This design comes from an exercise in tuning for small area and a short achievable clock period on the open sky130 flow, not from production work.
At most, simulation tests tie the RTL to the original design; equivalence was not proved.
Some runs may be left out. An edit can pass the tests and still lose a function that they never use.
No functional check of the RTL was part of runs 7 and 8.

==> flow/run.sh <==
#!/bin/bash
# synth_recipe.tcl (not shown) runs the flow's synth.tcl, then flattens the netlist and writes it again
# the make line also repeats each setting of config.mk as NAME=value (left out here)
make -C /OpenROAD-flow-scripts/flow DESIGN_CONFIG=/design/flow/config.mk WORK_HOME=/design/flow/orfs CLKGATE_MAP_FILE= SYNTH_SCRIPT=/design/flow/synth_recipe.tcl finish
==> flow/config.mk <==
export PLATFORM = sky130hd
export DESIGN_NAME = fifo_queue
export DESIGN_NICKNAME = fifo_queue
export VERILOG_FILES = /design/flow/design.v
export SDC_FILE = /design/flow/constraint.sdc
export NUM_CORES = 4
export LEC_CHECK = 0
export CAP_MARGIN = 20
export CORE_MARGIN = 2
export CORE_UTILIZATION = 40
export SLEW_MARGIN = 20
==> flow/constraint.sdc <==
create_clock -name core_clock -period 5.0 [get_ports {clk_in}]
set_input_delay 1.0000 -clock core_clock [delete_from_list [all_inputs] [get_ports {clk_in}]]
set_output_delay 1.0000 -clock core_clock [all_outputs]
set_load 0.01 [all_outputs]
==> flow/design.v <==
module fifo_queue
#(
        parameter QUEUE_SIZE = 16,
        parameter QUEUE_PTR_WIDTH_IN_BITS = 4,
        parameter SINGLE_ENTRY_WIDTH_IN_BITS = 32,
        parameter STORAGE_TYPE = "LUTRAM"
)
(  
        input                                                                   reset_in,
        input                                                                   clk_in,
        output                                                                  is_empty_out,
        output                                                                  is_full_out,
        input           [SINGLE_ENTRY_WIDTH_IN_BITS - 1 : 0]                    request_in,
        input                                                                   request_valid_in,
        output  reg                                                             issue_ack_out,
        output  reg     [SINGLE_ENTRY_WIDTH_IN_BITS - 1 : 0]                    request_out,
        output  reg                                                             request_valid_out,
        input                                                                   issue_ack_in,
        output          [SINGLE_ENTRY_WIDTH_IN_BITS * QUEUE_SIZE - 1 : 0]       fifo_entry_packed_out,
        output          [QUEUE_SIZE - 1 : 0]                                    fifo_entry_valid_packed_out
);
wire [SINGLE_ENTRY_WIDTH_IN_BITS  - 1 : 0] fifo_entry_packed [QUEUE_SIZE - 1 : 0];
wire [QUEUE_SIZE                  - 1 : 0] fifo_entry_valid_packed;
genvar gen;
for(gen = 0; gen < QUEUE_SIZE; gen = gen + 1)
begin
        assign fifo_entry_packed_out[(gen+1) * SINGLE_ENTRY_WIDTH_IN_BITS - 1 : gen * SINGLE_ENTRY_WIDTH_IN_BITS] = fifo_entry_packed[gen];
end
assign fifo_entry_valid_packed_out = fifo_entry_valid_packed;
reg  [QUEUE_PTR_WIDTH_IN_BITS     - 1 : 0] write_ptr;
reg  [QUEUE_PTR_WIDTH_IN_BITS     - 1 : 0] read_ptr;
assign is_full_out  = &fifo_entry_valid_packed;
assign is_empty_out = &(~fifo_entry_valid_packed);
always@(posedge clk_in, posedge reset_in)
begin
        if(reset_in)
        begin
                write_ptr     <= {(QUEUE_PTR_WIDTH_IN_BITS){1'b0}};
                issue_ack_out <= 1'b0;
                read_ptr      <= {(QUEUE_PTR_WIDTH_IN_BITS){1'b0}};
                request_out   <= {(SINGLE_ENTRY_WIDTH_IN_BITS){1'b0}};
                request_valid_out <= 1'b0;
        end
        else
        begin
                if((~is_full_out | (issue_ack_in & is_full_out)) & request_valid_in)
                begin
                        write_ptr     <= write_ptr == {(QUEUE_PTR_WIDTH_IN_BITS){1'b1}} ? {(QUEUE_PTR_WIDTH_IN_BITS){1'b0}} : write_ptr + 1'b1;
                        issue_ack_out <= 1'b1;
                end
                else 
                begin
                        write_ptr     <= write_ptr;
                        issue_ack_out <= 1'b0;
                end
                if(issue_ack_in & fifo_entry_valid_packed[read_ptr])
                begin
                        read_ptr    <= read_ptr == {(QUEUE_PTR_WIDTH_IN_BITS){1'b1}} ? {(QUEUE_PTR_WIDTH_IN_BITS){1'b0}} : read_ptr + 1'b1;
                        request_out <= fifo_entry_packed[read_ptr];
                        request_valid_out <= 1'b1;
                end
                else if(fifo_entry_valid_packed[read_ptr])
                begin
                        read_ptr    <= read_ptr;
                        request_out <= fifo_entry_packed[read_ptr];   
                        request_valid_out <= 1'b1;    
                end
                else
                begin
                        read_ptr    <= read_ptr;
                        request_out <= {(SINGLE_ENTRY_WIDTH_IN_BITS){1'b0}};
                        request_valid_out <= 1'b0;
                end
        end
end
generate
if(STORAGE_TYPE == "LUTRAM")
        for(gen = 0; gen < QUEUE_SIZE; gen = gen + 1)
        begin
                reg [SINGLE_ENTRY_WIDTH_IN_BITS  - 1 : 0] entry;
                reg                                       entry_valid;
                assign fifo_entry_packed[gen]        =    entry;
                assign fifo_entry_valid_packed[gen]  =    entry_valid;
                wire write_qualified = (~is_full_out | (issue_ack_in & is_full_out)) & request_valid_in & gen == write_ptr;
                wire read_qualified  = ~is_empty_out & issue_ack_in & entry_valid & gen == read_ptr;
                always @(posedge clk_in, posedge reset_in)
                begin
                        if (reset_in)
                        begin
                                entry       <= {(SINGLE_ENTRY_WIDTH_IN_BITS){1'b0}};
                                entry_valid <= 1'b0;
                        end
                        else
                        begin
                                if(write_qualified & read_qualified)
                                begin
                                        entry       <= request_in;
                                        entry_valid <= 1'b1;
                                end
                                else
                                begin
                                        if(read_qualified)
                                        begin
                                                entry       <= {(SINGLE_ENTRY_WIDTH_IN_BITS){1'b0}};
                                                entry_valid <= 1'b0;
                                        end
                                        else if(write_qualified)
                                        begin
                                                entry       <= request_in;
                                                entry_valid <= 1'b1;
                                        end
                                        else
                                        begin
                                                entry       <= entry;
                                                entry_valid <= entry_valid;   
                                        end
                                end
                        end
                end
        end
endgenerate
endmodule
==> results by group, run 1 <==
Critical path
  – Critical Path End: request_out[24]
  – CP Max Fanout: 60
  – Crit-path slowest cell: nor2b_1
  – Critical Path RT: 5570 ps
  – R2R Setup Slk: 1080 ps
  – Setup crit start: read_ptr[0]
  – Setup crit end kind: flop
  – R2r startpoint: read_ptr[0]

Final layout
  – Layout area overhead: 32.81%
  – # diodes: 4
  – Buffers excl. clock: 683
  – Clock network area share: 0.05795
  – Fraction of area in multi-input gates: 0.2971
  – FF+latch area: 14270 µm²
  – Most common cell after layout, fill and taps aside: clkdlybuf4s50_1
  – Area of the multi-input gates: 10260 µm²
  – Final cell count without fillers: 4053
  – Biggest Area Class: flip-flops and latches
  – Multi-input comb cells: 1792

Clock tree
  – Clock Path Buffers: 3
  – Clk slew on worst S/H paths: 60 ps
  – H-tree depth: 2
  – Clk Latency, worst-skew pair: 650 ps
  – CTS root buffer: clkbuf_16
  – Setup bufs post-CTS: 0
  – Clk sinks: 570
  – Num CTS Buffers: 60

Worst hold path
  – Hold Path Class: flop to flop
  – Hold path endpoint: genblk2.genblk1[6].entry[18]
  – Hold depth: 2
  – Hold Crit Start: genblk2.genblk1[6].entry[18]

Floorplan
  – I/O pins: 600
  – Area of the die: 67040 µm²

Synthesis
  – Post-synthesis async set-or-reset flop share: 1.000
  – Synth area leader: dfrtp_1
  – Simple-Gate Fraction of Synth Area: 0.1495
  – Area contributors post-synth: dfrtp_1, o21ai_0, nand3_1, nand2_1, buf_2
  – Syn Nets: 2754
  – Area share of xor/xnor cells in the synthesized design: 0.0003369
  – Proportion of synthesized area in mux cells: 0.02065
  – Synthesized area per cell: 9.593 µm²

Placed design
  – DP Cell Count: 3941
  – Gp weighted congestion: 0.9167
  – Detailed placer's ending HPWL: 90390 µm
  – I/O Buffers: 599
  – Pre-CTS setup slack: 1107 ps
  – Placed Area: 32500 µm²

GRT
  – Global-route wire length before repair: 187500 µm
  – GRT Max-Usage Layer: met2
  – Tot GR Track Use: 0.3893

Route
  – Drt initial violations: 4196
  – Uppermost routed layer: met4

Timing
  – Final min period: 3922 ps
  – Tightest hold margin: 530.1 ps
  – Relative slew margins: 0.2974

Status
  – Status: no timing/DRC/antenna violations
### Placement view, run 1

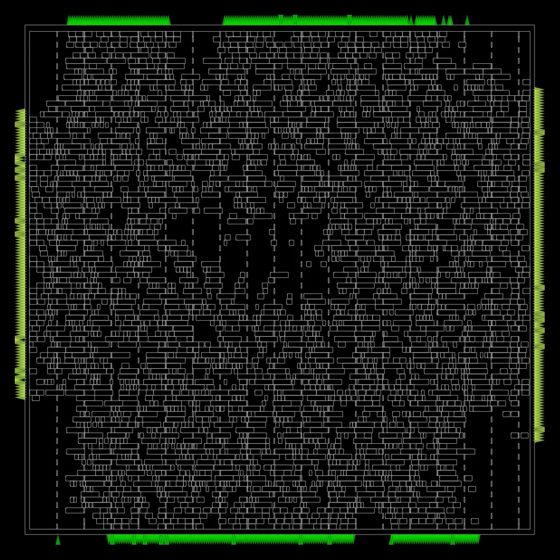
sequential cells: 570
# Taps: 855
final core utilization: 0.5365
CORE AREA: 64350 µm²

### Floorplan with the power grid, run 1

Bar = 100 µm. Pins as bars on the die edge.
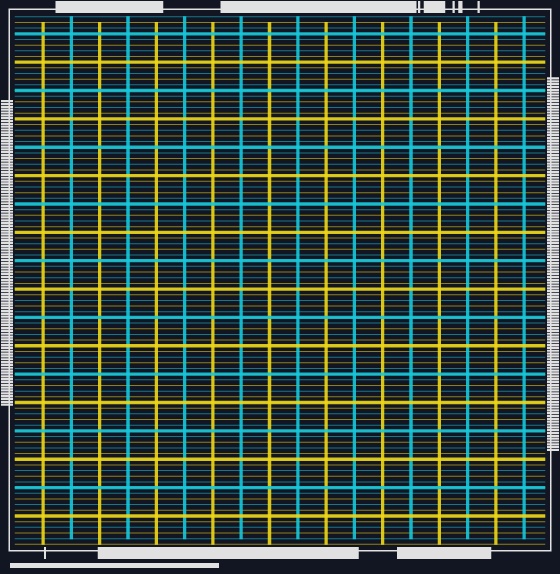
Key: VDD = cyan; VSS = yellow
18 straps on met4. 18 straps on met5. 94 met1 rails follow the rows. The core has 93 rows.
Die Y: 258.9 µm
Die W: 258.9 µm

### Cell classes on the final placement, run 1

Bar = 100 µm.
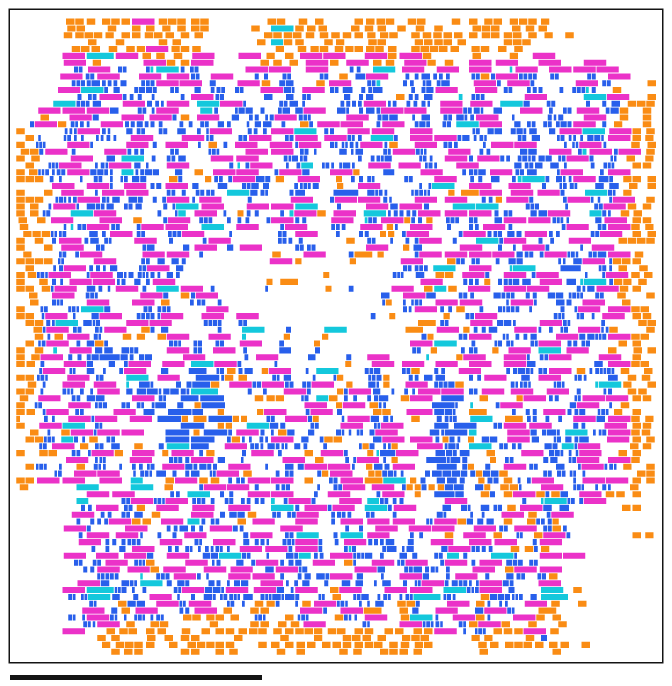
Key: combinational and other logic = blue [cells 1834, share of their area 31%]; clock drivers and dummy loads = cyan [cells 107, share of their area 6.0%]; other buffers and delay cells = orange [cells 683, share of their area 20%]; flops = magenta [cells 570, share of their area 43%]
Cell Rows: 93
post-route cell area: 34530 µm²
sequential cell area share: 0.4134

### M4 wires, run 1

Bar = 100 µm.
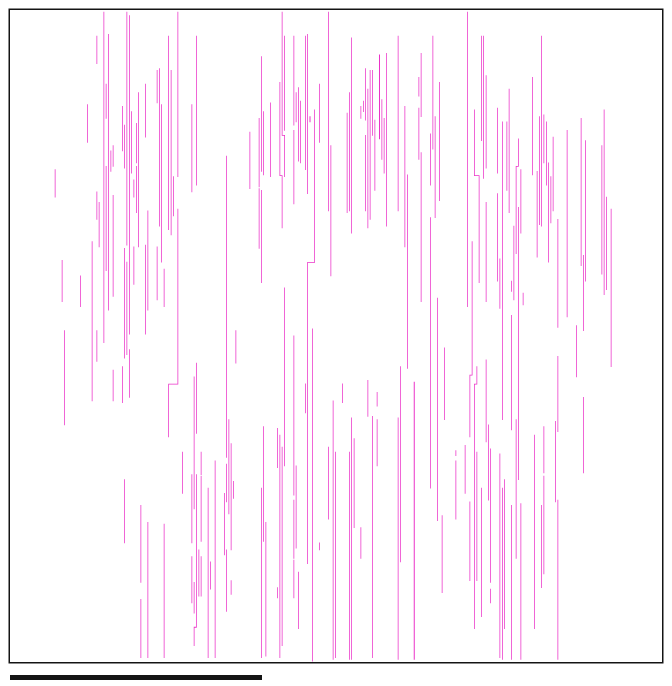
The layer carries 9410 µm of wire. The wires run mostly vertical.
total number of vias: 26310
final wirelength: 133500 µm

==> run 2: changes to the inputs <==
==> flow/design.v (replaced) <==
module fifo_queue
#(
        parameter QUEUE_SIZE = 16,
        parameter QUEUE_PTR_WIDTH_IN_BITS = 4,
        parameter SINGLE_ENTRY_WIDTH_IN_BITS = 32,
        parameter STORAGE_TYPE = "LUTRAM"
)
(
        input                                                                   reset_in,
        input                                                                   clk_in,
        output                                                                  is_empty_out,
        output                                                                  is_full_out,
        input           [SINGLE_ENTRY_WIDTH_IN_BITS - 1 : 0]                    request_in,
        input                                                                   request_valid_in,
        output  reg                                                             issue_ack_out,
        output  reg     [SINGLE_ENTRY_WIDTH_IN_BITS - 1 : 0]                    request_out,
        output  reg                                                             request_valid_out,
        input                                                                   issue_ack_in,
        output          [SINGLE_ENTRY_WIDTH_IN_BITS * QUEUE_SIZE - 1 : 0]       fifo_entry_packed_out,
        output          [QUEUE_SIZE - 1 : 0]                                    fifo_entry_valid_packed_out
);
localparam W = SINGLE_ENTRY_WIDTH_IN_BITS;
localparam N = QUEUE_SIZE;
reg  [QUEUE_PTR_WIDTH_IN_BITS - 1 : 0] write_ptr;
reg  [QUEUE_PTR_WIDTH_IN_BITS - 1 : 0] read_ptr;
reg                                    full_r;
reg                                    empty_r;
reg  [N - 1 : 0]                       valid_r;
reg  [W * N - 1 : 0]                   data_r;
assign is_full_out                 = full_r;
assign is_empty_out                = empty_r;
assign fifo_entry_valid_packed_out = valid_r;
assign fifo_entry_packed_out       = data_r;
wire write = request_valid_in & (~full_r | issue_ack_in);
wire read  = issue_ack_in & ~empty_r;
wire [N - 1 : 0] write_sel = {{(N - 1){1'b0}}, 1'b1} << write_ptr;
wire [N - 1 : 0] read_sel  = {{(N - 1){1'b0}}, 1'b1} << read_ptr;
wire after_read_valid  = valid_r[read_ptr + 1'b1];
wire after_write_valid = valid_r[write_ptr + 1'b1];
reg  [W - 1 : 0] head;
integer k;
always @(*)
begin
        head = {W{1'b0}};
        for (k = 0; k < N; k = k + 1)
                head = head | (data_r[k * W +: W] & {W{read_sel[k]}});
end
always @(posedge clk_in, posedge reset_in)
begin
        if (reset_in)
        begin
                write_ptr         <= {(QUEUE_PTR_WIDTH_IN_BITS){1'b0}};
                read_ptr          <= {(QUEUE_PTR_WIDTH_IN_BITS){1'b0}};
                issue_ack_out     <= 1'b0;
                request_out       <= {W{1'b0}};
                request_valid_out <= 1'b0;
                full_r            <= 1'b0;
                empty_r           <= 1'b1;
        end
        else
        begin
                write_ptr         <= write_ptr + write;
                read_ptr          <= read_ptr + read;
                issue_ack_out     <= write;
                request_out       <= head;
                request_valid_out <= ~empty_r;
                full_r            <= full_r ? (~issue_ack_in | request_valid_in)
                                            : (request_valid_in & ~read & after_write_valid);
                empty_r           <= ~full_r & ~request_valid_in & (empty_r | (issue_ack_in & ~after_read_valid));
        end
end
genvar gen;
generate
        for (gen = 0; gen < N; gen = gen + 1)
        begin : slot
                wire we   = write & write_sel[gen];
                wire rd   = read  & read_sel[gen];
                wire keep = ~(we | rd);
                always @(posedge clk_in, posedge reset_in)
                begin
                        if (reset_in)
                        begin
                                data_r[gen * W +: W] <= {W{1'b0}};
                                valid_r[gen]         <= 1'b0;
                        end
                        else
                        begin
                                data_r[gen * W +: W] <= (request_in & {W{we}}) | (data_r[gen * W +: W] & {W{keep}});
                                valid_r[gen]         <= we | (valid_r[gen] & ~rd);
                        end
                end
        end
endgenerate
endmodule
--- a/flow/config.mk
+++ b/flow/config.mk
@@ -9,3 +9,4 @@
 export CORE_MARGIN = 2
 export CORE_UTILIZATION = 40
+export SETUP_SLACK_MARGIN = 3.0
 export SLEW_MARGIN = 20
### Routed metal per tile, run 2

Bar = 100 µm. 25 x 25 tiles, from dark purple (low) to yellow (high), scaled to the fullest tile. Values are wire area over tile area, all layers added.
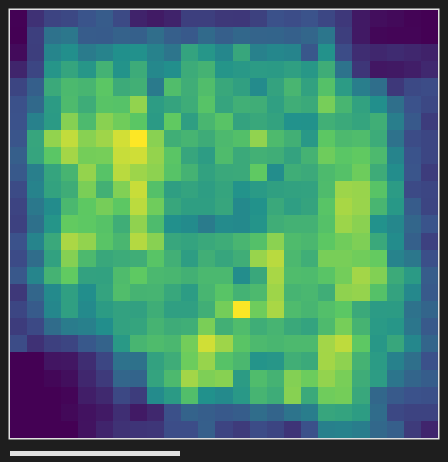
59% of the tiles are over half the peak. The fullest tile reaches 1.0. The emptiest ninth of the die: lower left.
final wirelength: 167400 µm
total number of vias: 28980
Tot GR Track Use: 0.4691
routed len/inst: 40.67 µm

### Floorplan with the power grid, run 2

Bar = 100 µm. Pins as bars on the die edge.
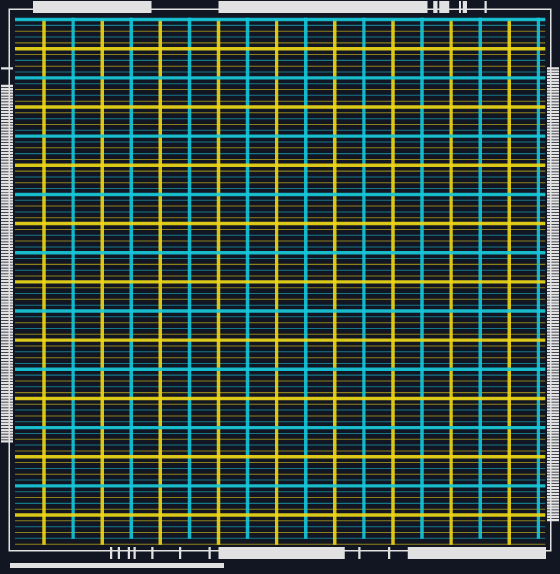
Key: VDD = cyan; VSS = yellow
91 met1 rails follow the rows. 18 straps on met5. 600 signal pins sit on the boundary. 18 straps on met4. The core has 90 rows.
Die Y: 252.0 µm
CORE AREA: 60580 µm²
Die W: 252.0 µm

### M4 wires, run 2

Bar = 100 µm.
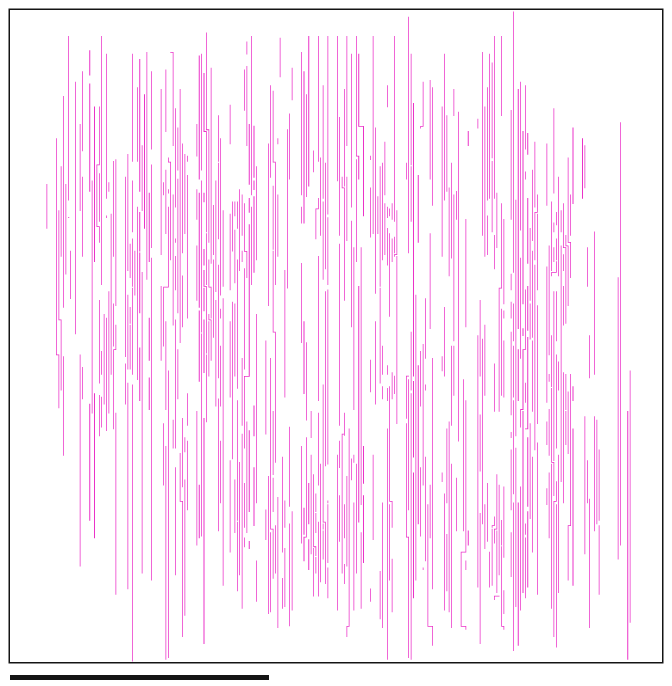

### Cell classes on the final placement, run 2

Bar = 100 µm.
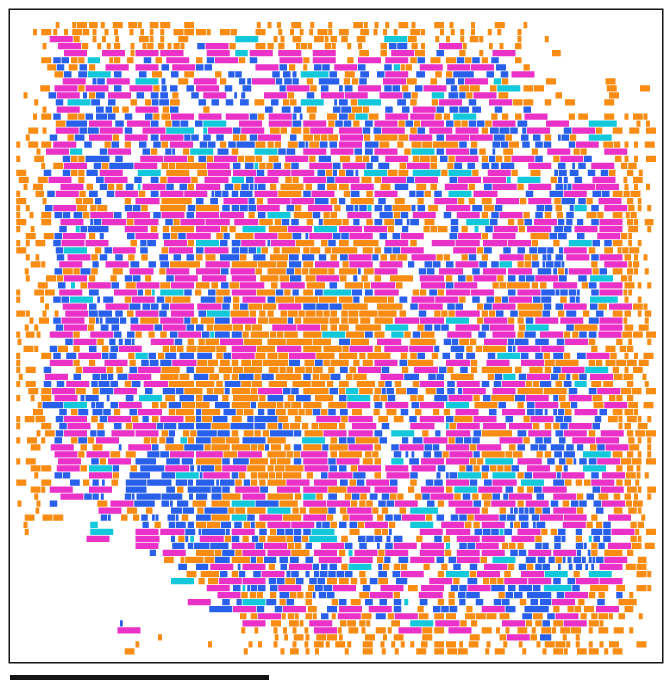
Key: clock drivers and dummy loads = cyan [cells 112, share of their area 5.4%]; flops = magenta [cells 572, share of their area 35%]; other buffers and delay cells = orange [cells 1546, share of their area 35%]; combinational and other logic = blue [cells 1098, share of their area 24%]

==> results by group, run 2 <==
Synthesis
  – Post-synthesis async set-or-reset flop share: 1.000 (unchanged)
  – Synth unique cells: 67 (unchanged)
  – Proportion of synthesized area in mux cells: 0.03673 (was 0.02065)
  – Simple-Gate Fraction of Synth Area: 0.03718 (was 0.1495)
  – Area contributors post-synth: dfrtp_1, a22o_1, a22oi_1, clkbuf_1, buf_2 (was dfrtp_1, o21ai_0, nand3_1, nand2_1, buf_2)
  – Synth area leader: dfrtp_1 (unchanged)
  – Syn Nets: 1976 (was 2754)
  – Post-synth EDFFs: 0 (unchanged)
  – Largest family of logic cells by synthesized area: compound AO/OA/AOI/OAI gates (unchanged)
  – Area share of xor/xnor cells in the synthesized design: 0.001780 (was 0.0003369)
  – Synth Instances: 1924 (was 2710)
  – Synthesized area per cell: 12.78 µm² (was 9.593 µm²)
  – Post-Syn Area: 24600 µm² (was 26000 µm²)

Worst hold path
  – Hold Crit Start: data_r[384] (was genblk2.genblk1[6].entry[18])
  – Hold depth: 1 (was 2)
  – Hold Path Class: flop to flop (unchanged)
  – Hold path endpoint: data_r[384] (was genblk2.genblk1[6].entry[18])

Clock tree
  – Clk Latency, worst-skew pair: 670 ps (was 650 ps)
  – Num CTS Buffers: 60 (unchanged)
  – CTS resizes: 2912 (was 0)
  – Hold Buf Count CTS: 0 (unchanged)
  – H-tree depth: 2 (unchanged)
  – CTS root buffer: clkbuf_16 (unchanged)
  – Setup bufs post-CTS: 670 (was 0)
  – Clk slew on worst S/H paths: 80 ps (was 60 ps)
  – Clock Path Buffers: 3 (unchanged)
  – Clk sinks: 572 (was 570)

Placed design
  – Detailed placer's ending HPWL: 82540 µm (was 90390 µm)
  – DP Cell Count: 3106 (was 3941)
  – I/O Buffers: 599 (unchanged)
  – Pre-CTS setup slack: 1373 ps (was 1107 ps)
  – Gp weighted congestion: 0.9051 (was 0.9167)
  – Placed Area: 31440 µm² (was 32500 µm²)

Final layout
  – Sequential cell area share: 0.3412 (was 0.4134)
  – Buffers excl. clock: 1546 (was 683)
  – Number of flip-flops under the largest register name: 512 (unchanged)
  – Clock network area share: 0.05248 (was 0.05795)
  – Most common cell after layout, fill and taps aside: buf_4 (was clkdlybuf4s50_1)
  – Area of the multi-input gates: 10030 µm² (was 10260 µm²)
  – Post-route cell area: 42420 µm² (was 34530 µm²)
  – # diodes: 7 (was 4)
  – Non-clk buf share: 0.3442 (was 0.1956)
  – Multi-input comb cells: 1085 (was 1792)
  – Fin nets: 3330 (was 3193)
  – FF+latch area: 14470 µm² (was 14270 µm²)
  – Biggest Area Class: buffers (was flip-flops and latches)
  – Layout area overhead: 72.44% (was 32.81%)
  – Sequential cells: 572 (was 570)
  – Final core utilization: 0.7001 (was 0.5365)
  – Fraction of area in multi-input gates: 0.2364 (was 0.2971)
  – Final cell count without fillers: 4117 (was 4053)

Critical path
  – Critical Path RT: 5540 ps (was 5570 ps)
  – Crit path DAT: 2950 ps (was 4500 ps)
  – RR Endpoint: data_r[257] (was request_out[24])
  – Critical Path End: data_r[257] (was request_out[24])
  – Crit-path slowest cell: dfrtp_2 (was nor2b_1)
  – Cell count of the worst reg-to-reg path: 10 (was 6)
  – R2R Setup Slk: 2590 ps (was 1080 ps)
  – CP peak stage delay: 500 ps (was 860 ps)
  – CP Max Fanout: 17 (was 60)
  – Setup crit end kind: flop (unchanged)
  – R2r startpoint: read_ptr[0] (unchanged)
  – Critical Path, Cell by Cell: inv_4, ha_4, buf_12, buf_6, nor2b_4, buf_4, nand3_2, nor2b_4, buf_12, a22o_1 (was ha_4, buf_4, nor2b_1, a32oi_1, a31oi_1, o21a_1)
  – Kind of start point of the critical path: flop (unchanged)
  – Largest delay contributor family on the critical path: buffers and inverters (was simple AND/OR/NAND/NOR gates)
  – Setup crit start: read_ptr[0] (unchanged)

Status
  – Status: no timing/DRC/antenna violations (unchanged)

Route
  – Drt initial violations: 5304 (was 4196)
  – Pre-antenna DRT Iters: 7 (was 9)
  – Uppermost routed layer: met5 (was met4)
  – Routed wire length on met3: 29230 µm (was 16730 µm)

GRT
  – Total grt overflow: 0 (unchanged)
  – Global-route wire length before repair: 208900 µm (was 187500 µm)
  – GRT Max-Usage Layer: met2 (unchanged)

Timing
  – Fin. Hold Viols: 0 (unchanged)
  – Relative slew margins: 0.2915 (was 0.2974)
  – Final min period: 2413 ps (was 3922 ps)
  – Tightest hold margin: 542.7 ps (was 530.1 ps)

Floorplan
  – I/O pins: 600 (unchanged)
  – Cell Rows: 90 (was 93)
  – # Taps: 782 (was 855)
  – Area of the die: 63490 µm² (was 67040 µm²)
  – Initial core utilization: 0.4060 (was 0.4040)
==> run 3: changes to the inputs <==
--- a/flow/config.mk
+++ b/flow/config.mk
@@ -9,4 +9,4 @@
 export CORE_MARGIN = 2
 export CORE_UTILIZATION = 40
-export SETUP_SLACK_MARGIN = 3.0
+export SETUP_SLACK_MARGIN = 2.5
 export SLEW_MARGIN = 20
### M4 wires, run 3

Bar = 100 µm.
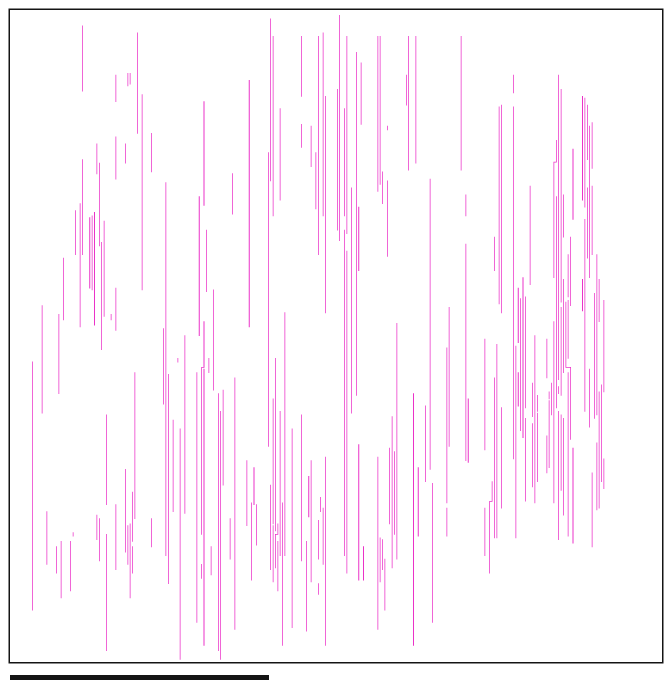
125 nets have wire on it. The wires run mostly vertical.

### Routed metal per tile, run 3

Bar = 100 µm. 25 x 25 tiles, from dark purple (low) to yellow (high), scaled to the fullest tile. Values are wire area over tile area, all layers added.
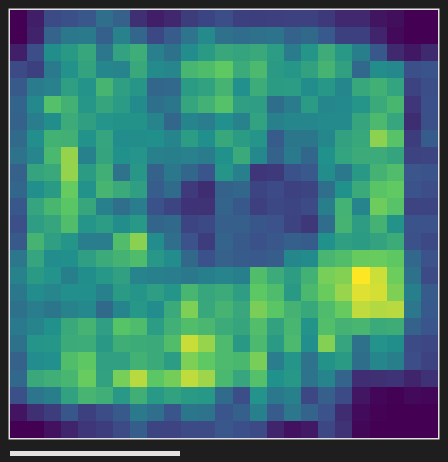
routed len/inst: 39.30 µm
total number of vias: 23320

### Floorplan with the power grid, run 3

Bar = 100 µm. Pins as bars on the die edge.
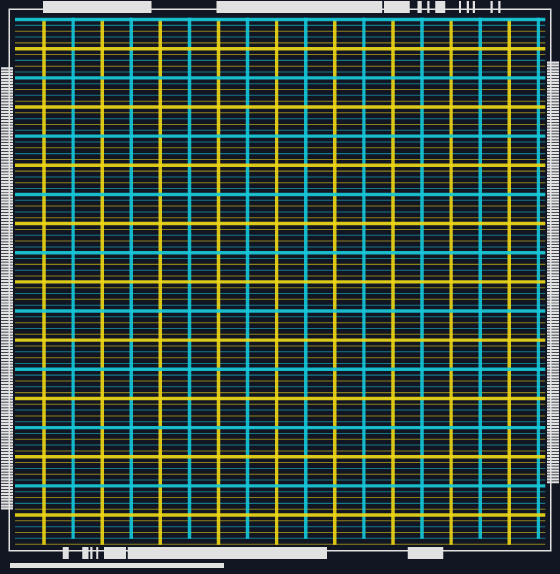
Key: VSS = yellow; VDD = cyan
600 signal pins sit on the boundary. The core has 90 rows. 91 met1 rails follow the rows. 18 straps on met4. 18 straps on met5.

### Placement view, run 3

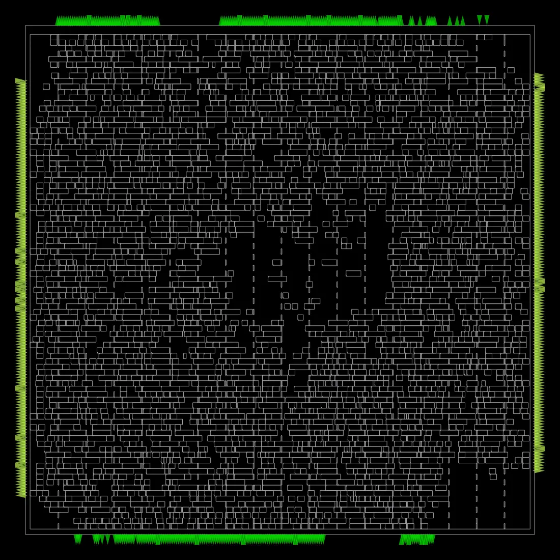
Cell Rows: 90
sequential cell area share: 0.4187
sequential cells: 572
fill count: 5279

==> results by group, run 3 <==
Critical path
  – CP Max Fanout: 35 (was 17)
  – Critical Path, Cell by Cell: clkdlybuf4s50_1, nor2b_4, and4b_4, nor2b_4, buf_4, a22o_1 (was inv_4, ha_4, buf_12, buf_6, nor2b_4, buf_4, nand3_2, nor2b_4, buf_12, a22o_1)
  – RR Endpoint: data_r[273] (was data_r[257])
  – Cell count of the worst reg-to-reg path: 8 (was 10)
  – Largest delay contributor family on the critical path: simple AND/OR/NAND/NOR gates (was buffers and inverters)
  – Crit-path slowest cell: and4b_4 (was dfrtp_2)
  – R2R Setup Slk: 2530 ps (was 2590 ps)
  – Setup crit end kind: flop (unchanged)
  – Kind of start point of the critical path: primary input (was flop)
  – Critical Path RT: 5520 ps (was 5540 ps)
  – Setup crit start: issue_ack_in (was read_ptr[0])
  – Crit path DAT: 3020 ps (was 2950 ps)

Clock tree
  – H-tree depth: 2 (unchanged)
  – CTS root buffer: clkbuf_16 (unchanged)
  – Hold Buf Count CTS: 0 (unchanged)
  – Clock Path Buffers: 3 (unchanged)

Synthesis
  – Syn Nets: 1976 (unchanged)
  – Post-synth EDFFs: 0 (unchanged)
  – Post-Syn Area: 24600 µm² (unchanged)
  – Synth unique cells: 67 (unchanged)
  – Area contributors post-synth: dfrtp_1, a22o_1, a22oi_1, clkbuf_1, buf_2 (unchanged)
  – Simple-Gate Fraction of Synth Area: 0.03718 (unchanged)
  – Area share of xor/xnor cells in the synthesized design: 0.001780 (unchanged)
  – Synthesized area per cell: 12.78 µm² (unchanged)

Route
  – Drt initial violations: 3313 (was 5304)
  – Uppermost routed layer: met5 (unchanged)
  – Final wirelength: 133100 µm (was 167400 µm)
  – Pre-antenna DRT Iters: 6 (was 7)

Final layout
  – Post-route cell area: 34400 µm² (was 42420 µm²)
  – Multi-input comb cells: 1083 (was 1085)
  – Buffers excl. clock: 830 (was 1546)
  – Biggest Area Class: flip-flops and latches (was buffers)
  – Fraction of area in multi-input gates: 0.2760 (was 0.2364)
  – Non-clk buf share: 0.2193 (was 0.3442)
  – Fin nets: 2610 (was 3330)
  – FF+latch area: 14410 µm² (was 14470 µm²)
  – Clock network area share: 0.05564 (was 0.05248)
  – Most common cell after layout, fill and taps aside: dlygate4sd2_1 (was buf_4)
  – Final core utilization: 0.5679 (was 0.7001)
  – Area of the multi-input gates: 9495 µm² (was 10030 µm²)

Timing
  – Relative slew margins: 0.3873 (was 0.2915)
  – Final min period: 2501 ps (was 2413 ps)
  – Fin. Hold Viols: 0 (unchanged)
  – Tightest hold margin: 453.3 ps (was 542.7 ps)

Placed design
  – Gp weighted congestion: 0.9278 (was 0.9051)
  – DP Cell Count: 3115 (was 3106)
  – Placed Area: 31380 µm² (was 31440 µm²)
  – Detailed placer's ending HPWL: 79960 µm (was 82540 µm)
  – Pre-CTS setup slack: 1039 ps (was 1373 ps)

Floorplan
  – # Taps: 782 (unchanged)
  – CORE AREA: 60580 µm² (unchanged)
  – Area of the die: 63490 µm² (unchanged)
  – Die W: 252.0 µm (unchanged)

Status
  – Status: no timing/DRC/antenna violations (unchanged)

Worst hold path
  – Hold path endpoint: request_valid_out (was data_r[384])
  – Hold depth: 1 (unchanged)
  – Hold Crit Start: empty_r (was data_r[384])
==> run 4: changes to the inputs <==
--- a/flow/config.mk
+++ b/flow/config.mk
@@ -9,4 +9,3 @@
 export CORE_MARGIN = 2
 export CORE_UTILIZATION = 40
-export SETUP_SLACK_MARGIN = 2.5
 export SLEW_MARGIN = 20
### Placement view, run 4

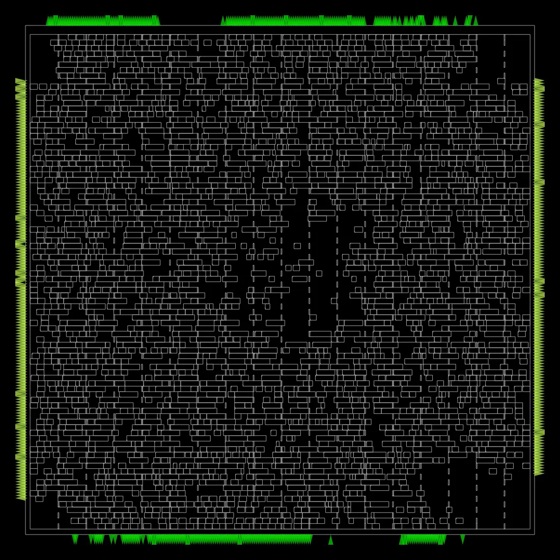
# Taps: 782
final core utilization: 0.5520
fill count: 5121
final cell count without fillers: 3222
sequential cell area share: 0.4282

### Floorplan with the power grid, run 4

Bar = 100 µm. Pins as bars on the die edge.
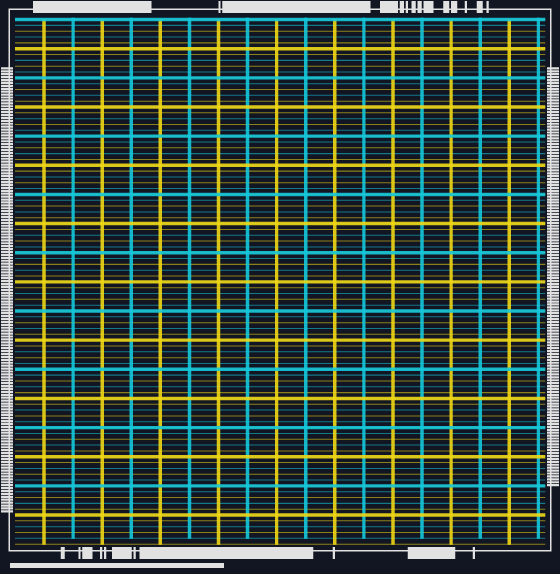
Key: VDD = cyan; VSS = yellow
91 met1 rails follow the rows. 18 straps on met4. The core has 90 rows.

### Routed metal per tile, run 4

Bar = 100 µm. 25 x 25 tiles, from dark purple (low) to yellow (high), scaled to the fullest tile. Values are wire area over tile area, all layers added.
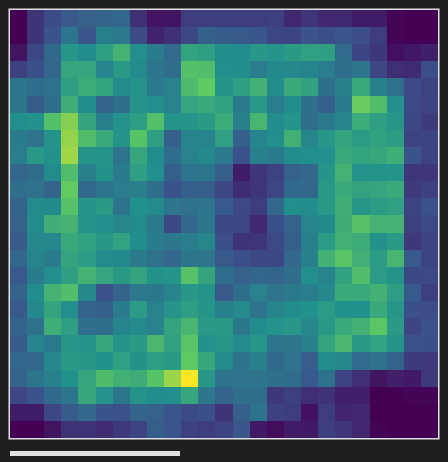
The emptiest ninth of the die: lower right. The fullest tile reaches 0.88. The mean over all tiles is 0.35.

### M4 wires, run 4

Bar = 100 µm.
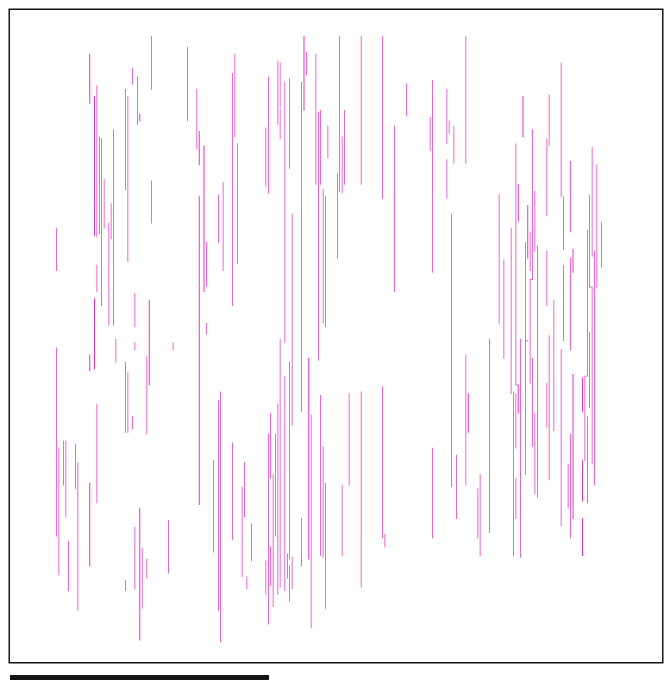
The wires run mostly vertical. 100 nets have wire on it. The longest straight run is 127 µm. The layer carries 6730 µm of wire.

==> results by group, run 4 <==
Critical path
  – CP peak stage delay: 860 ps (was 800 ps)
  – RR Endpoint: data_r[281] (was data_r[273])
  – Critical Path, Cell by Cell: clkdlybuf4s50_1, nor2b_2, nor3_4, buf_4, nor2b_4, buf_4, a22o_1 (was clkdlybuf4s50_1, nor2b_4, and4b_4, nor2b_4, buf_4, a22o_1)
  – Setup crit end kind: flop (unchanged)
  – Cell count of the worst reg-to-reg path: 8 (unchanged)
  – Largest delay contributor family on the critical path: simple AND/OR/NAND/NOR gates (unchanged)
  – Critical Path End: data_r[281] (was data_r[376])
  – Crit path DAT: 4260 ps (was 3020 ps)
  – R2R Setup Slk: 1510 ps (was 2530 ps)
  – Crit-path slowest cell: nor2b_2 (was and4b_4)
  – Setup crit start: issue_ack_in (unchanged)
  – Top cell by count, worst path: buf_4 (was nor2b_4)
  – Critical Path RT: 5570 ps (was 5520 ps)
  – CP Max Fanout: 34 (was 35)
  – Kind of start point of the critical path: primary input (unchanged)

Synthesis
  – Area contributors post-synth: dfrtp_1, a22o_1, a22oi_1, clkbuf_1, buf_2 (unchanged)
  – Synth unique cells: 67 (unchanged)
  – Proportion of synthesized area in mux cells: 0.03673 (unchanged)
  – Simple-Gate Fraction of Synth Area: 0.03718 (unchanged)
  – Post-synth EDFFs: 0 (unchanged)
  – Area share of xor/xnor cells in the synthesized design: 0.001780 (unchanged)
  – Synth Instances: 1924 (unchanged)
  – Post-Syn Area: 24600 µm² (unchanged)
  – Post-synthesis async set-or-reset flop share: 1.000 (unchanged)
  – Synth area leader: dfrtp_1 (unchanged)
  – Syn Nets: 1976 (unchanged)
  – Synthesized area per cell: 12.78 µm² (unchanged)

Route
  – Total number of vias: 22280 (was 23320)
  – Routed wire length on met3: 16110 µm (was 17400 µm)
  – Final wirelength: 126200 µm (was 133100 µm)
  – # DRC: 0 (unchanged)
  – Pre-antenna DRT Iters: 7 (was 6)
  – Drt initial violations: 2883 (was 3313)
  – Uppermost routed layer: met5 (unchanged)

GRT
  – Global-route wire length before repair: 176700 µm (was 183900 µm)
  – GRT Max-Usage Layer: met2 (unchanged)
  – Total grt overflow: 0 (unchanged)
  – Tot GR Track Use: 0.3919 (was 0.4121)

Timing
  – Tightest hold margin: 464.3 ps (was 453.3 ps)
  – Fin. Hold Viols: 0 (unchanged)
  – Relative slew margins: 0.2071 (was 0.3873)
  – Final min period: 3692 ps (was 2501 ps)

Placed design
  – Detailed placer's ending HPWL: 80860 µm (was 79960 µm)
  – DP Cell Count: 3111 (was 3115)
  – I/O Buffers: 599 (unchanged)
  – Placed Area: 31400 µm² (was 31380 µm²)
  – Gp weighted congestion: 0.9236 (was 0.9278)

Clock tree
  – CTS resizes: 0 (was 671)
  – Hold Buf Count CTS: 0 (unchanged)
  – Clk sinks: 572 (unchanged)
  – Clk slew on worst S/H paths: 60 ps (about the same)
  – Setup bufs post-CTS: 0 (was 150)
  – CTS root buffer: clkbuf_16 (unchanged)
  – Clk Latency, worst-skew pair: 650 ps (was 640 ps)
  – Num CTS Buffers: 60 (unchanged)
  – H-tree depth: 2 (unchanged)

Final layout
  – Area of the multi-input gates: 9399 µm² (was 9495 µm²)
  – Number of flip-flops under the largest register name: 512 (unchanged)
  – Fin nets: 2443 (was 2610)
  – FF+latch area: 14320 µm² (was 14410 µm²)
  – Sequential cells: 572 (unchanged)
  – Clock network area share: 0.06102 (was 0.05564)
  – Non-clk buf share: 0.1990 (was 0.2193)
  – Multi-input comb cells: 1081 (was 1083)
  – Post-route cell area: 33440 µm² (was 34400 µm²)
  – Layout area overhead: 35.97% (was 39.87%)
  – Buffers excl. clock: 665 (was 830)

Floorplan
  – Die Y: 252.0 µm (unchanged)
  – I/O pins: 600 (unchanged)
  – Cell Rows: 90 (unchanged)

Worst hold path
  – Hold Crit Start: empty_r (unchanged)
  – Hold path endpoint: request_valid_out (unchanged)
  – Hold Path Class: flop to flop (unchanged)

Status
  – Status: no timing/DRC/antenna violations (unchanged)
==> run 5: changes to the inputs <==
--- a/flow/design.v
+++ b/flow/design.v
@@ -22,10 +22,10 @@
 localparam W = SINGLE_ENTRY_WIDTH_IN_BITS;
 localparam N = QUEUE_SIZE;
-reg  [QUEUE_PTR_WIDTH_IN_BITS - 1 : 0] write_ptr;
-reg  [QUEUE_PTR_WIDTH_IN_BITS - 1 : 0] read_ptr;
-reg                                    full_r;
-reg                                    empty_r;
-reg  [N - 1 : 0]                       valid_r;
-reg  [W * N - 1 : 0]                   data_r;
+reg  [N - 1 : 0]     write_sel;
+reg  [N - 1 : 0]     read_sel;
+reg                  full_r;
+reg                  empty_r;
+reg  [N - 1 : 0]     valid_r;
+reg  [W * N - 1 : 0] data_r;
 assign is_full_out                 = full_r;
 assign is_empty_out                = empty_r;
@@ -34,8 +34,7 @@
 wire write = request_valid_in & (~full_r | issue_ack_in);
 wire read  = issue_ack_in & ~empty_r;
-wire [N - 1 : 0] write_sel = {{(N - 1){1'b0}}, 1'b1} << write_ptr;
-wire [N - 1 : 0] read_sel  = {{(N - 1){1'b0}}, 1'b1} << read_ptr;
-wire after_read_valid  = valid_r[read_ptr + 1'b1];
-wire after_write_valid = valid_r[write_ptr + 1'b1];
+wire [N - 1 : 0] valid_next_slot = {valid_r[0], valid_r[N - 1 : 1]};
+wire after_read_valid  = |(read_sel  & valid_next_slot);
+wire after_write_valid = |(write_sel & valid_next_slot);
 reg  [W - 1 : 0] head;
 integer k;
@@ -50,6 +49,6 @@
         if (reset_in)
         begin
-                write_ptr         <= {(QUEUE_PTR_WIDTH_IN_BITS){1'b0}};
-                read_ptr          <= {(QUEUE_PTR_WIDTH_IN_BITS){1'b0}};
+                write_sel         <= {{(N - 1){1'b0}}, 1'b1};
+                read_sel          <= {{(N - 1){1'b0}}, 1'b1};
                 issue_ack_out     <= 1'b0;
                 request_out       <= {W{1'b0}};
@@ -60,6 +59,8 @@
         else
         begin
-                write_ptr         <= write_ptr + write;
-                read_ptr          <= read_ptr + read;
+                if (write)
+                        write_sel <= {write_sel[N - 2 : 0], write_sel[N - 1]};
+                if (read)
+                        read_sel  <= {read_sel[N - 2 : 0], read_sel[N - 1]};
                 issue_ack_out     <= write;
                 request_out       <= head;
==> flow/flow/run.sh (new file) <==
#!/bin/bash
export BUFFER_PORTS_ARGS="-buffer_cell sky130_fd_sc_hd__buf_1"
export SETUP_MOVE_SEQUENCE="unbuffer,sizeup,swap"
bash standard.sh > standard.log 2>&1
==> flow/standard.sh (new file) <==
#!/bin/bash
# synth_recipe.tcl (not shown) runs the flow's synth.tcl, then flattens the netlist and writes it again
# the make line also repeats each setting of config.mk as NAME=value (left out here)
make -C /OpenROAD-flow-scripts/flow DESIGN_CONFIG=/design/flow/config.mk WORK_HOME=/design/flow/orfs CLKGATE_MAP_FILE= SYNTH_SCRIPT=/design/flow/synth_recipe.tcl "${@:-finish}"
--- a/flow/config.mk
+++ b/flow/config.mk
@@ -9,3 +9,4 @@
 export CORE_MARGIN = 2
 export CORE_UTILIZATION = 40
+export SETUP_SLACK_MARGIN = 2.8
 export SLEW_MARGIN = 20
removed: flow/run.sh
### Cell classes on the final placement, run 5

Bar = 50 µm.
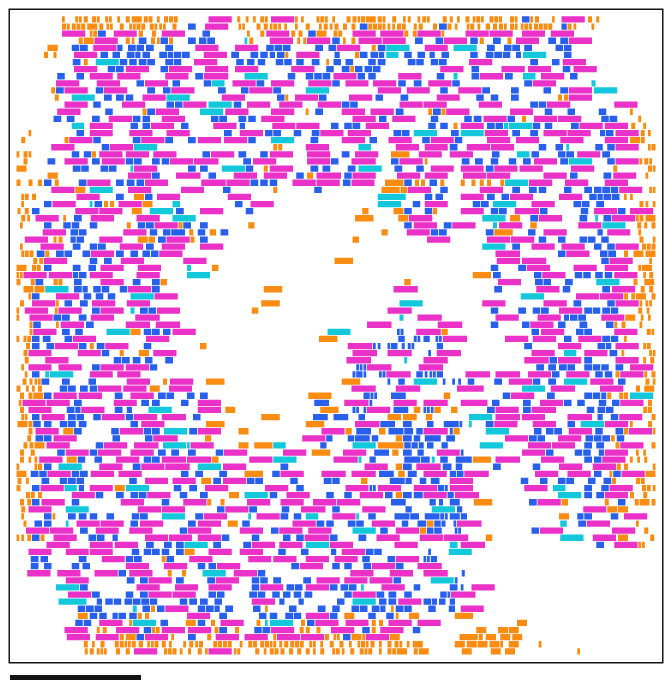
Key: clock drivers and dummy loads = cyan [cells 109, share of their area 7.1%]; other buffers and delay cells = orange [cells 662, share of their area 14%]; flops = magenta [cells 596, share of their area 52%]; combinational and other logic = blue [cells 945, share of their area 28%]
post-route cell area: 30090 µm²
CORE AREA: 60020 µm²

### Placement view, run 5

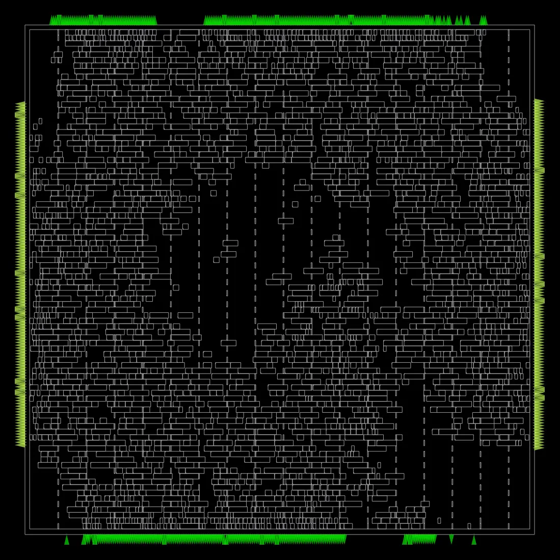
fill count: 5314
final core utilization: 0.5013
final cell count without fillers: 3096
sequential cell area share: 0.4986

### M4 wires, run 5

Bar = 50 µm.
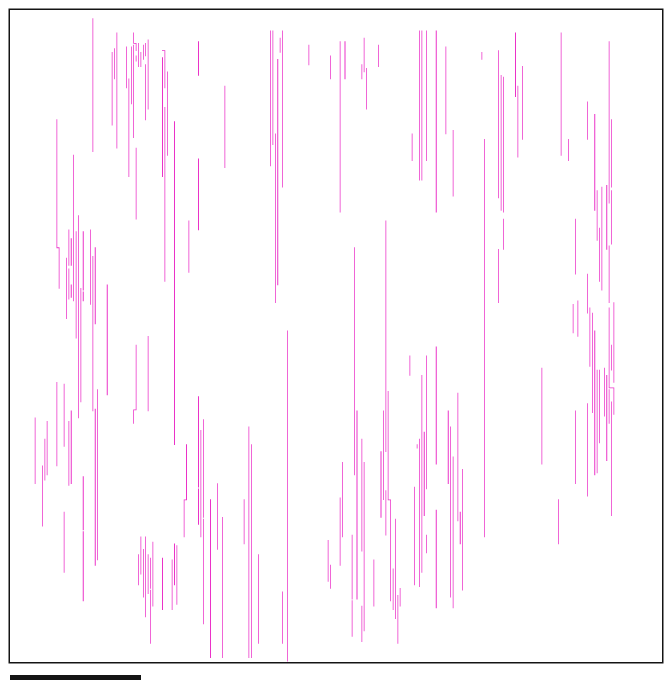
The wires run mostly vertical. The longest straight run is 152 µm. The layer holds 5.3% of the routed length. The layer carries 6050 µm of wire. 111 nets have wire on it.

### Routed metal per tile, run 5

Bar = 50 µm. 25 x 25 tiles, from dark purple (low) to yellow (high), scaled to the fullest tile. Values are wire area over tile area, all layers added.
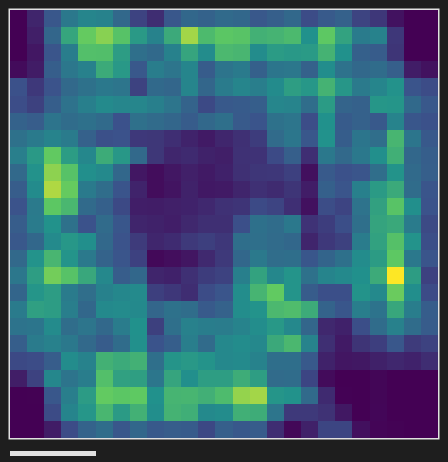
The emptiest ninth of the die: lower right. The fullest tile reaches 0.91. 21% of the tiles are over half the peak.

==> results by group, run 5 <==
Worst hold path
  – Hold Path Class: flop to flop (unchanged)
  – Hold path endpoint: data_r[163] (was request_valid_out)
  – Hold depth: 1 (unchanged)
  – Hold Crit Start: data_r[163] (was empty_r)

Timing
  – Fin. Hold Viols: 0 (unchanged)
  – Slew Limit Fails: 0 (unchanged)
  – PnR worst setup slack: 2686 ps (was 1308 ps)
  – Tightest hold margin: 521.8 ps (was 464.3 ps)
  – Clock skew: 23.71 ps (was 21.04 ps)
  – Crit share post-route: 0.4628 (was 0.7383)
  – Setup TNS: 0 ps (unchanged)
  – Worst slew pin tran: 1107 ps (was 1187 ps)
  – Final setup violation count: 0 (unchanged)
  – Unrepaired setup endpoints after global routing: yes (was no)
  – Final min period: 2314 ps (was 3692 ps)
  – Relative slew margins: 0.2617 (was 0.2071)
  – Max Freq: 432.2 MHz (was 270.9 MHz)

Clock tree
  – Setup bufs post-CTS: 0 (unchanged)
  – H-tree depth: 3 (was 2)
  – Clock Path Buffers: 3 (unchanged)
  – Clk sinks: 596 (was 572)
  – Hold Buf Count CTS: 0 (unchanged)
  – CTS resizes: 446 (was 0)
  – Clk Latency, worst-skew pair: 610 ps (was 650 ps)
  – CTS tree: done (unchanged)
  – CTS root buffer: clkbuf_16 (unchanged)
  – Num CTS Buffers: 66 (was 60)
  – Clk slew on worst S/H paths: 60 ps (about the same)

Final layout
  – Inverters: 5 (was 11)
  – Sequential cells: 596 (was 572)
  – Top flop regs: data_r (512), request_out (32) (was data_r (512), request_out (32), valid_r (16))
  – Layout cells sized above 1: 0.2751 (was 0.1062)
  – Multi-input comb cells: 940 (was 1081)
  – Buffers excl. clock: 662 (was 665)
  – Layout area overhead: 24.50% (was 35.97%)
  – Reg with most FFs: data_r (unchanged)
  – # diodes: 2 (was 1)
  – Layout clock buffer count: 95 (was 91)
  – Most frequent cells in the layout: a22o_1, dfrtp_1, buf_2, buf_1, a221oi_1 (was clkdlybuf4s50_1, dfrtp_1, a22o_1, a22oi_1, clkbuf_16)
  – Fin nets: 2307 (was 2443)
  – Clock network area share: 0.06862 (was 0.06102)
  – Most common cell after layout, fill and taps aside: a22o_1 (was clkdlybuf4s50_1)
  – Non-clk buf share: 0.1332 (was 0.1990)
  – FF+latch area: 15000 µm² (was 14320 µm²)
  – Biggest Area Class: flip-flops and latches (unchanged)
  – Area of the multi-input gates: 7999 µm² (was 9399 µm²)
  – Number of flip-flops under the largest register name: 512 (unchanged)
  – Fraction of area in multi-input gates: 0.2659 (was 0.2810)

Synthesis
  – Post-synth EDFFs: 0 (unchanged)
  – Synth unique cells: 27 (was 67)
  – Most frequent cell after synthesis: a22o_1 (was dfrtp_1)
  – Compound-Gate Fraction of Synth Area: 0.3100 (was 0.2866)
  – Ys Warns: 1 (unchanged)
  – Synth area leader: dfrtp_1 (unchanged)
  – Synthesis-stage register bit count: 596 (was 572)
  – Largest family of logic cells by synthesized area: compound AO/OA/AOI/OAI gates (unchanged)
  – Commonest cells post-synth: a22o_1, dfrtp_1, a221oi_1, clkbuf_1, buf_2 (was dfrtp_1, a22o_1, clkbuf_1, buf_2, a22oi_1)
  – Area contributors post-synth: dfrtp_1, a22o_1, a221oi_1, buf_6, clkbuf_1 (was dfrtp_1, a22o_1, a22oi_1, clkbuf_1, buf_2)
  – Prevailing post-synth register cell: dfrtp_1 (unchanged)
  – Post-synthesis async set-or-reset flop share: 1.000 (unchanged)
  – Synth Instances: 1791 (was 1924)
  – Proportion of synthesized area in mux cells: 0 (was 0.03673)
  – Area share of xor/xnor cells in the synthesized design: 0 (was 0.001780)
  – Syn Nets: 1827 (was 1976)
  – Top cell type's share of synthesized area: 0.6141 (was 0.5809)
  – Synth Area in Adders: 0 (was 0.008139)
  – Post-Syn Area: 24170 µm² (was 24600 µm²)
  – Simple-Gate Fraction of Synth Area: 0.01766 (was 0.03718)
  – Sequential element share of the synthesized area: 0.6173 (was 0.5820)
  – Synthesized area per cell: 13.49 µm² (was 12.78 µm²)

Floorplan
  – Die W: 249.8 µm (was 252.0 µm)
  – Cell Rows: 90 (unchanged)
  – Initial core utilization: 0.4026 (was 0.4060)
  – Area of the die: 62400 µm² (was 63490 µm²)
  – I/O pins: 600 (unchanged)
  – Die Y: 249.8 µm (was 252.0 µm)
  – # Taps: 782 (unchanged)

GRT
  – Met3 usage: 0.09376 (was 0.1249)
  – Largest net degree at the start of global routing: 118 (was 126)
  – Total grt overflow: 0 (unchanged)
  – Met1 GRT Util: 0.4645 (was 0.4997)
  – Vias in the first global route: 21080 (was 22050)
  – Tot GR Track Use: 0.3557 (was 0.3919)
  – Global-route wire length before repair: 159900 µm (was 176700 µm)
  – Initial antenna violation count: 2 (was 3)
  – GRT met2 Usage: 0.5456 (was 0.6046)
  – GRT Max-Usage Layer: met2 (unchanged)

Critical path
  – CP peak stage delay: 570 ps (was 860 ps)
  – CP Max Fanout: 20 (was 34)
  – Top cell by count, worst path: buf_12 (was buf_4)
  – Worst Path Buf+Inv: 4 (was 3)
  – Critical Path, Cell by Cell: buf_6, buf_12, inv_8, nor2_4, a21oi_4, buf_12, a22o_1 (was clkdlybuf4s50_1, nor2b_2, nor3_4, buf_4, nor2b_4, buf_4, a22o_1)
  – R2R Setup Slk: 2730 ps (was 1510 ps)
  – RR Endpoint: data_r[82] (was data_r[281])
  – Largest delay contributor family on the critical path: compound AO/OA/AOI/OAI gates (was simple AND/OR/NAND/NOR gates)
  – Cell count of the worst reg-to-reg path: 4 (was 8)
  – Setup crit end kind: flop (unchanged)
  – Setup crit start: issue_ack_in (unchanged)
  – Crit-path slowest cell: nor2_4 (was nor2b_2)
  – Kind of start point of the critical path: primary input (unchanged)
  – Critical path depth: 7 (unchanged)
  – Critical Path End: data_r[301] (was data_r[281])
  – R2r startpoint: read_sel[2] (was read_ptr[0])
  – Critical Path RT: 5470 ps (was 5570 ps)
  – Crit path DAT: 2790 ps (was 4260 ps)
  – Crit Path Category: primary input to flop (unchanged)

Route
  – Total number of vias: 21620 (was 22280)
  – Vias per cell: 6.982 (was 6.914)
  – Drt initial violations: 2995 (was 2883)
  – Pre-antenna DRT Iters: 9 (was 7)
  – Met2 wire length: 52150 µm (was 57500 µm)
  – # DRC: 0 (unchanged)
  – DRT antenna net count: 0 (unchanged)
  – Met1 wire length: 42220 µm (was 45830 µm)
  – Uppermost routed layer: met4 (was met5)
  – Routed len/inst: 36.68 µm (was 39.17 µm)
  – Routed wire length on met3: 13130 µm (was 16110 µm)
  – Final wirelength: 113600 µm (was 126200 µm)

Placed design
  – I/O Buffers: 599 (unchanged)
  – DP Cell Count: 2983 (was 3111)
  – Detailed placer's ending HPWL: 69440 µm (was 80860 µm)
  – Placed Area: 26690 µm² (was 31400 µm²)
  – Gp weighted congestion: 0.9111 (was 0.9236)
  – Pre-CTS setup slack: 1521 ps (was 726.3 ps)

Run
  – Max cap viols: 0 (unchanged)

Status
  – Status: no timing/DRC/antenna violations (unchanged)
==> run 6: changes to the inputs <==
--- a/flow/config.mk
+++ b/flow/config.mk
@@ -6,4 +6,5 @@
 export NUM_CORES = 4
 export LEC_CHECK = 0
+export ABC_CLOCK_PERIOD_IN_PS = 1500
 export CAP_MARGIN = 20
 export CORE_MARGIN = 2
### Floorplan with the power grid, run 6

Bar = 50 µm. Pins as bars on the die edge.
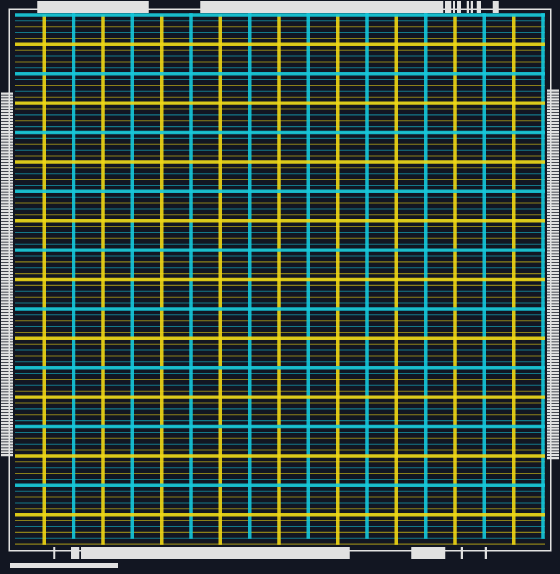
Die W: 249.8 µm
Die Y: 249.8 µm

==> results by group, run 6 <==
Critical path
  – Critical path depth: 7 (unchanged)
  – Crit path DAT: 2790 ps (about the same)
  – Cell count of the worst reg-to-reg path: 4 (unchanged)
  – Critical Path RT: 5470 ps (about the same)
  – R2R Setup Slk: 2730 ps (about the same)
  – CP peak stage delay: 570 ps (about the same)
  – Critical Path, Cell by Cell: buf_6, buf_12, inv_8, nor2_4, a21oi_4, buf_12, a22o_1 (unchanged)
  – RR Endpoint: data_r[82] (unchanged)
  – Largest delay contributor family on the critical path: compound AO/OA/AOI/OAI gates (unchanged)
  – Crit-path slowest cell: nor2_4 (unchanged)
  – CP Max Fanout: 20 (unchanged)
  – Kind of start point of the critical path: primary input (unchanged)
  – Top cell by count, worst path: buf_12 (unchanged)
  – Crit Path Category: primary input to flop (unchanged)
  – Setup crit end kind: flop (unchanged)
  – Setup crit start: issue_ack_in (unchanged)

Placed design
  – I/O Buffers: 599 (unchanged)
  – Pre-CTS setup slack: 1521 ps (unchanged)
  – Detailed placer's ending HPWL: 69440 µm (unchanged)
  – Placed Area: 26690 µm² (unchanged)
  – DP Cell Count: 2983 (unchanged)
  – Gp weighted congestion: 0.9111 (unchanged)

Timing
  – Max Freq: 432.2 MHz (unchanged)
  – Final setup violation count: 0 (unchanged)
  – Unrepaired setup endpoints after global routing: yes (unchanged)
  – Tightest hold margin: 521.8 ps (unchanged)
  – Fin. Hold Viols: 0 (unchanged)
  – Crit share post-route: 0.4628 (unchanged)
  – Worst slew pin tran: 1107 ps (unchanged)
  – Setup TNS: 0 ps (unchanged)
  – PnR worst setup slack: 2686 ps (unchanged)
  – Slew Limit Fails: 0 (unchanged)
  – Final min period: 2314 ps (unchanged)

Final layout
  – Sequential cell area share: 0.4986 (unchanged)
  – Layout area overhead: 24.50% (unchanged)
  – Multi-input comb cells: 940 (unchanged)
  – Biggest Area Class: flip-flops and latches (unchanged)
  – Sequential cells: 596 (unchanged)
  – FF+latch area: 15000 µm² (unchanged)
  – Clock network area share: 0.06862 (unchanged)
  – Layout clock buffer count: 95 (unchanged)
  – Most common cell after layout, fill and taps aside: a22o_1 (unchanged)
  – Final cell count without fillers: 3096 (unchanged)
  – Post-route cell area: 30090 µm² (unchanged)
  – Layout cells sized above 1: 0.2751 (unchanged)
  – Non-clk buf share: 0.1332 (unchanged)
  – # diodes: 2 (unchanged)
  – Fin nets: 2307 (unchanged)
  – Reg with most FFs: data_r (unchanged)
  – Most frequent cells in the layout: a22o_1, dfrtp_1, buf_2, buf_1, a221oi_1 (unchanged)
  – Fraction of area in multi-input gates: 0.2659 (unchanged)
  – Area of the multi-input gates: 7999 µm² (unchanged)
  – Inverters: 5 (unchanged)
  – Buffers excl. clock: 662 (unchanged)

Floorplan
  – # Taps: 782 (unchanged)
  – CORE AREA: 60020 µm² (unchanged)
  – Initial core utilization: 0.4026 (unchanged)
  – I/O pins: 600 (unchanged)
  – Cell Rows: 90 (unchanged)
  – Area of the die: 62400 µm² (unchanged)

Clock tree
  – CTS root buffer: clkbuf_16 (unchanged)
  – Hold Buf Count CTS: 0 (unchanged)
  – Num CTS Buffers: 66 (unchanged)
  – Setup bufs post-CTS: 0 (unchanged)
  – H-tree depth: 3 (unchanged)
  – Clk slew on worst S/H paths: 60 ps (about the same)
  – Clk Latency, worst-skew pair: 610 ps (about the same)
  – Clock Path Buffers: 3 (unchanged)
  – CTS tree: done (unchanged)
  – CTS resizes: 446 (unchanged)

Synthesis
  – Ys Warns: 1 (unchanged)
  – Commonest cells post-synth: a22o_1, dfrtp_1, a221oi_1, clkbuf_1, buf_2 (unchanged)
  – Synth Area in Adders: 0 (unchanged)
  – Proportion of synthesized area in mux cells: 0 (unchanged)
  – Post-Syn Area: 24170 µm² (unchanged)
  – Prevailing post-synth register cell: dfrtp_1 (unchanged)
  – Top cell type's share of synthesized area: 0.6141 (unchanged)
  – Most frequent cell after synthesis: a22o_1 (unchanged)
  – Synth Instances: 1791 (unchanged)
  – Synthesis-stage register bit count: 596 (unchanged)
  – Area share of xor/xnor cells in the synthesized design: 0 (unchanged)
  – Simple-Gate Fraction of Synth Area: 0.01766 (unchanged)
  – Post-synthesis async set-or-reset flop share: 1.000 (unchanged)
  – Post-synth EDFFs: 0 (unchanged)
  – Synthesized area per cell: 13.49 µm² (unchanged)
  – Sequential element share of the synthesized area: 0.6173 (unchanged)

GRT
  – Met1 GRT Util: 0.4645 (unchanged)
  – Vias in the first global route: 21080 (unchanged)
  – GRT met2 Usage: 0.5456 (unchanged)
  – Largest net degree at the start of global routing: 118 (unchanged)
  – Tot GR Track Use: 0.3557 (unchanged)
  – GRT Max-Usage Layer: met2 (unchanged)
  – Initial antenna violation count: 2 (unchanged)
  – Global-route wire length before repair: 159900 µm (unchanged)
  – Met3 usage: 0.09376 (unchanged)

Route
  – # DRC: 0 (unchanged)
  – Pre-antenna DRT Iters: 9 (unchanged)
  – Drt initial violations: 2995 (unchanged)
  – Uppermost routed layer: met4 (unchanged)
  – Met1 wire length: 42220 µm (unchanged)
  – Met2 wire length: 52150 µm (unchanged)
  – Routed wire length on met3: 13130 µm (unchanged)
  – Routed len/inst: 36.68 µm (unchanged)
  – Total number of vias: 21620 (unchanged)

Worst hold path
  – Hold path endpoint: data_r[163] (unchanged)
  – Hold Path Class: flop to flop (unchanged)
  – Hold Crit Start: data_r[163] (unchanged)
  – Hold depth: 1 (unchanged)

Run
  – Max cap viols: 0 (unchanged)

Status
  – Status: no timing/DRC/antenna violations (unchanged)
==> run 7: changes to the inputs <==
--- a/flow/design.v
+++ b/flow/design.v
@@ -26,4 +26,6 @@
 reg                  full_r;
 reg                  empty_r;
+reg                  not_full_r;
+reg                  not_empty_r;
 reg  [N - 1 : 0]     valid_r;
 reg  [W * N - 1 : 0] data_r;
@@ -32,9 +34,12 @@
 assign fifo_entry_valid_packed_out = valid_r;
 assign fifo_entry_packed_out       = data_r;
-wire write = request_valid_in & (~full_r | issue_ack_in);
-wire read  = issue_ack_in & ~empty_r;
 wire [N - 1 : 0] valid_next_slot = {valid_r[0], valid_r[N - 1 : 1]};
 wire after_read_valid  = |(read_sel  & valid_next_slot);
 wire after_write_valid = |(write_sel & valid_next_slot);
+wire write = request_valid_in & (not_full_r | issue_ack_in);
+wire read  = issue_ack_in & not_empty_r;
+wire full_next  = not_full_r ? (request_valid_in & ~read & after_write_valid)
+                             : (~issue_ack_in | request_valid_in);
+wire empty_next = not_full_r & ~request_valid_in & (~not_empty_r | (issue_ack_in & ~after_read_valid));
 reg  [W - 1 : 0] head;
 integer k;
@@ -56,4 +61,6 @@
                 full_r            <= 1'b0;
                 empty_r           <= 1'b1;
+                not_full_r        <= 1'b1;
+                not_empty_r       <= 1'b0;
         end
         else
@@ -65,8 +72,9 @@
                 issue_ack_out     <= write;
                 request_out       <= head;
-                request_valid_out <= ~empty_r;
-                full_r            <= full_r ? (~issue_ack_in | request_valid_in)
-                                            : (request_valid_in & ~read & after_write_valid);
-                empty_r           <= ~full_r & ~request_valid_in & (empty_r | (issue_ack_in & ~after_read_valid));
+                request_valid_out <= not_empty_r;
+                full_r            <= full_next;
+                empty_r           <= empty_next;
+                not_full_r        <= ~full_next;
+                not_empty_r       <= ~empty_next;
         end
 end
--- a/flow/config.mk
+++ b/flow/config.mk
@@ -6,5 +6,4 @@
 export NUM_CORES = 4
 export LEC_CHECK = 0
-export ABC_CLOCK_PERIOD_IN_PS = 1500
 export CAP_MARGIN = 20
 export CORE_MARGIN = 2
### Routed metal per tile, run 7

Bar = 50 µm. 25 x 25 tiles, from dark purple (low) to yellow (high), scaled to the fullest tile. Values are wire area over tile area, all layers added.
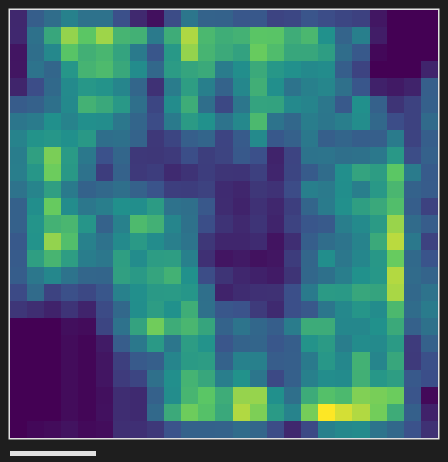
The fullest tile reaches 0.90. The mean over all tiles is 0.33. The emptiest ninth of the die: lower left. 5.8% of the tiles are nearly empty. 26% of the tiles are over half the peak.

### Cell classes on the final placement, run 7

Bar = 50 µm.
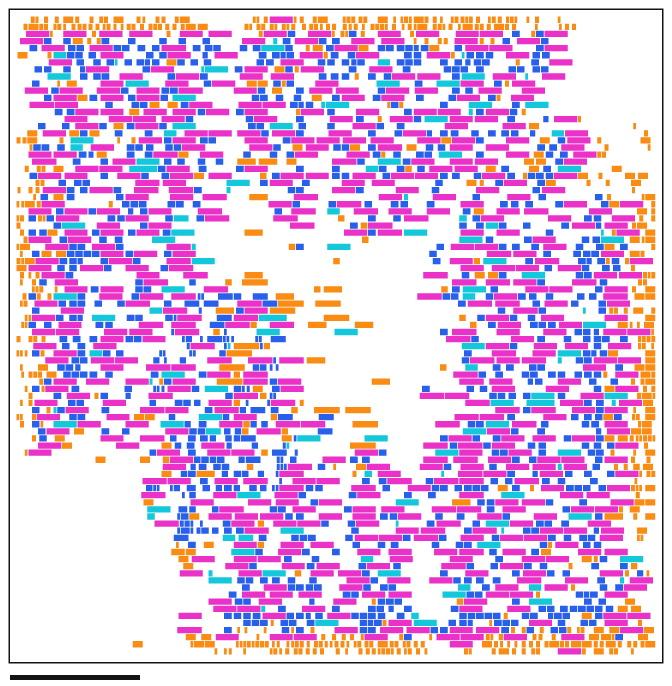
post-route cell area: 31040 µm²
final core utilization: 0.5172
sequential cell area share: 0.4867

### Placement view, run 7

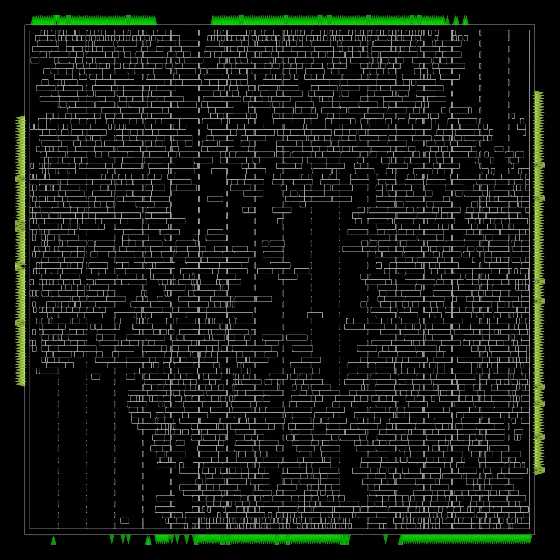
sequential cells: 598
final cell count without fillers: 3106
fill count: 5139

### M4 wires, run 7

Bar = 50 µm.
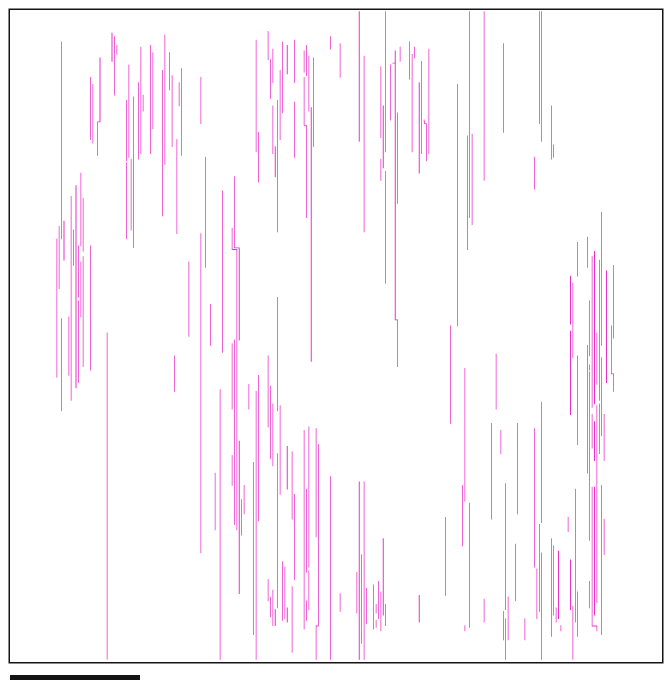
The longest straight run is 125 µm. The layer carries 6950 µm of wire. 109 nets have wire on it. The layer holds 5.9% of the routed length. The wires run mostly vertical.

==> results by group, run 7 <==
Final layout
  – Fin nets: 2307 (unchanged)
  – # diodes: 1 (was 2)
  – Most frequent cells in the layout: a22o_1, dfrtp_1, buf_2, buf_6, buf_1 (was a22o_1, dfrtp_1, buf_2, buf_1, a221oi_1)
  – Layout clock buffer count: 99 (was 95)
  – Number of flip-flops under the largest register name: 512 (unchanged)
  – Inverters: 2 (was 5)
  – Reg with most FFs: data_r (unchanged)
  – Most common cell after layout, fill and taps aside: a22o_1 (unchanged)
  – Layout cells sized above 1: 0.3319 (was 0.2751)
  – Clock network area share: 0.07263 (was 0.06862)
  – Non-clk buf share: 0.1517 (was 0.1332)
  – Fraction of area in multi-input gates: 0.2569 (was 0.2659)
  – Top flop regs: data_r (512), request_out (32) (unchanged)
  – Buffers excl. clock: 659 (was 662)
  – Layout area overhead: 28.35% (was 24.50%)
  – Biggest Area Class: flip-flops and latches (unchanged)
  – Multi-input comb cells: 943 (was 940)
  – Area of the multi-input gates: 7976 µm² (was 7999 µm²)
  – FF+latch area: 15110 µm² (was 15000 µm²)

GRT
  – Total grt overflow: 0 (unchanged)
  – Initial antenna violation count: 1 (was 2)
  – Met3 usage: 0.1218 (was 0.09376)
  – Largest net degree at the start of global routing: 148 (was 118)
  – GRT met2 Usage: 0.5476 (was 0.5456)
  – Vias in the first global route: 21290 (was 21080)
  – GRT Max-Usage Layer: met2 (unchanged)
  – Met1 GRT Util: 0.4727 (was 0.4645)
  – Tot GR Track Use: 0.3668 (was 0.3557)
  – Global-route wire length before repair: 164100 µm (was 159900 µm)

Critical path
  – Critical path depth: 8 (was 7)
  – Top cell by count, worst path: buf_16 (was buf_12)
  – Setup crit end kind: flop (unchanged)
  – Critical Path, Cell by Cell: buf_8, o21ai_4, inv_4, and2_4, a21oi_4, buf_16, buf_16, a22o_1 (was buf_6, buf_12, inv_8, nor2_4, a21oi_4, buf_12, a22o_1)
  – RR Endpoint: data_r[370] (was data_r[82])
  – Crit Path Category: primary input to flop (unchanged)
  – Crit path DAT: 3330 ps (was 2790 ps)
  – Kind of start point of the critical path: primary input (unchanged)
  – Crit-path slowest cell: a21oi_4 (was nor2_4)
  – Largest delay contributor family on the critical path: compound AO/OA/AOI/OAI gates (unchanged)
  – Worst Path Buf+Inv: 4 (unchanged)
  – Cell count of the worst reg-to-reg path: 7 (was 4)
  – R2r startpoint: not_full_r (was read_sel[2])
  – CP peak stage delay: 620 ps (was 570 ps)
  – Setup crit start: issue_ack_in (unchanged)
  – R2R Setup Slk: 2290 ps (was 2730 ps)
  – Critical Path End: data_r[370] (was data_r[301])
  – Critical Path RT: 5540 ps (was 5470 ps)
  – CP Max Fanout: 35 (was 20)

Clock tree
  – H-tree depth: 3 (unchanged)
  – Hold Buf Count CTS: 0 (unchanged)
  – Setup bufs post-CTS: 0 (unchanged)
  – Num CTS Buffers: 67 (was 66)
  – Clk slew on worst S/H paths: 60 ps (about the same)
  – CTS resizes: 613 (was 446)
  – Clk Latency, worst-skew pair: 630 ps (was 610 ps)
  – Clk sinks: 598 (was 596)
  – CTS tree: done (unchanged)
  – Clock Path Buffers: 3 (unchanged)
  – CTS root buffer: clkbuf_16 (unchanged)

Synthesis
  – Post-synth EDFFs: 0 (unchanged)
  – Ys Warns: 1 (unchanged)
  – Synth Area in Adders: 0 (unchanged)
  – Synth area leader: dfrtp_1 (unchanged)
  – Synthesis-stage register bit count: 598 (was 596)
  – Prevailing post-synth register cell: dfrtp_1 (unchanged)
  – Synth Instances: 1790 (was 1791)
  – Top cell type's share of synthesized area: 0.6146 (was 0.6141)
  – Synthesized area per cell: 13.51 µm² (was 13.49 µm²)
  – Area contributors post-synth: dfrtp_1, a22o_1, a221oi_1, buf_6, clkbuf_1 (unchanged)
  – Post-synthesis async set-or-reset flop share: 1.000 (unchanged)
  – Commonest cells post-synth: a22o_1, dfrtp_1, a221oi_1, clkbuf_1, buf_2 (unchanged)
  – Proportion of synthesized area in mux cells: 0 (unchanged)
  – Area share of xor/xnor cells in the synthesized design: 0 (unchanged)
  – Post-Syn Area: 24190 µm² (was 24170 µm²)
  – Largest family of logic cells by synthesized area: compound AO/OA/AOI/OAI gates (unchanged)
  – Syn Nets: 1826 (was 1827)
  – Sequential element share of the synthesized area: 0.6189 (was 0.6173)
  – Simple-Gate Fraction of Synth Area: 0.02287 (was 0.01766)
  – Synth unique cells: 28 (was 27)
  – Compound-Gate Fraction of Synth Area: 0.3043 (was 0.3100)
  – Most frequent cell after synthesis: a22o_1 (unchanged)

Placed design
  – Detailed placer's ending HPWL: 72430 µm (was 69440 µm)
  – I/O Buffers: 599 (unchanged)
  – Pre-CTS setup slack: 1391 ps (was 1521 ps)
  – Gp weighted congestion: 0.9365 (was 0.9111)
  – Placed Area: 26960 µm² (was 26690 µm²)
  – DP Cell Count: 2983 (unchanged)

Floorplan
  – Cell Rows: 90 (unchanged)
  – CORE AREA: 60020 µm² (unchanged)
  – I/O pins: 600 (unchanged)
  – Die W: 249.9 µm (was 249.8 µm)
  – Die Y: 249.9 µm (was 249.8 µm)
  – Area of the die: 62450 µm² (was 62400 µm²)
  – # Taps: 782 (unchanged)
  – Initial core utilization: 0.4030 (was 0.4026)

Timing
  – Crit share post-route: 0.5583 (was 0.4628)
  – Fin. Hold Viols: 0 (unchanged)
  – Relative slew margins: 0.2403 (was 0.2617)
  – Slew Limit Fails: 0 (unchanged)
  – Worst slew pin tran: 1137 ps (was 1107 ps)
  – Setup TNS: 0 ps (unchanged)
  – Final min period: 2792 ps (was 2314 ps)
  – Max Freq: 358.2 MHz (was 432.2 MHz)
  – PnR worst setup slack: 2208 ps (was 2686 ps)
  – Final setup violation count: 0 (unchanged)
  – Unrepaired setup endpoints after global routing: yes (unchanged)
  – Tightest hold margin: 420.5 ps (was 521.8 ps)
  – Clock skew: 33.51 ps (was 23.71 ps)

Route
  – Pre-antenna DRT Iters: 6 (was 9)
  – Vias per cell: 7.042 (was 6.982)
  – Total number of vias: 21870 (was 21620)
  – Drt initial violations: 3278 (was 2995)
  – Met2 wire length: 52330 µm (was 52150 µm)
  – Final wirelength: 117600 µm (was 113600 µm)
  – DRT antenna net count: 0 (unchanged)
  – Routed len/inst: 37.87 µm (was 36.68 µm)
  – Routed wire length on met3: 15060 µm (was 13130 µm)
  – Uppermost routed layer: met5 (was met4)
  – # DRC: 0 (unchanged)
  – Met1 wire length: 43260 µm (was 42220 µm)

Status
  – Status: no timing/DRC/antenna violations (unchanged)

Worst hold path
  – Hold Path Class: primary input to async pin (was flop to flop)

Run
  – Max cap viols: 0 (unchanged)
==> run 8: changes to the inputs <==
==> flow/flow/run.sh (replaced) <==
#!/bin/bash
export BUFFER_PORTS_ARGS="-buffer_cell sky130_fd_sc_hd__buf_1"
export SETUP_MOVE_SEQUENCE="unbuffer,sizeup,swap"
export PRE_RESIZE_TCL="$PWD/flow/pre_resize.tcl"
bash standard.sh > standard.log 2>&1
==> flow/flow/pre_resize.tcl (new file) <==
# buffer high-fanout nets by gain before the standard repair_design
estimate_parasitics -placement
repair_design -buffer_gain 4.0 -verbose
==> results by group, run 8 <==
Synthesis
  – Post-synthesis async set-or-reset flop share: 1.000 (unchanged)
  – Synth unique cells: 28 (unchanged)
  – Synthesized area per cell: 13.51 µm² (unchanged)
  – Sequential element share of the synthesized area: 0.6189 (unchanged)
  – Syn Nets: 1826 (unchanged)
  – Synth area leader: dfrtp_1 (unchanged)
  – Compound-Gate Fraction of Synth Area: 0.3043 (unchanged)
  – Commonest cells post-synth: a22o_1, dfrtp_1, a221oi_1, clkbuf_1, buf_2 (unchanged)
  – Simple-Gate Fraction of Synth Area: 0.02287 (unchanged)
  – Synth Instances: 1790 (unchanged)
  – Synthesis-stage register bit count: 598 (unchanged)
  – Area share of xor/xnor cells in the synthesized design: 0 (unchanged)
  – Post-synth EDFFs: 0 (unchanged)
  – Largest family of logic cells by synthesized area: compound AO/OA/AOI/OAI gates (unchanged)
  – Top cell type's share of synthesized area: 0.6146 (unchanged)
  – Ys Warns: 1 (unchanged)
  – Area contributors post-synth: dfrtp_1, a22o_1, a221oi_1, buf_6, clkbuf_1 (unchanged)
  – Synth Area in Adders: 0 (unchanged)
  – Prevailing post-synth register cell: dfrtp_1 (unchanged)
  – Post-Syn Area: 24190 µm² (unchanged)
  – Most frequent cell after synthesis: a22o_1 (unchanged)
  – Proportion of synthesized area in mux cells: 0 (unchanged)

Placed design
  – I/O Buffers: 599 (unchanged)
  – Gp weighted congestion: 0.9365 (unchanged)

Status
  – Status: did not finish (was no timing/DRC/antenna violations)
  – Failed at: 3_4_place_resized
  – Error: [ERROR EST-0104] inconsistent parasitics state

Floorplan
  – Initial core utilization: 0.4030 (unchanged)
  – Die W: 249.9 µm (unchanged)
  – Die Y: 249.9 µm (unchanged)
  – Cell Rows: 90 (unchanged)
  – I/O pins: 600 (unchanged)
==> run 9: changes to the inputs <==
--- a/flow/design.v
+++ b/flow/design.v
@@ -34,12 +34,14 @@
 assign fifo_entry_valid_packed_out = valid_r;
 assign fifo_entry_packed_out       = data_r;
+wire write = request_valid_in & (not_full_r | issue_ack_in);
+wire read  = issue_ack_in & not_empty_r;
 wire [N - 1 : 0] valid_next_slot = {valid_r[0], valid_r[N - 1 : 1]};
 wire after_read_valid  = |(read_sel  & valid_next_slot);
 wire after_write_valid = |(write_sel & valid_next_slot);
-wire write = request_valid_in & (not_full_r | issue_ack_in);
-wire read  = issue_ack_in & not_empty_r;
 wire full_next  = not_full_r ? (request_valid_in & ~read & after_write_valid)
                              : (~issue_ack_in | request_valid_in);
 wire empty_next = not_full_r & ~request_valid_in & (~not_empty_r | (issue_ack_in & ~after_read_valid));
+wire [N - 1 : 0] write_sel_next = write ? {write_sel[N - 2 : 0], write_sel[N - 1]} : write_sel;
+wire [N - 1 : 0] read_sel_next  = read  ? {read_sel[N - 2 : 0],  read_sel[N - 1]}  : read_sel;
 reg  [W - 1 : 0] head;
 integer k;
@@ -66,8 +68,6 @@
         else
         begin
-                if (write)
-                        write_sel <= {write_sel[N - 2 : 0], write_sel[N - 1]};
-                if (read)
-                        read_sel  <= {read_sel[N - 2 : 0], read_sel[N - 1]};
+                write_sel         <= write_sel_next;
+                read_sel          <= read_sel_next;
                 issue_ack_out     <= write;
                 request_out       <= head;
@@ -84,6 +84,5 @@
         begin : slot
                 wire we   = write & write_sel[gen];
-                wire rd   = read  & read_sel[gen];
-                wire keep = ~(we | rd);
+                wire keep = ~(issue_ack_in & (read_sel[gen] & not_empty_r));
                 always @(posedge clk_in, posedge reset_in)
                 begin
@@ -96,5 +95,5 @@
                         begin
                                 data_r[gen * W +: W] <= (request_in & {W{we}}) | (data_r[gen * W +: W] & {W{keep}});
-                                valid_r[gen]         <= we | (valid_r[gen] & ~rd);
+                                valid_r[gen]         <= we | (valid_r[gen] & keep);
                         end
                 end
==> flow/flow/run.sh (replaced) <==
#!/bin/bash
export BUFFER_PORTS_ARGS="-buffer_cell sky130_fd_sc_hd__buf_1"
export SETUP_MOVE_SEQUENCE="unbuffer,sizeup,swap"
bash standard.sh > standard.log 2>&1
removed: flow/flow/pre_resize.tcl
### Routed metal per tile, run 9

Bar = 50 µm. 25 x 25 tiles, from dark purple (low) to yellow (high), scaled to the fullest tile. Values are wire area over tile area, all layers added.
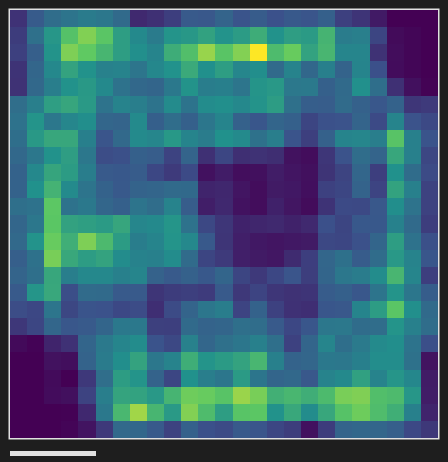
Tot GR Track Use: 0.3572
total number of vias: 21160
final wirelength: 114200 µm
routed len/inst: 37.29 µm

### Floorplan with the power grid, run 9

Bar = 50 µm. Pins as bars on the die edge.
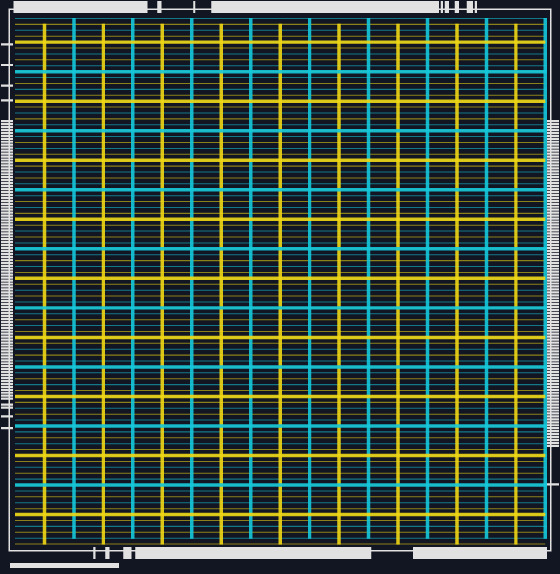
Die Y: 248.7 µm

### Cell classes on the final placement, run 9

Bar = 50 µm.
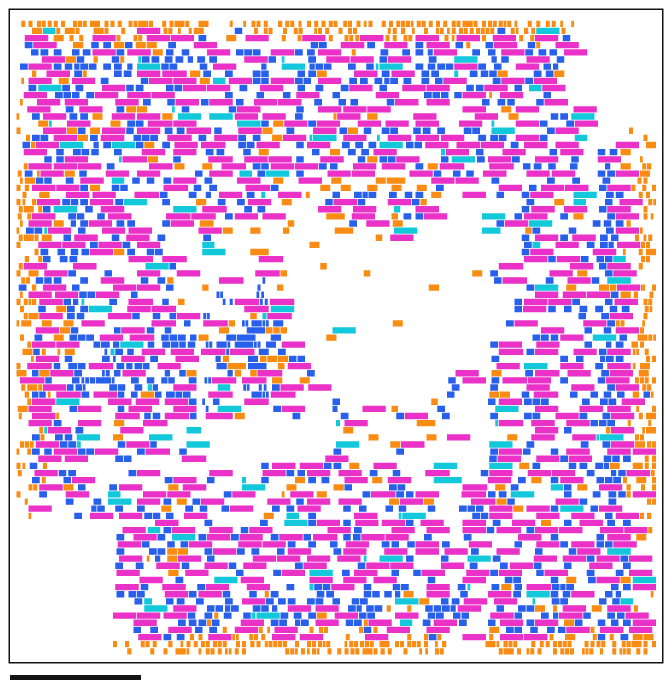
Key: flops = magenta [cells 598, share of their area 51%]; combinational and other logic = blue [cells 929, share of their area 27%]; other buffers and delay cells = orange [cells 648, share of their area 15%]; clock drivers and dummy loads = cyan [cells 113, share of their area 6.8%]
Cell Rows: 89
post-route cell area: 30270 µm²
sequential cell area share: 0.4971

### M4 wires, run 9

Bar = 50 µm.
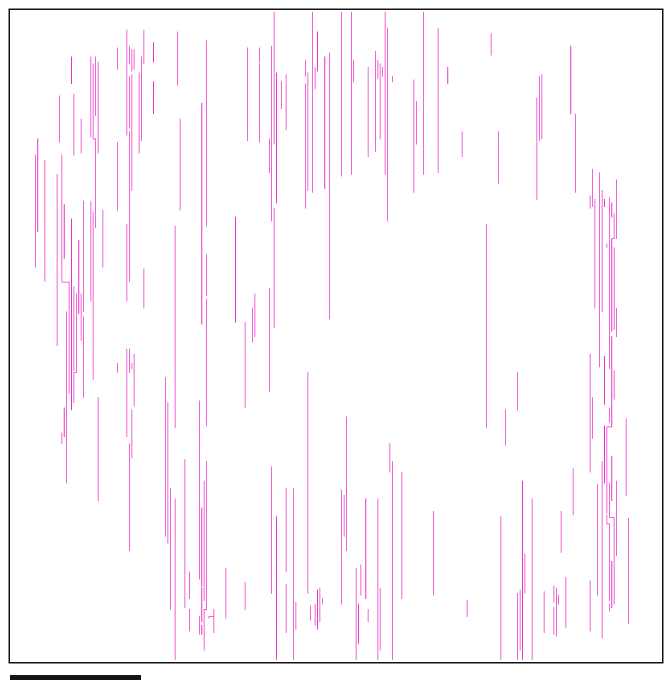
The layer carries 6180 µm of wire. The longest straight run is 101 µm. 100 nets have wire on it. The wires run mostly vertical.

==> results by group, run 9 <==
Floorplan
  – Area of the die: 61860 µm²
  – Die W: 248.7 µm (was 249.9 µm)
  – CORE AREA: 59130 µm²
  – Initial core utilization: 0.4051 (was 0.4030)
  – I/O pins: 600 (unchanged)
  – # Taps: 773

Synthesis
  – Simple-Gate Fraction of Synth Area: 0.02309 (was 0.02287)
  – Proportion of synthesized area in mux cells: 0 (unchanged)
  – Syn Nets: 1808 (was 1826)
  – Synth Instances: 1772 (was 1790)
  – Prevailing post-synth register cell: dfrtp_1 (unchanged)
  – Synth Area in Adders: 0 (unchanged)
  – Compound-Gate Fraction of Synth Area: 0.2986 (was 0.3043)
  – Synthesized area per cell: 13.52 µm² (was 13.51 µm²)
  – Synthesis-stage register bit count: 598 (unchanged)
  – Post-synth EDFFs: 0 (unchanged)
  – Most frequent cell after synthesis: a22o_1 (unchanged)
  – Post-synthesis async set-or-reset flop share: 1.000 (unchanged)
  – Commonest cells post-synth: a22o_1, dfrtp_1, a221oi_1, clkbuf_1, buf_2 (unchanged)
  – Ys Warns: 1 (unchanged)
  – Top cell type's share of synthesized area: 0.6206 (was 0.6146)
  – Area share of xor/xnor cells in the synthesized design: 0 (unchanged)
  – Post-Syn Area: 23950 µm² (was 24190 µm²)
  – Synth unique cells: 26 (was 28)
  – Area contributors post-synth: dfrtp_1, a22o_1, a221oi_1, clkbuf_1, buf_6 (was dfrtp_1, a22o_1, a221oi_1, buf_6, clkbuf_1)
  – Synth area leader: dfrtp_1 (unchanged)
  – Largest family of logic cells by synthesized area: compound AO/OA/AOI/OAI gates (unchanged)
  – Sequential element share of the synthesized area: 0.6249 (was 0.6189)

Route
  – Drt initial violations: 2707
  – Vias per cell: 6.912
  – Pre-antenna DRT Iters: 29
  – Routed wire length on met3: 12760 µm
  – Uppermost routed layer: met4
  – Met1 wire length: 44230 µm
  – DRT antenna net count: 0
  – # DRC: 0
  – Met2 wire length: 50980 µm

Clock tree
  – Clock Path Buffers: 3
  – CTS tree: done
  – CTS root buffer: clkbuf_16
  – Clk slew on worst S/H paths: 60 ps
  – H-tree depth: 2
  – Setup bufs post-CTS: 0
  – Clk sinks: 598
  – CTS resizes: 667
  – Clk Latency, worst-skew pair: 650 ps
  – Num CTS Buffers: 61
  – Hold Buf Count CTS: 0

Critical path
  – Crit-path slowest cell: dfrtp_1
  – R2R Setup Slk: 2880 ps
  – Critical Path, Cell by Cell: buf_2
  – CP peak stage delay: 460 ps
  – Setup crit end kind: primary output
  – Critical path depth: 1
  – Largest delay contributor family on the critical path: flip-flops
  – Worst Path Buf+Inv: 1
  – Critical Path RT: 4000 ps
  – Crit path DAT: 1290 ps
  – Crit Path Category: flop to primary output
  – Setup crit start: data_r[376]
  – Critical Path End: fifo_entry_packed_out[376]
  – Cell count of the worst reg-to-reg path: 4
  – RR Endpoint: data_r[438]
  – R2r startpoint: read_sel[13]
  – CP Max Fanout: 3
  – Kind of start point of the critical path: flop

Worst hold path
  – Hold Path Class: primary input to async pin

Final layout
  – Sequential cells: 598
  – FF+latch area: 15050 µm²
  – Number of flip-flops under the largest register name: 512
  – Layout area overhead: 26.36%
  – Reg with most FFs: data_r
  – Final cell count without fillers: 3061
  – Fin nets: 2274
  – Final core utilization: 0.5119
  – Area of the multi-input gates: 7868 µm²
  – Clock network area share: 0.06560
  – Fraction of area in multi-input gates: 0.2599
  – Non-clk buf share: 0.1450
  – Layout cells sized above 1: 0.3313
  – Top flop regs: data_r (512), request_out (32)
  – Multi-input comb cells: 927
  – Buffers excl. clock: 648
  – Fill count: 5205
  – Inverters: 2
  – # diodes: 0
  – Most frequent cells in the layout: a22o_1, dfrtp_1, buf_2, buf_6, a221oi_1
  – Most common cell after layout, fill and taps aside: a22o_1
  – Layout clock buffer count: 96
  – Biggest Area Class: flip-flops and latches

Placed design
  – Gp weighted congestion: 0.9007 (was 0.9365)
  – Detailed placer's ending HPWL: 67820 µm
  – DP Cell Count: 2948
  – Pre-CTS setup slack: 1755 ps
  – I/O Buffers: 599 (unchanged)
  – Placed Area: 26410 µm²

Timing
  – Worst slew pin tran: 1004 ps
  – Relative slew margins: 0.3308
  – Tightest hold margin: 464.1 ps
  – Slew Limit Fails: 0
  – Clock skew: 27.62 ps
  – Fin. Hold Viols: 0
  – Unrepaired setup endpoints after global routing: yes
  – Setup TNS: 0 ps
  – Final setup violation count: 0
  – Max Freq: 436.7 MHz
  – Final min period: 2290 ps
  – PnR worst setup slack: 2710 ps
  – Crit share post-route: 0.4580

Status
  – Status: no timing/DRC/antenna violations (was did not finish)

GRT
  – Total grt overflow: 0
  – Initial antenna violation count: 1
  – Met1 GRT Util: 0.4804
  – GRT Max-Usage Layer: met2
  – Global-route wire length before repair: 159600 µm
  – GRT met2 Usage: 0.5383
  – Met3 usage: 0.1011
  – Largest net degree at the start of global routing: 150
  – Vias in the first global route: 20610

Run
  – Max cap viols: 0
==> run 10: changes to the inputs <==
==> flow/flow/run.sh (replaced) <==
#!/bin/bash
export BUFFER_PORTS_ARGS="-buffer_cell sky130_fd_sc_hd__buf_1"
export SETUP_MOVE_SEQUENCE="unbuffer,sizeup,swap"
bash standard.sh MATCH_CELL_FOOTPRINT=0 finish > standard.log 2>&1
### Routed metal per tile, run 10

Bar = 50 µm. 25 x 25 tiles, from dark purple (low) to yellow (high), scaled to the fullest tile. Values are wire area over tile area, all layers added.
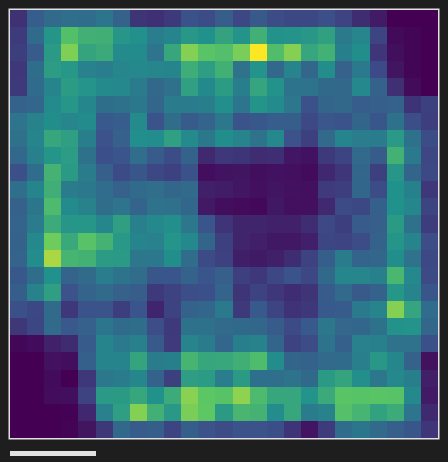
20% of the tiles are over half the peak. 4.2% of the tiles are nearly empty. The emptiest ninth of the die: centre. The mean over all tiles is 0.32.
total number of vias: 21080
routed len/inst: 37.18 µm
final wirelength: 113900 µm
Tot GR Track Use: 0.3568

### Cell classes on the final placement, run 10

Bar = 50 µm.
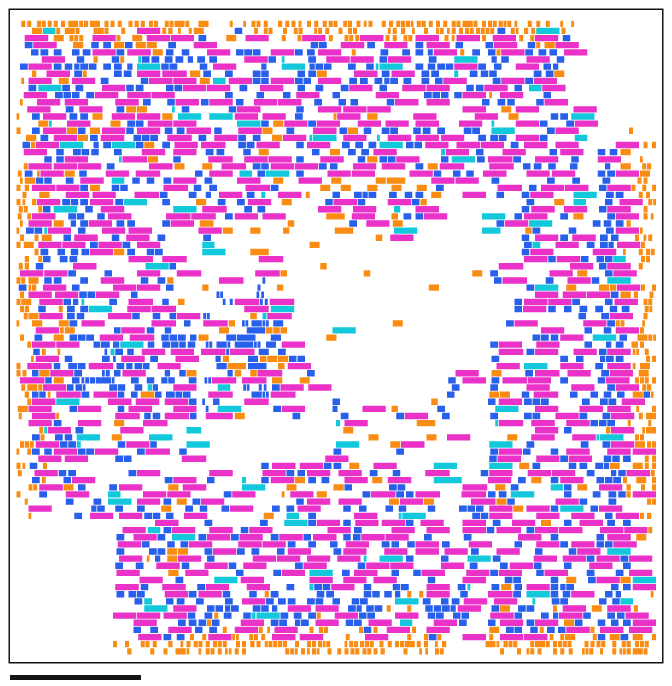
Key: flops = magenta [cells 598, share of their area 51%]; other buffers and delay cells = orange [cells 648, share of their area 15%]; combinational and other logic = blue [cells 929, share of their area 27%]; clock drivers and dummy loads = cyan [cells 113, share of their area 6.8%]
sequential cell area share: 0.4980
final core utilization: 0.5111
CORE AREA: 59130 µm²
post-route cell area: 30220 µm²

### Placement view, run 10

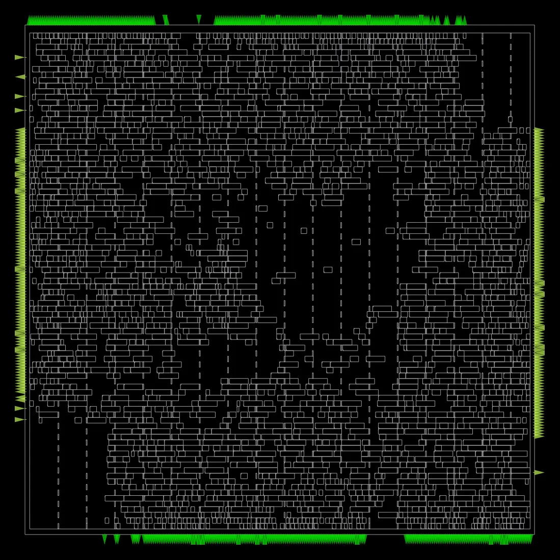
fill count: 5227
# Taps: 773
final cell count without fillers: 3062

### M4 wires, run 10

Bar = 50 µm.
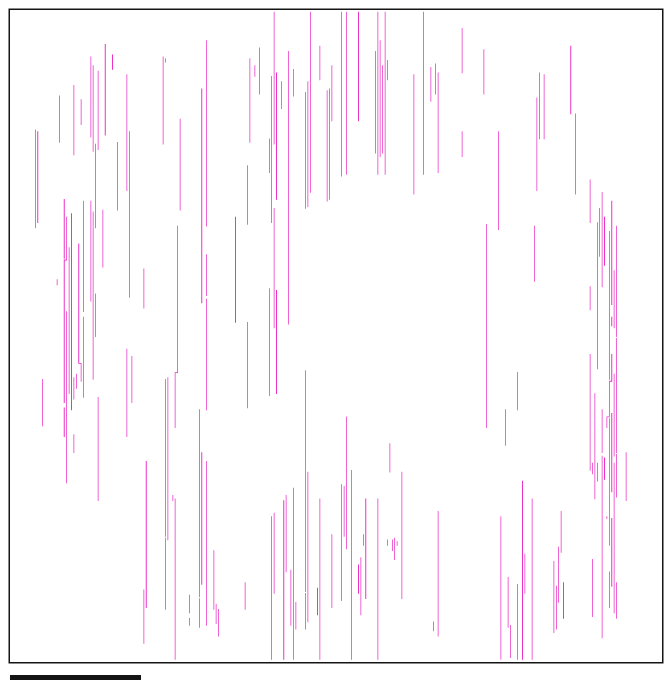
The longest straight run is 104 µm. The layer holds 5.3% of the routed length. The wires run mostly vertical. 94 nets have wire on it.

==> results by group, run 10 <==
Synthesis
  – Synth Area in Adders: 0 (unchanged)
  – Top cell type's share of synthesized area: 0.6206 (unchanged)
  – Post-synth EDFFs: 0 (unchanged)
  – Synthesis-stage register bit count: 598 (unchanged)
  – Sequential element share of the synthesized area: 0.6249 (unchanged)
  – Synth unique cells: 26 (unchanged)
  – Prevailing post-synth register cell: dfrtp_1 (unchanged)
  – Proportion of synthesized area in mux cells: 0 (unchanged)
  – Post-Syn Area: 23950 µm² (unchanged)
  – Compound-Gate Fraction of Synth Area: 0.2986 (unchanged)
  – Commonest cells post-synth: a22o_1, dfrtp_1, a221oi_1, clkbuf_1, buf_2 (unchanged)
  – Post-synthesis async set-or-reset flop share: 1.000 (unchanged)
  – Simple-Gate Fraction of Synth Area: 0.02309 (unchanged)
  – Synth area leader: dfrtp_1 (unchanged)
  – Most frequent cell after synthesis: a22o_1 (unchanged)
  – Synthesized area per cell: 13.52 µm² (unchanged)
  – Ys Warns: 1 (unchanged)
  – Area share of xor/xnor cells in the synthesized design: 0 (unchanged)
  – Syn Nets: 1808 (unchanged)
  – Area contributors post-synth: dfrtp_1, a22o_1, a221oi_1, clkbuf_1, buf_6 (unchanged)
  – Synth Instances: 1772 (unchanged)
  – Largest family of logic cells by synthesized area: compound AO/OA/AOI/OAI gates (unchanged)

Critical path
  – Cell count of the worst reg-to-reg path: 4 (unchanged)
  – Kind of start point of the critical path: flop (unchanged)
  – RR Endpoint: request_out[30] (was data_r[438])
  – Crit path DAT: 1280 ps (was 1290 ps)
  – Critical path depth: 1 (unchanged)
  – Crit Path Category: flop to primary output (unchanged)
  – Critical Path End: fifo_entry_packed_out[376] (unchanged)
  – Critical Path, Cell by Cell: buf_2 (unchanged)
  – Largest delay contributor family on the critical path: flip-flops (unchanged)
  – CP Max Fanout: 3 (unchanged)
  – CP peak stage delay: 450 ps (was 460 ps)
  – Worst Path Buf+Inv: 1 (unchanged)
  – Crit-path slowest cell: dfrtp_1 (unchanged)
  – Critical Path RT: 4000 ps (about the same)
  – R2r startpoint: read_sel[2] (was read_sel[13])
  – R2R Setup Slk: 2910 ps (was 2880 ps)
  – Setup crit end kind: primary output (unchanged)
  – Setup crit start: data_r[376] (unchanged)

GRT
  – Global-route wire length before repair: 159400 µm (was 159600 µm)
  – Met1 GRT Util: 0.4780 (was 0.4804)
  – Total grt overflow: 0 (unchanged)
  – Vias in the first global route: 20650 (was 20610)
  – Initial antenna violation count: 2 (was 1)
  – GRT met2 Usage: 0.5347 (was 0.5383)
  – Met3 usage: 0.1053 (was 0.1011)
  – GRT Max-Usage Layer: met2 (unchanged)
  – Largest net degree at the start of global routing: 150 (unchanged)

Final layout
  – Area of the multi-input gates: 7868 µm² (unchanged)
  – Biggest Area Class: flip-flops and latches (unchanged)
  – Reg with most FFs: data_r (unchanged)
  – Multi-input comb cells: 927 (unchanged)
  – Sequential cells: 598 (unchanged)
  – Non-clk buf share: 0.1435 (was 0.1450)
  – Layout clock buffer count: 96 (unchanged)
  – Most common cell after layout, fill and taps aside: a22o_1 (unchanged)
  – Layout cells sized above 1: 0.3335 (was 0.3313)
  – Top flop regs: data_r (512), request_out (32) (unchanged)
  – Most frequent cells in the layout: a22o_1, dfrtp_1, clkbuf_2, buf_6, a221oi_1 (was a22o_1, dfrtp_1, buf_2, buf_6, a221oi_1)
  – Fraction of area in multi-input gates: 0.2603 (was 0.2599)
  – Inverters: 2 (unchanged)
  – FF+latch area: 15050 µm² (about the same)
  – # diodes: 1 (was 0)
  – Buffers excl. clock: 648 (unchanged)
  – Layout area overhead: 26.18% (was 26.36%)
  – Fin nets: 2274 (unchanged)
  – Clock network area share: 0.06570 (was 0.06560)
  – Number of flip-flops under the largest register name: 512 (unchanged)

Timing
  – PnR worst setup slack: 2720 ps (was 2710 ps)
  – Relative slew margins: 0.3429 (was 0.3308)
  – Final min period: 2280 ps (was 2290 ps)
  – Setup TNS: 0 ps (unchanged)
  – Worst slew pin tran: 985.6 ps (was 1004 ps)
  – Fin. Hold Viols: 0 (unchanged)
  – Unrepaired setup endpoints after global routing: yes (unchanged)
  – Max Freq: 438.6 MHz (was 436.7 MHz)
  – Tightest hold margin: 489.0 ps (was 464.1 ps)
  – Final setup violation count: 0 (unchanged)
  – Clock skew: 24.01 ps (was 27.62 ps)
  – Crit share post-route: 0.4560 (was 0.4580)
  – Slew Limit Fails: 0 (unchanged)

Placed design
  – Detailed placer's ending HPWL: 67820 µm (unchanged)
  – DP Cell Count: 2948 (unchanged)
  – I/O Buffers: 599 (unchanged)
  – Gp weighted congestion: 0.9007 (unchanged)
  – Placed Area: 26410 µm² (unchanged)
  – Pre-CTS setup slack: 1755 ps (unchanged)

Run
  – Max cap viols: 0 (unchanged)

Route
  – DRT antenna net count: 0 (unchanged)
  – Drt initial violations: 2741 (was 2707)
  – Pre-antenna DRT Iters: 26 (was 29)
  – Met2 wire length: 50830 µm (was 50980 µm)
  – Routed wire length on met3: 12890 µm (was 12760 µm)
  – Uppermost routed layer: met4 (unchanged)
  – Met1 wire length: 44140 µm (was 44230 µm)
  – # DRC: 0 (unchanged)
  – Vias per cell: 6.885 (was 6.912)

Floorplan
  – I/O pins: 600 (unchanged)
  – Area of the die: 61860 µm² (unchanged)
  – Die W: 248.7 µm (unchanged)
  – Initial core utilization: 0.4051 (unchanged)
  – Die Y: 248.7 µm (unchanged)
  – Cell Rows: 89 (unchanged)

Clock tree
  – Num CTS Buffers: 61 (unchanged)
  – Hold Buf Count CTS: 0 (unchanged)
  – CTS root buffer: clkbuf_16 (unchanged)
  – CTS tree: done (unchanged)
  – Clk sinks: 598 (unchanged)
  – H-tree depth: 2 (unchanged)
  – Clk Latency, worst-skew pair: 650 ps (about the same)
  – Clock Path Buffers: 3 (unchanged)
  – Clk slew on worst S/H paths: 60 ps (about the same)
  – CTS resizes: 879 (was 667)
  – Setup bufs post-CTS: 0 (unchanged)

Worst hold path
  – Hold Path Class: primary input to async pin (unchanged)

Status
  – Status: no timing/DRC/antenna violations (unchanged)
==> run 11: changes to the inputs <==
--- a/flow/config.mk
+++ b/flow/config.mk
@@ -6,4 +6,5 @@
 export NUM_CORES = 4
 export LEC_CHECK = 0
+export ABC_AREA = 1
 export CAP_MARGIN = 20
 export CORE_MARGIN = 2
### Cell classes on the final placement, run 11

Bar = 100 µm.
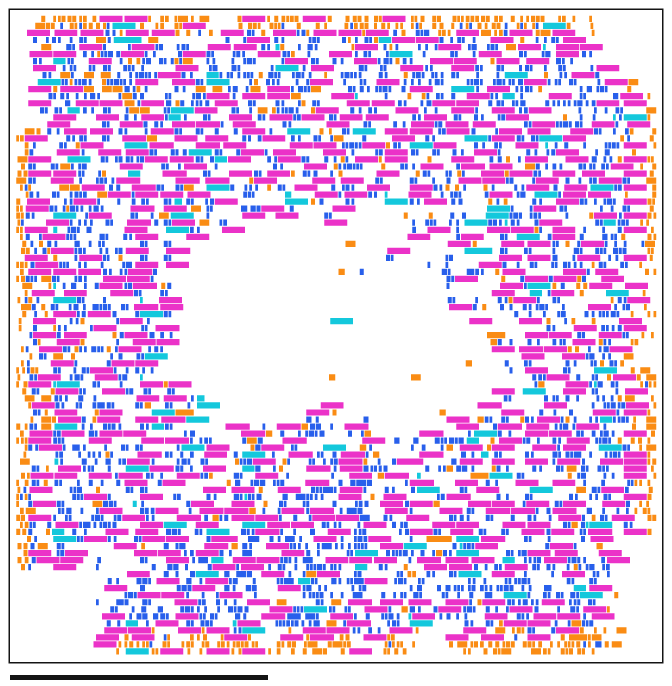
final core utilization: 0.4962
sequential cell area share: 0.4941
post-route cell area: 30450 µm²
CORE AREA: 61370 µm²

### Placement view, run 11

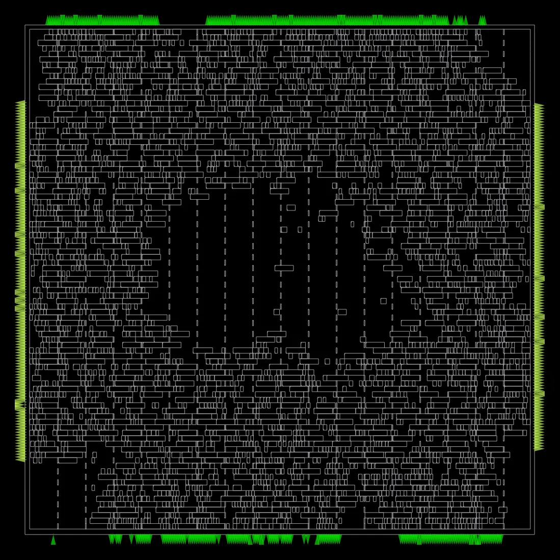
final cell count without fillers: 4099
# Taps: 790
Cell Rows: 91

### Floorplan with the power grid, run 11

Bar = 100 µm. Pins as bars on the die edge.
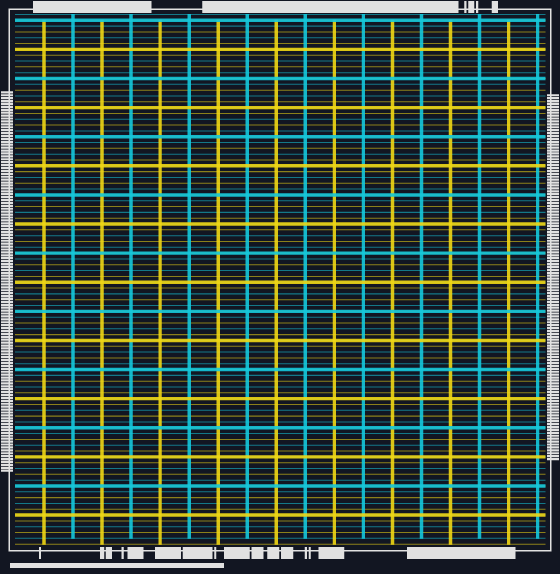
Die Y: 252.3 µm
Die W: 252.3 µm

### Routed metal per tile, run 11

Bar = 100 µm. 25 x 25 tiles, from dark purple (low) to yellow (high), scaled to the fullest tile. Values are wire area over tile area, all layers added.
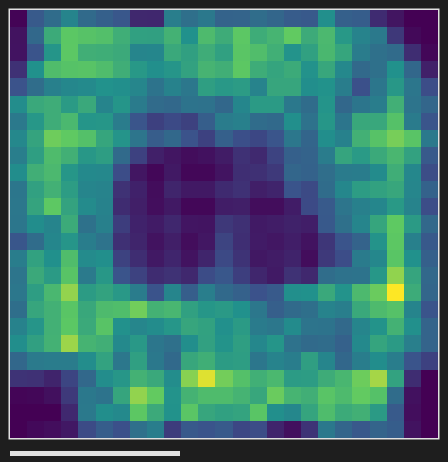
The fullest tile reaches 0.76. The emptiest ninth of the die: centre. 3.2% of the tiles are nearly empty. The mean over all tiles is 0.31.
routed len/inst: 28.05 µm
total number of vias: 23860
Tot GR Track Use: 0.3539

==> results by group, run 11 <==
Critical path
  – Crit path DAT: 2930 ps (was 1280 ps)
  – Critical Path RT: 5480 ps (was 4000 ps)
  – Setup crit start: issue_ack_in (was data_r[376])
  – Kind of start point of the critical path: primary input (was flop)
  – R2R Setup Slk: 2630 ps (was 2910 ps)
  – CP peak stage delay: 730 ps (was 450 ps)
  – Setup crit end kind: flop (was primary output)
  – Critical Path, Cell by Cell: buf_1, o21a_4, nand2_2, o21ai_0 (was buf_2)
  – CP Max Fanout: 34 (was 3)
  – Critical Path End: data_r[112] (was fifo_entry_packed_out[376])
  – Crit Path Category: primary input to flop (was flop to primary output)
  – Cell count of the worst reg-to-reg path: 5 (was 4)
  – Critical path depth: 4 (was 1)
  – Largest delay contributor family on the critical path: compound AO/OA/AOI/OAI gates (was flip-flops)

Placed design
  – DP Cell Count: 3982 (was 2948)
  – Pre-CTS setup slack: 1889 ps (was 1755 ps)
  – Gp weighted congestion: 0.8792 (was 0.9007)

Timing
  – Max Freq: 408.7 MHz (was 438.6 MHz)
  – Clock skew: 27.42 ps (was 24.01 ps)
  – Slew Limit Fails: 0 (unchanged)
  – Final setup violation count: 0 (unchanged)
  – Setup TNS: 0 ps (unchanged)
  – Relative slew margins: 0.3221 (was 0.3429)
  – Crit share post-route: 0.4893 (was 0.4560)

Final layout
  – Non-clk buf share: 0.1162 (was 0.1435)
  – Buffers excl. clock: 629 (was 648)
  – Most common cell after layout, fill and taps aside: nand2_1 (was a22o_1)
  – Fin nets: 3296 (was 2274)
  – Top flop regs: data_r (512), request_out (32) (unchanged)
  – FF+latch area: 15040 µm² (was 15050 µm²)
  – Most frequent cells in the layout: nand2_1, dfrtp_1, o21ai_0, clkbuf_2, buf_1 (was a22o_1, dfrtp_1, clkbuf_2, buf_6, a221oi_1)
  – Layout area overhead: 23.44% (was 26.18%)
  – Reg with most FFs: data_r (unchanged)
  – Inverters: 121 (was 2)
  – Fraction of area in multi-input gates: 0.2691 (was 0.2603)
  – Layout cells sized above 1: 0.1862 (was 0.3335)
  – Sequential cells: 598 (unchanged)
  – # diodes: 0 (was 1)

Synthesis
  – Post-synth EDFFs: 0 (unchanged)
  – Area share of xor/xnor cells in the synthesized design: 0 (unchanged)
  – Syn Nets: 2787 (was 1808)
  – Post-synthesis async set-or-reset flop share: 1.000 (unchanged)
  – Synth area leader: dfrtp_1 (unchanged)
  – Synth Area in Adders: 0 (unchanged)
  – Area contributors post-synth: dfrtp_1, nand2_1, o21ai_0, nand4_1, o21ai_1 (was dfrtp_1, a22o_1, a221oi_1, clkbuf_1, buf_6)
  – Simple-Gate Fraction of Synth Area: 0.2072 (was 0.02309)
  – Prevailing post-synth register cell: dfrtp_1 (unchanged)
  – Synthesis-stage register bit count: 598 (unchanged)
  – Synth unique cells: 28 (was 26)
  – Top cell type's share of synthesized area: 0.6026 (was 0.6206)
  – Post-Syn Area: 24670 µm² (was 23950 µm²)

Route
  – Met2 wire length: 53310 µm (was 50830 µm)
  – Final wirelength: 115000 µm (was 113900 µm)
  – # DRC: 0 (unchanged)
  – Drt initial violations: 2800 (was 2741)
  – Routed wire length on met3: 12930 µm (was 12890 µm)

Floorplan
  – Initial core utilization: 0.4019 (was 0.4051)
  – Area of the die: 63670 µm² (was 61860 µm²)

Run
  – Max cap viols: 0 (unchanged)

GRT
  – GRT met2 Usage: 0.5589 (was 0.5347)
  – Total grt overflow: 0 (unchanged)
  – Met1 GRT Util: 0.4579 (was 0.4780)
  – Vias in the first global route: 22290 (was 20650)

Clock tree
  – Setup bufs post-CTS: 0 (unchanged)
  – Num CTS Buffers: 66 (was 61)
  – Clock Path Buffers: 3 (unchanged)
  – H-tree depth: 3 (was 2)
  – Clk Latency, worst-skew pair: 610 ps (was 650 ps)
  – Clk slew on worst S/H paths: 60 ps (about the same)
  – CTS root buffer: clkbuf_16 (unchanged)

Status
  – Status: no timing/DRC/antenna violations (unchanged)
==> run 12: changes to the inputs <==
--- a/flow/config.mk
+++ b/flow/config.mk
@@ -6,8 +6,9 @@
 export NUM_CORES = 4
 export LEC_CHECK = 0
-export ABC_AREA = 1
 export CAP_MARGIN = 20
 export CORE_MARGIN = 2
 export CORE_UTILIZATION = 40
+export CTS_CLUSTER_DIAMETER = 100
+export CTS_CLUSTER_SIZE = 24
 export SETUP_SLACK_MARGIN = 2.8
 export SLEW_MARGIN = 20
### Cell classes on the final placement, run 12

Bar = 50 µm.
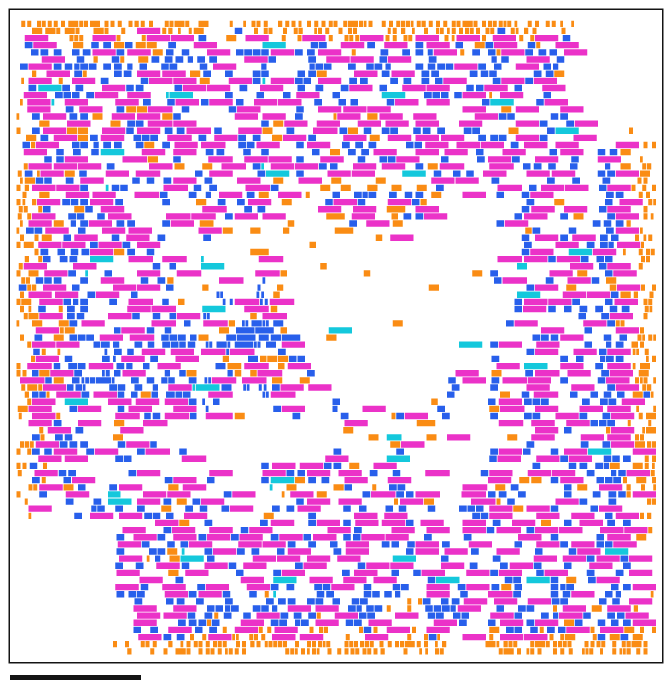
Key: clock drivers and dummy loads = cyan [cells 43, share of their area 2.9%]; flops = magenta [cells 598, share of their area 54%]; combinational and other logic = blue [cells 929, share of their area 28%]; other buffers and delay cells = orange [cells 648, share of their area 15%]
Cell Rows: 89
post-route cell area: 29020 µm²
CORE AREA: 59130 µm²

### M4 wires, run 12

Bar = 50 µm.
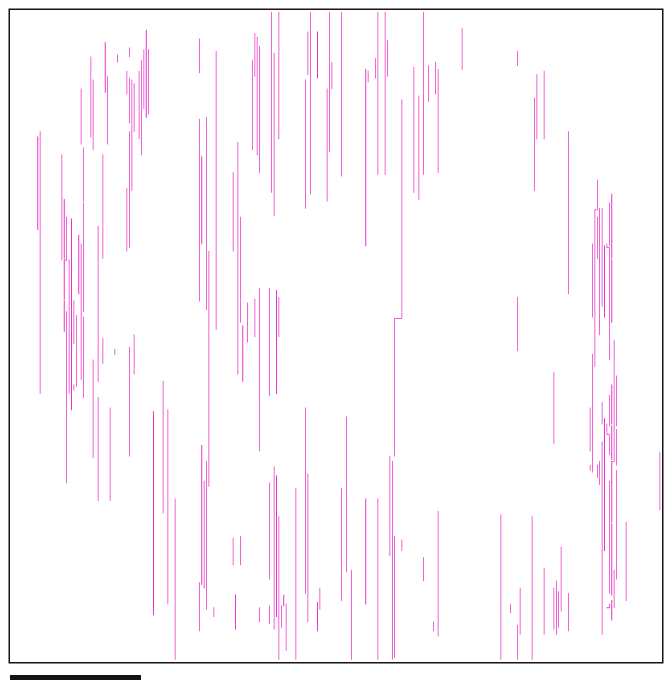
The wires run mostly vertical. The longest straight run is 106 µm.

### Placement view, run 12

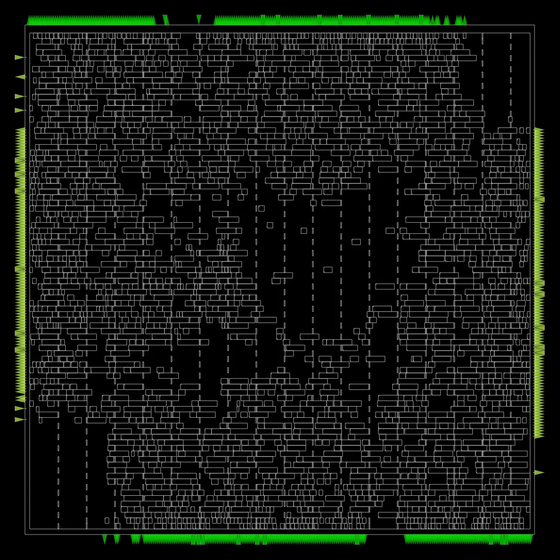
# Taps: 773
sequential cell area share: 0.5186
final cell count without fillers: 2993
fill count: 5333

### Routed metal per tile, run 12

Bar = 50 µm. 25 x 25 tiles, from dark purple (low) to yellow (high), scaled to the fullest tile. Values are wire area over tile area, all layers added.
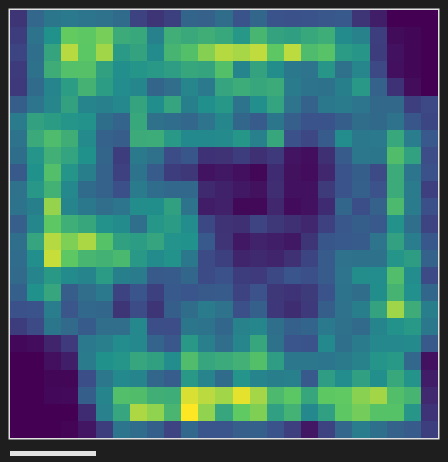
29% of the tiles are over half the peak. The mean over all tiles is 0.31. 4.3% of the tiles are nearly empty. The fullest tile reaches 0.81. The emptiest ninth of the die: centre.

==> results by group, run 12 <==
Status
  – Status: no timing/DRC/antenna violations (unchanged)

Worst hold path
  – Hold Path Class: primary input to async pin (unchanged)

Synthesis
  – Compound-Gate Fraction of Synth Area: 0.2986 (was 0.1239)
  – Sequential element share of the synthesized area: 0.6249 (was 0.6068)
  – Ys Warns: 1 (unchanged)
  – Most frequent cell after synthesis: a22o_1 (was nand2_1)
  – Prevailing post-synth register cell: dfrtp_1 (unchanged)
  – Post-Syn Area: 23950 µm² (was 24670 µm²)
  – Synth Area in Adders: 0 (unchanged)
  – Post-synth EDFFs: 0 (unchanged)
  – Commonest cells post-synth: a22o_1, dfrtp_1, a221oi_1, clkbuf_1, buf_2 (was nand2_1, dfrtp_1, o21ai_0, inv_1, nand4_1)

Clock tree
  – CTS root buffer: clkbuf_16 (unchanged)
  – H-tree depth: 1 (was 3)
  – Hold Buf Count CTS: 0 (unchanged)
  – Clk slew on worst S/H paths: 100 ps (was 60 ps)
  – Clk sinks: 598 (unchanged)
  – Setup bufs post-CTS: 0 (unchanged)

Critical path
  – Largest delay contributor family on the critical path: flip-flops (was compound AO/OA/AOI/OAI gates)
  – Critical Path, Cell by Cell: buf_2 (was buf_1, o21a_4, nand2_2, o21ai_0)
  – Setup crit start: data_r[376] (was issue_ack_in)
  – Setup crit end kind: primary output (was flop)
  – Crit Path Category: flop to primary output (was primary input to flop)
  – CP peak stage delay: 460 ps (was 730 ps)
  – Crit-path slowest cell: dfrtp_1 (was nand2_2)
  – Kind of start point of the critical path: flop (was primary input)

GRT
  – GRT met2 Usage: 0.5344 (was 0.5589)
  – Total grt overflow: 0 (unchanged)
  – GRT Max-Usage Layer: met2 (unchanged)
  – Largest net degree at the start of global routing: 150 (was 115)
  – Global-route wire length before repair: 158200 µm (was 161400 µm)

Timing
  – Unrepaired setup endpoints after global routing: yes (unchanged)
  – Clock skew: 17.68 ps (was 27.42 ps)
  – Fin. Hold Viols: 0 (unchanged)
  – Tightest hold margin: 482.9 ps (was 417.1 ps)
  – Relative slew margins: 0.3649 (was 0.3221)
  – Final setup violation count: 0 (unchanged)

Route
  – Vias per cell: 6.939 (was 5.821)
  – Met1 wire length: 43870 µm (was 43450 µm)
  – Routed len/inst: 37.68 µm (was 28.05 µm)
  – Total number of vias: 20770 (was 23860)
  – Drt initial violations: 2736 (was 2800)
  – Met2 wire length: 50210 µm (was 53310 µm)
  – Uppermost routed layer: met4 (unchanged)

Final layout
  – Fraction of area in multi-input gates: 0.2715 (was 0.2691)
  – Top flop regs: data_r (512), request_out (32) (unchanged)
  – Multi-input comb cells: 927 (was 1844)
  – Reg with most FFs: data_r (unchanged)
  – Layout area overhead: 21.17% (was 23.44%)
  – Number of flip-flops under the largest register name: 512 (unchanged)
  – Non-clk buf share: 0.1481 (was 0.1162)
  – Sequential cells: 598 (unchanged)
  – # diodes: 2 (was 0)
  – Most common cell after layout, fill and taps aside: a22o_1 (was nand2_1)

Placed design
  – DP Cell Count: 2948 (was 3982)
  – Pre-CTS setup slack: 1755 ps (was 1889 ps)
  – Detailed placer's ending HPWL: 67820 µm (was 70270 µm)
  – Gp weighted congestion: 0.9007 (was 0.8792)

Run
  – Max cap viols: 0 (unchanged)

Floorplan
  – I/O pins: 600 (unchanged)
  – Initial core utilization: 0.4051 (was 0.4019)

port drivers added, routing unchanged:
No port has a modelled driver above. Below, the same layouts with a new extraction and two added sets of constraints. Step 1 sets driving cells, clkbuf_16 on the clock port and buf_2 on the other inputs (assumed; they add their load-dependent delay and slew). Step 2 also shifts input and output timing later by t, the mid clock arrival at the registers, as if the neighbouring blocks saw the same clock. Slacks: no drivers / after step 1 / after step 2; pairs: no drivers / after step 1.
| run | t, ns | setup WS [ns] | latest minus earliest clock arrival (ns) |
|---|---|---|---|
| run 1 | 0.694 | 1.078 / 1.078 / 1.078 | 0.028 / 0.027 |
| run 2 | 0.729 | 2.587 / 2.567 / 2.316 | 0.023 / 0.022 |
| run 3 | 0.696 | 2.499 / 2.469 / 1.838 | 0.020 / 0.019 |
| run 4 | 0.699 | 1.308 / 1.350 / 0.651 | 0.027 / 0.026 |
| run 5 | 0.651 | 2.686 / 2.647 / 2.052 | 0.026 / 0.026 |
| run 6 | 0.651 | 2.686 / 2.647 / 2.052 | 0.026 / 0.026 |
| run 7 | 0.672 | 2.208 / 2.218 / 1.546 | 0.033 / 0.034 |
| run 9 | 0.700 | 2.710 / 2.644 / 2.136 | 0.028 / 0.028 |
| run 10 | 0.699 | 2.720 / 2.656 / 2.139 | 0.024 / 0.024 |
| run 11 | 0.657 | 2.553 / 2.584 / 1.927 | 0.031 / 0.031 |
| run 12 | 0.676 | 2.741 / 2.675 / 2.180 | 0.023 / 0.023 |
After both steps every run listed still meets setup and hold. The setup slack of run 7, which loses most, moves by +0.010 ns with the drivers and by -0.662 ns with both steps.
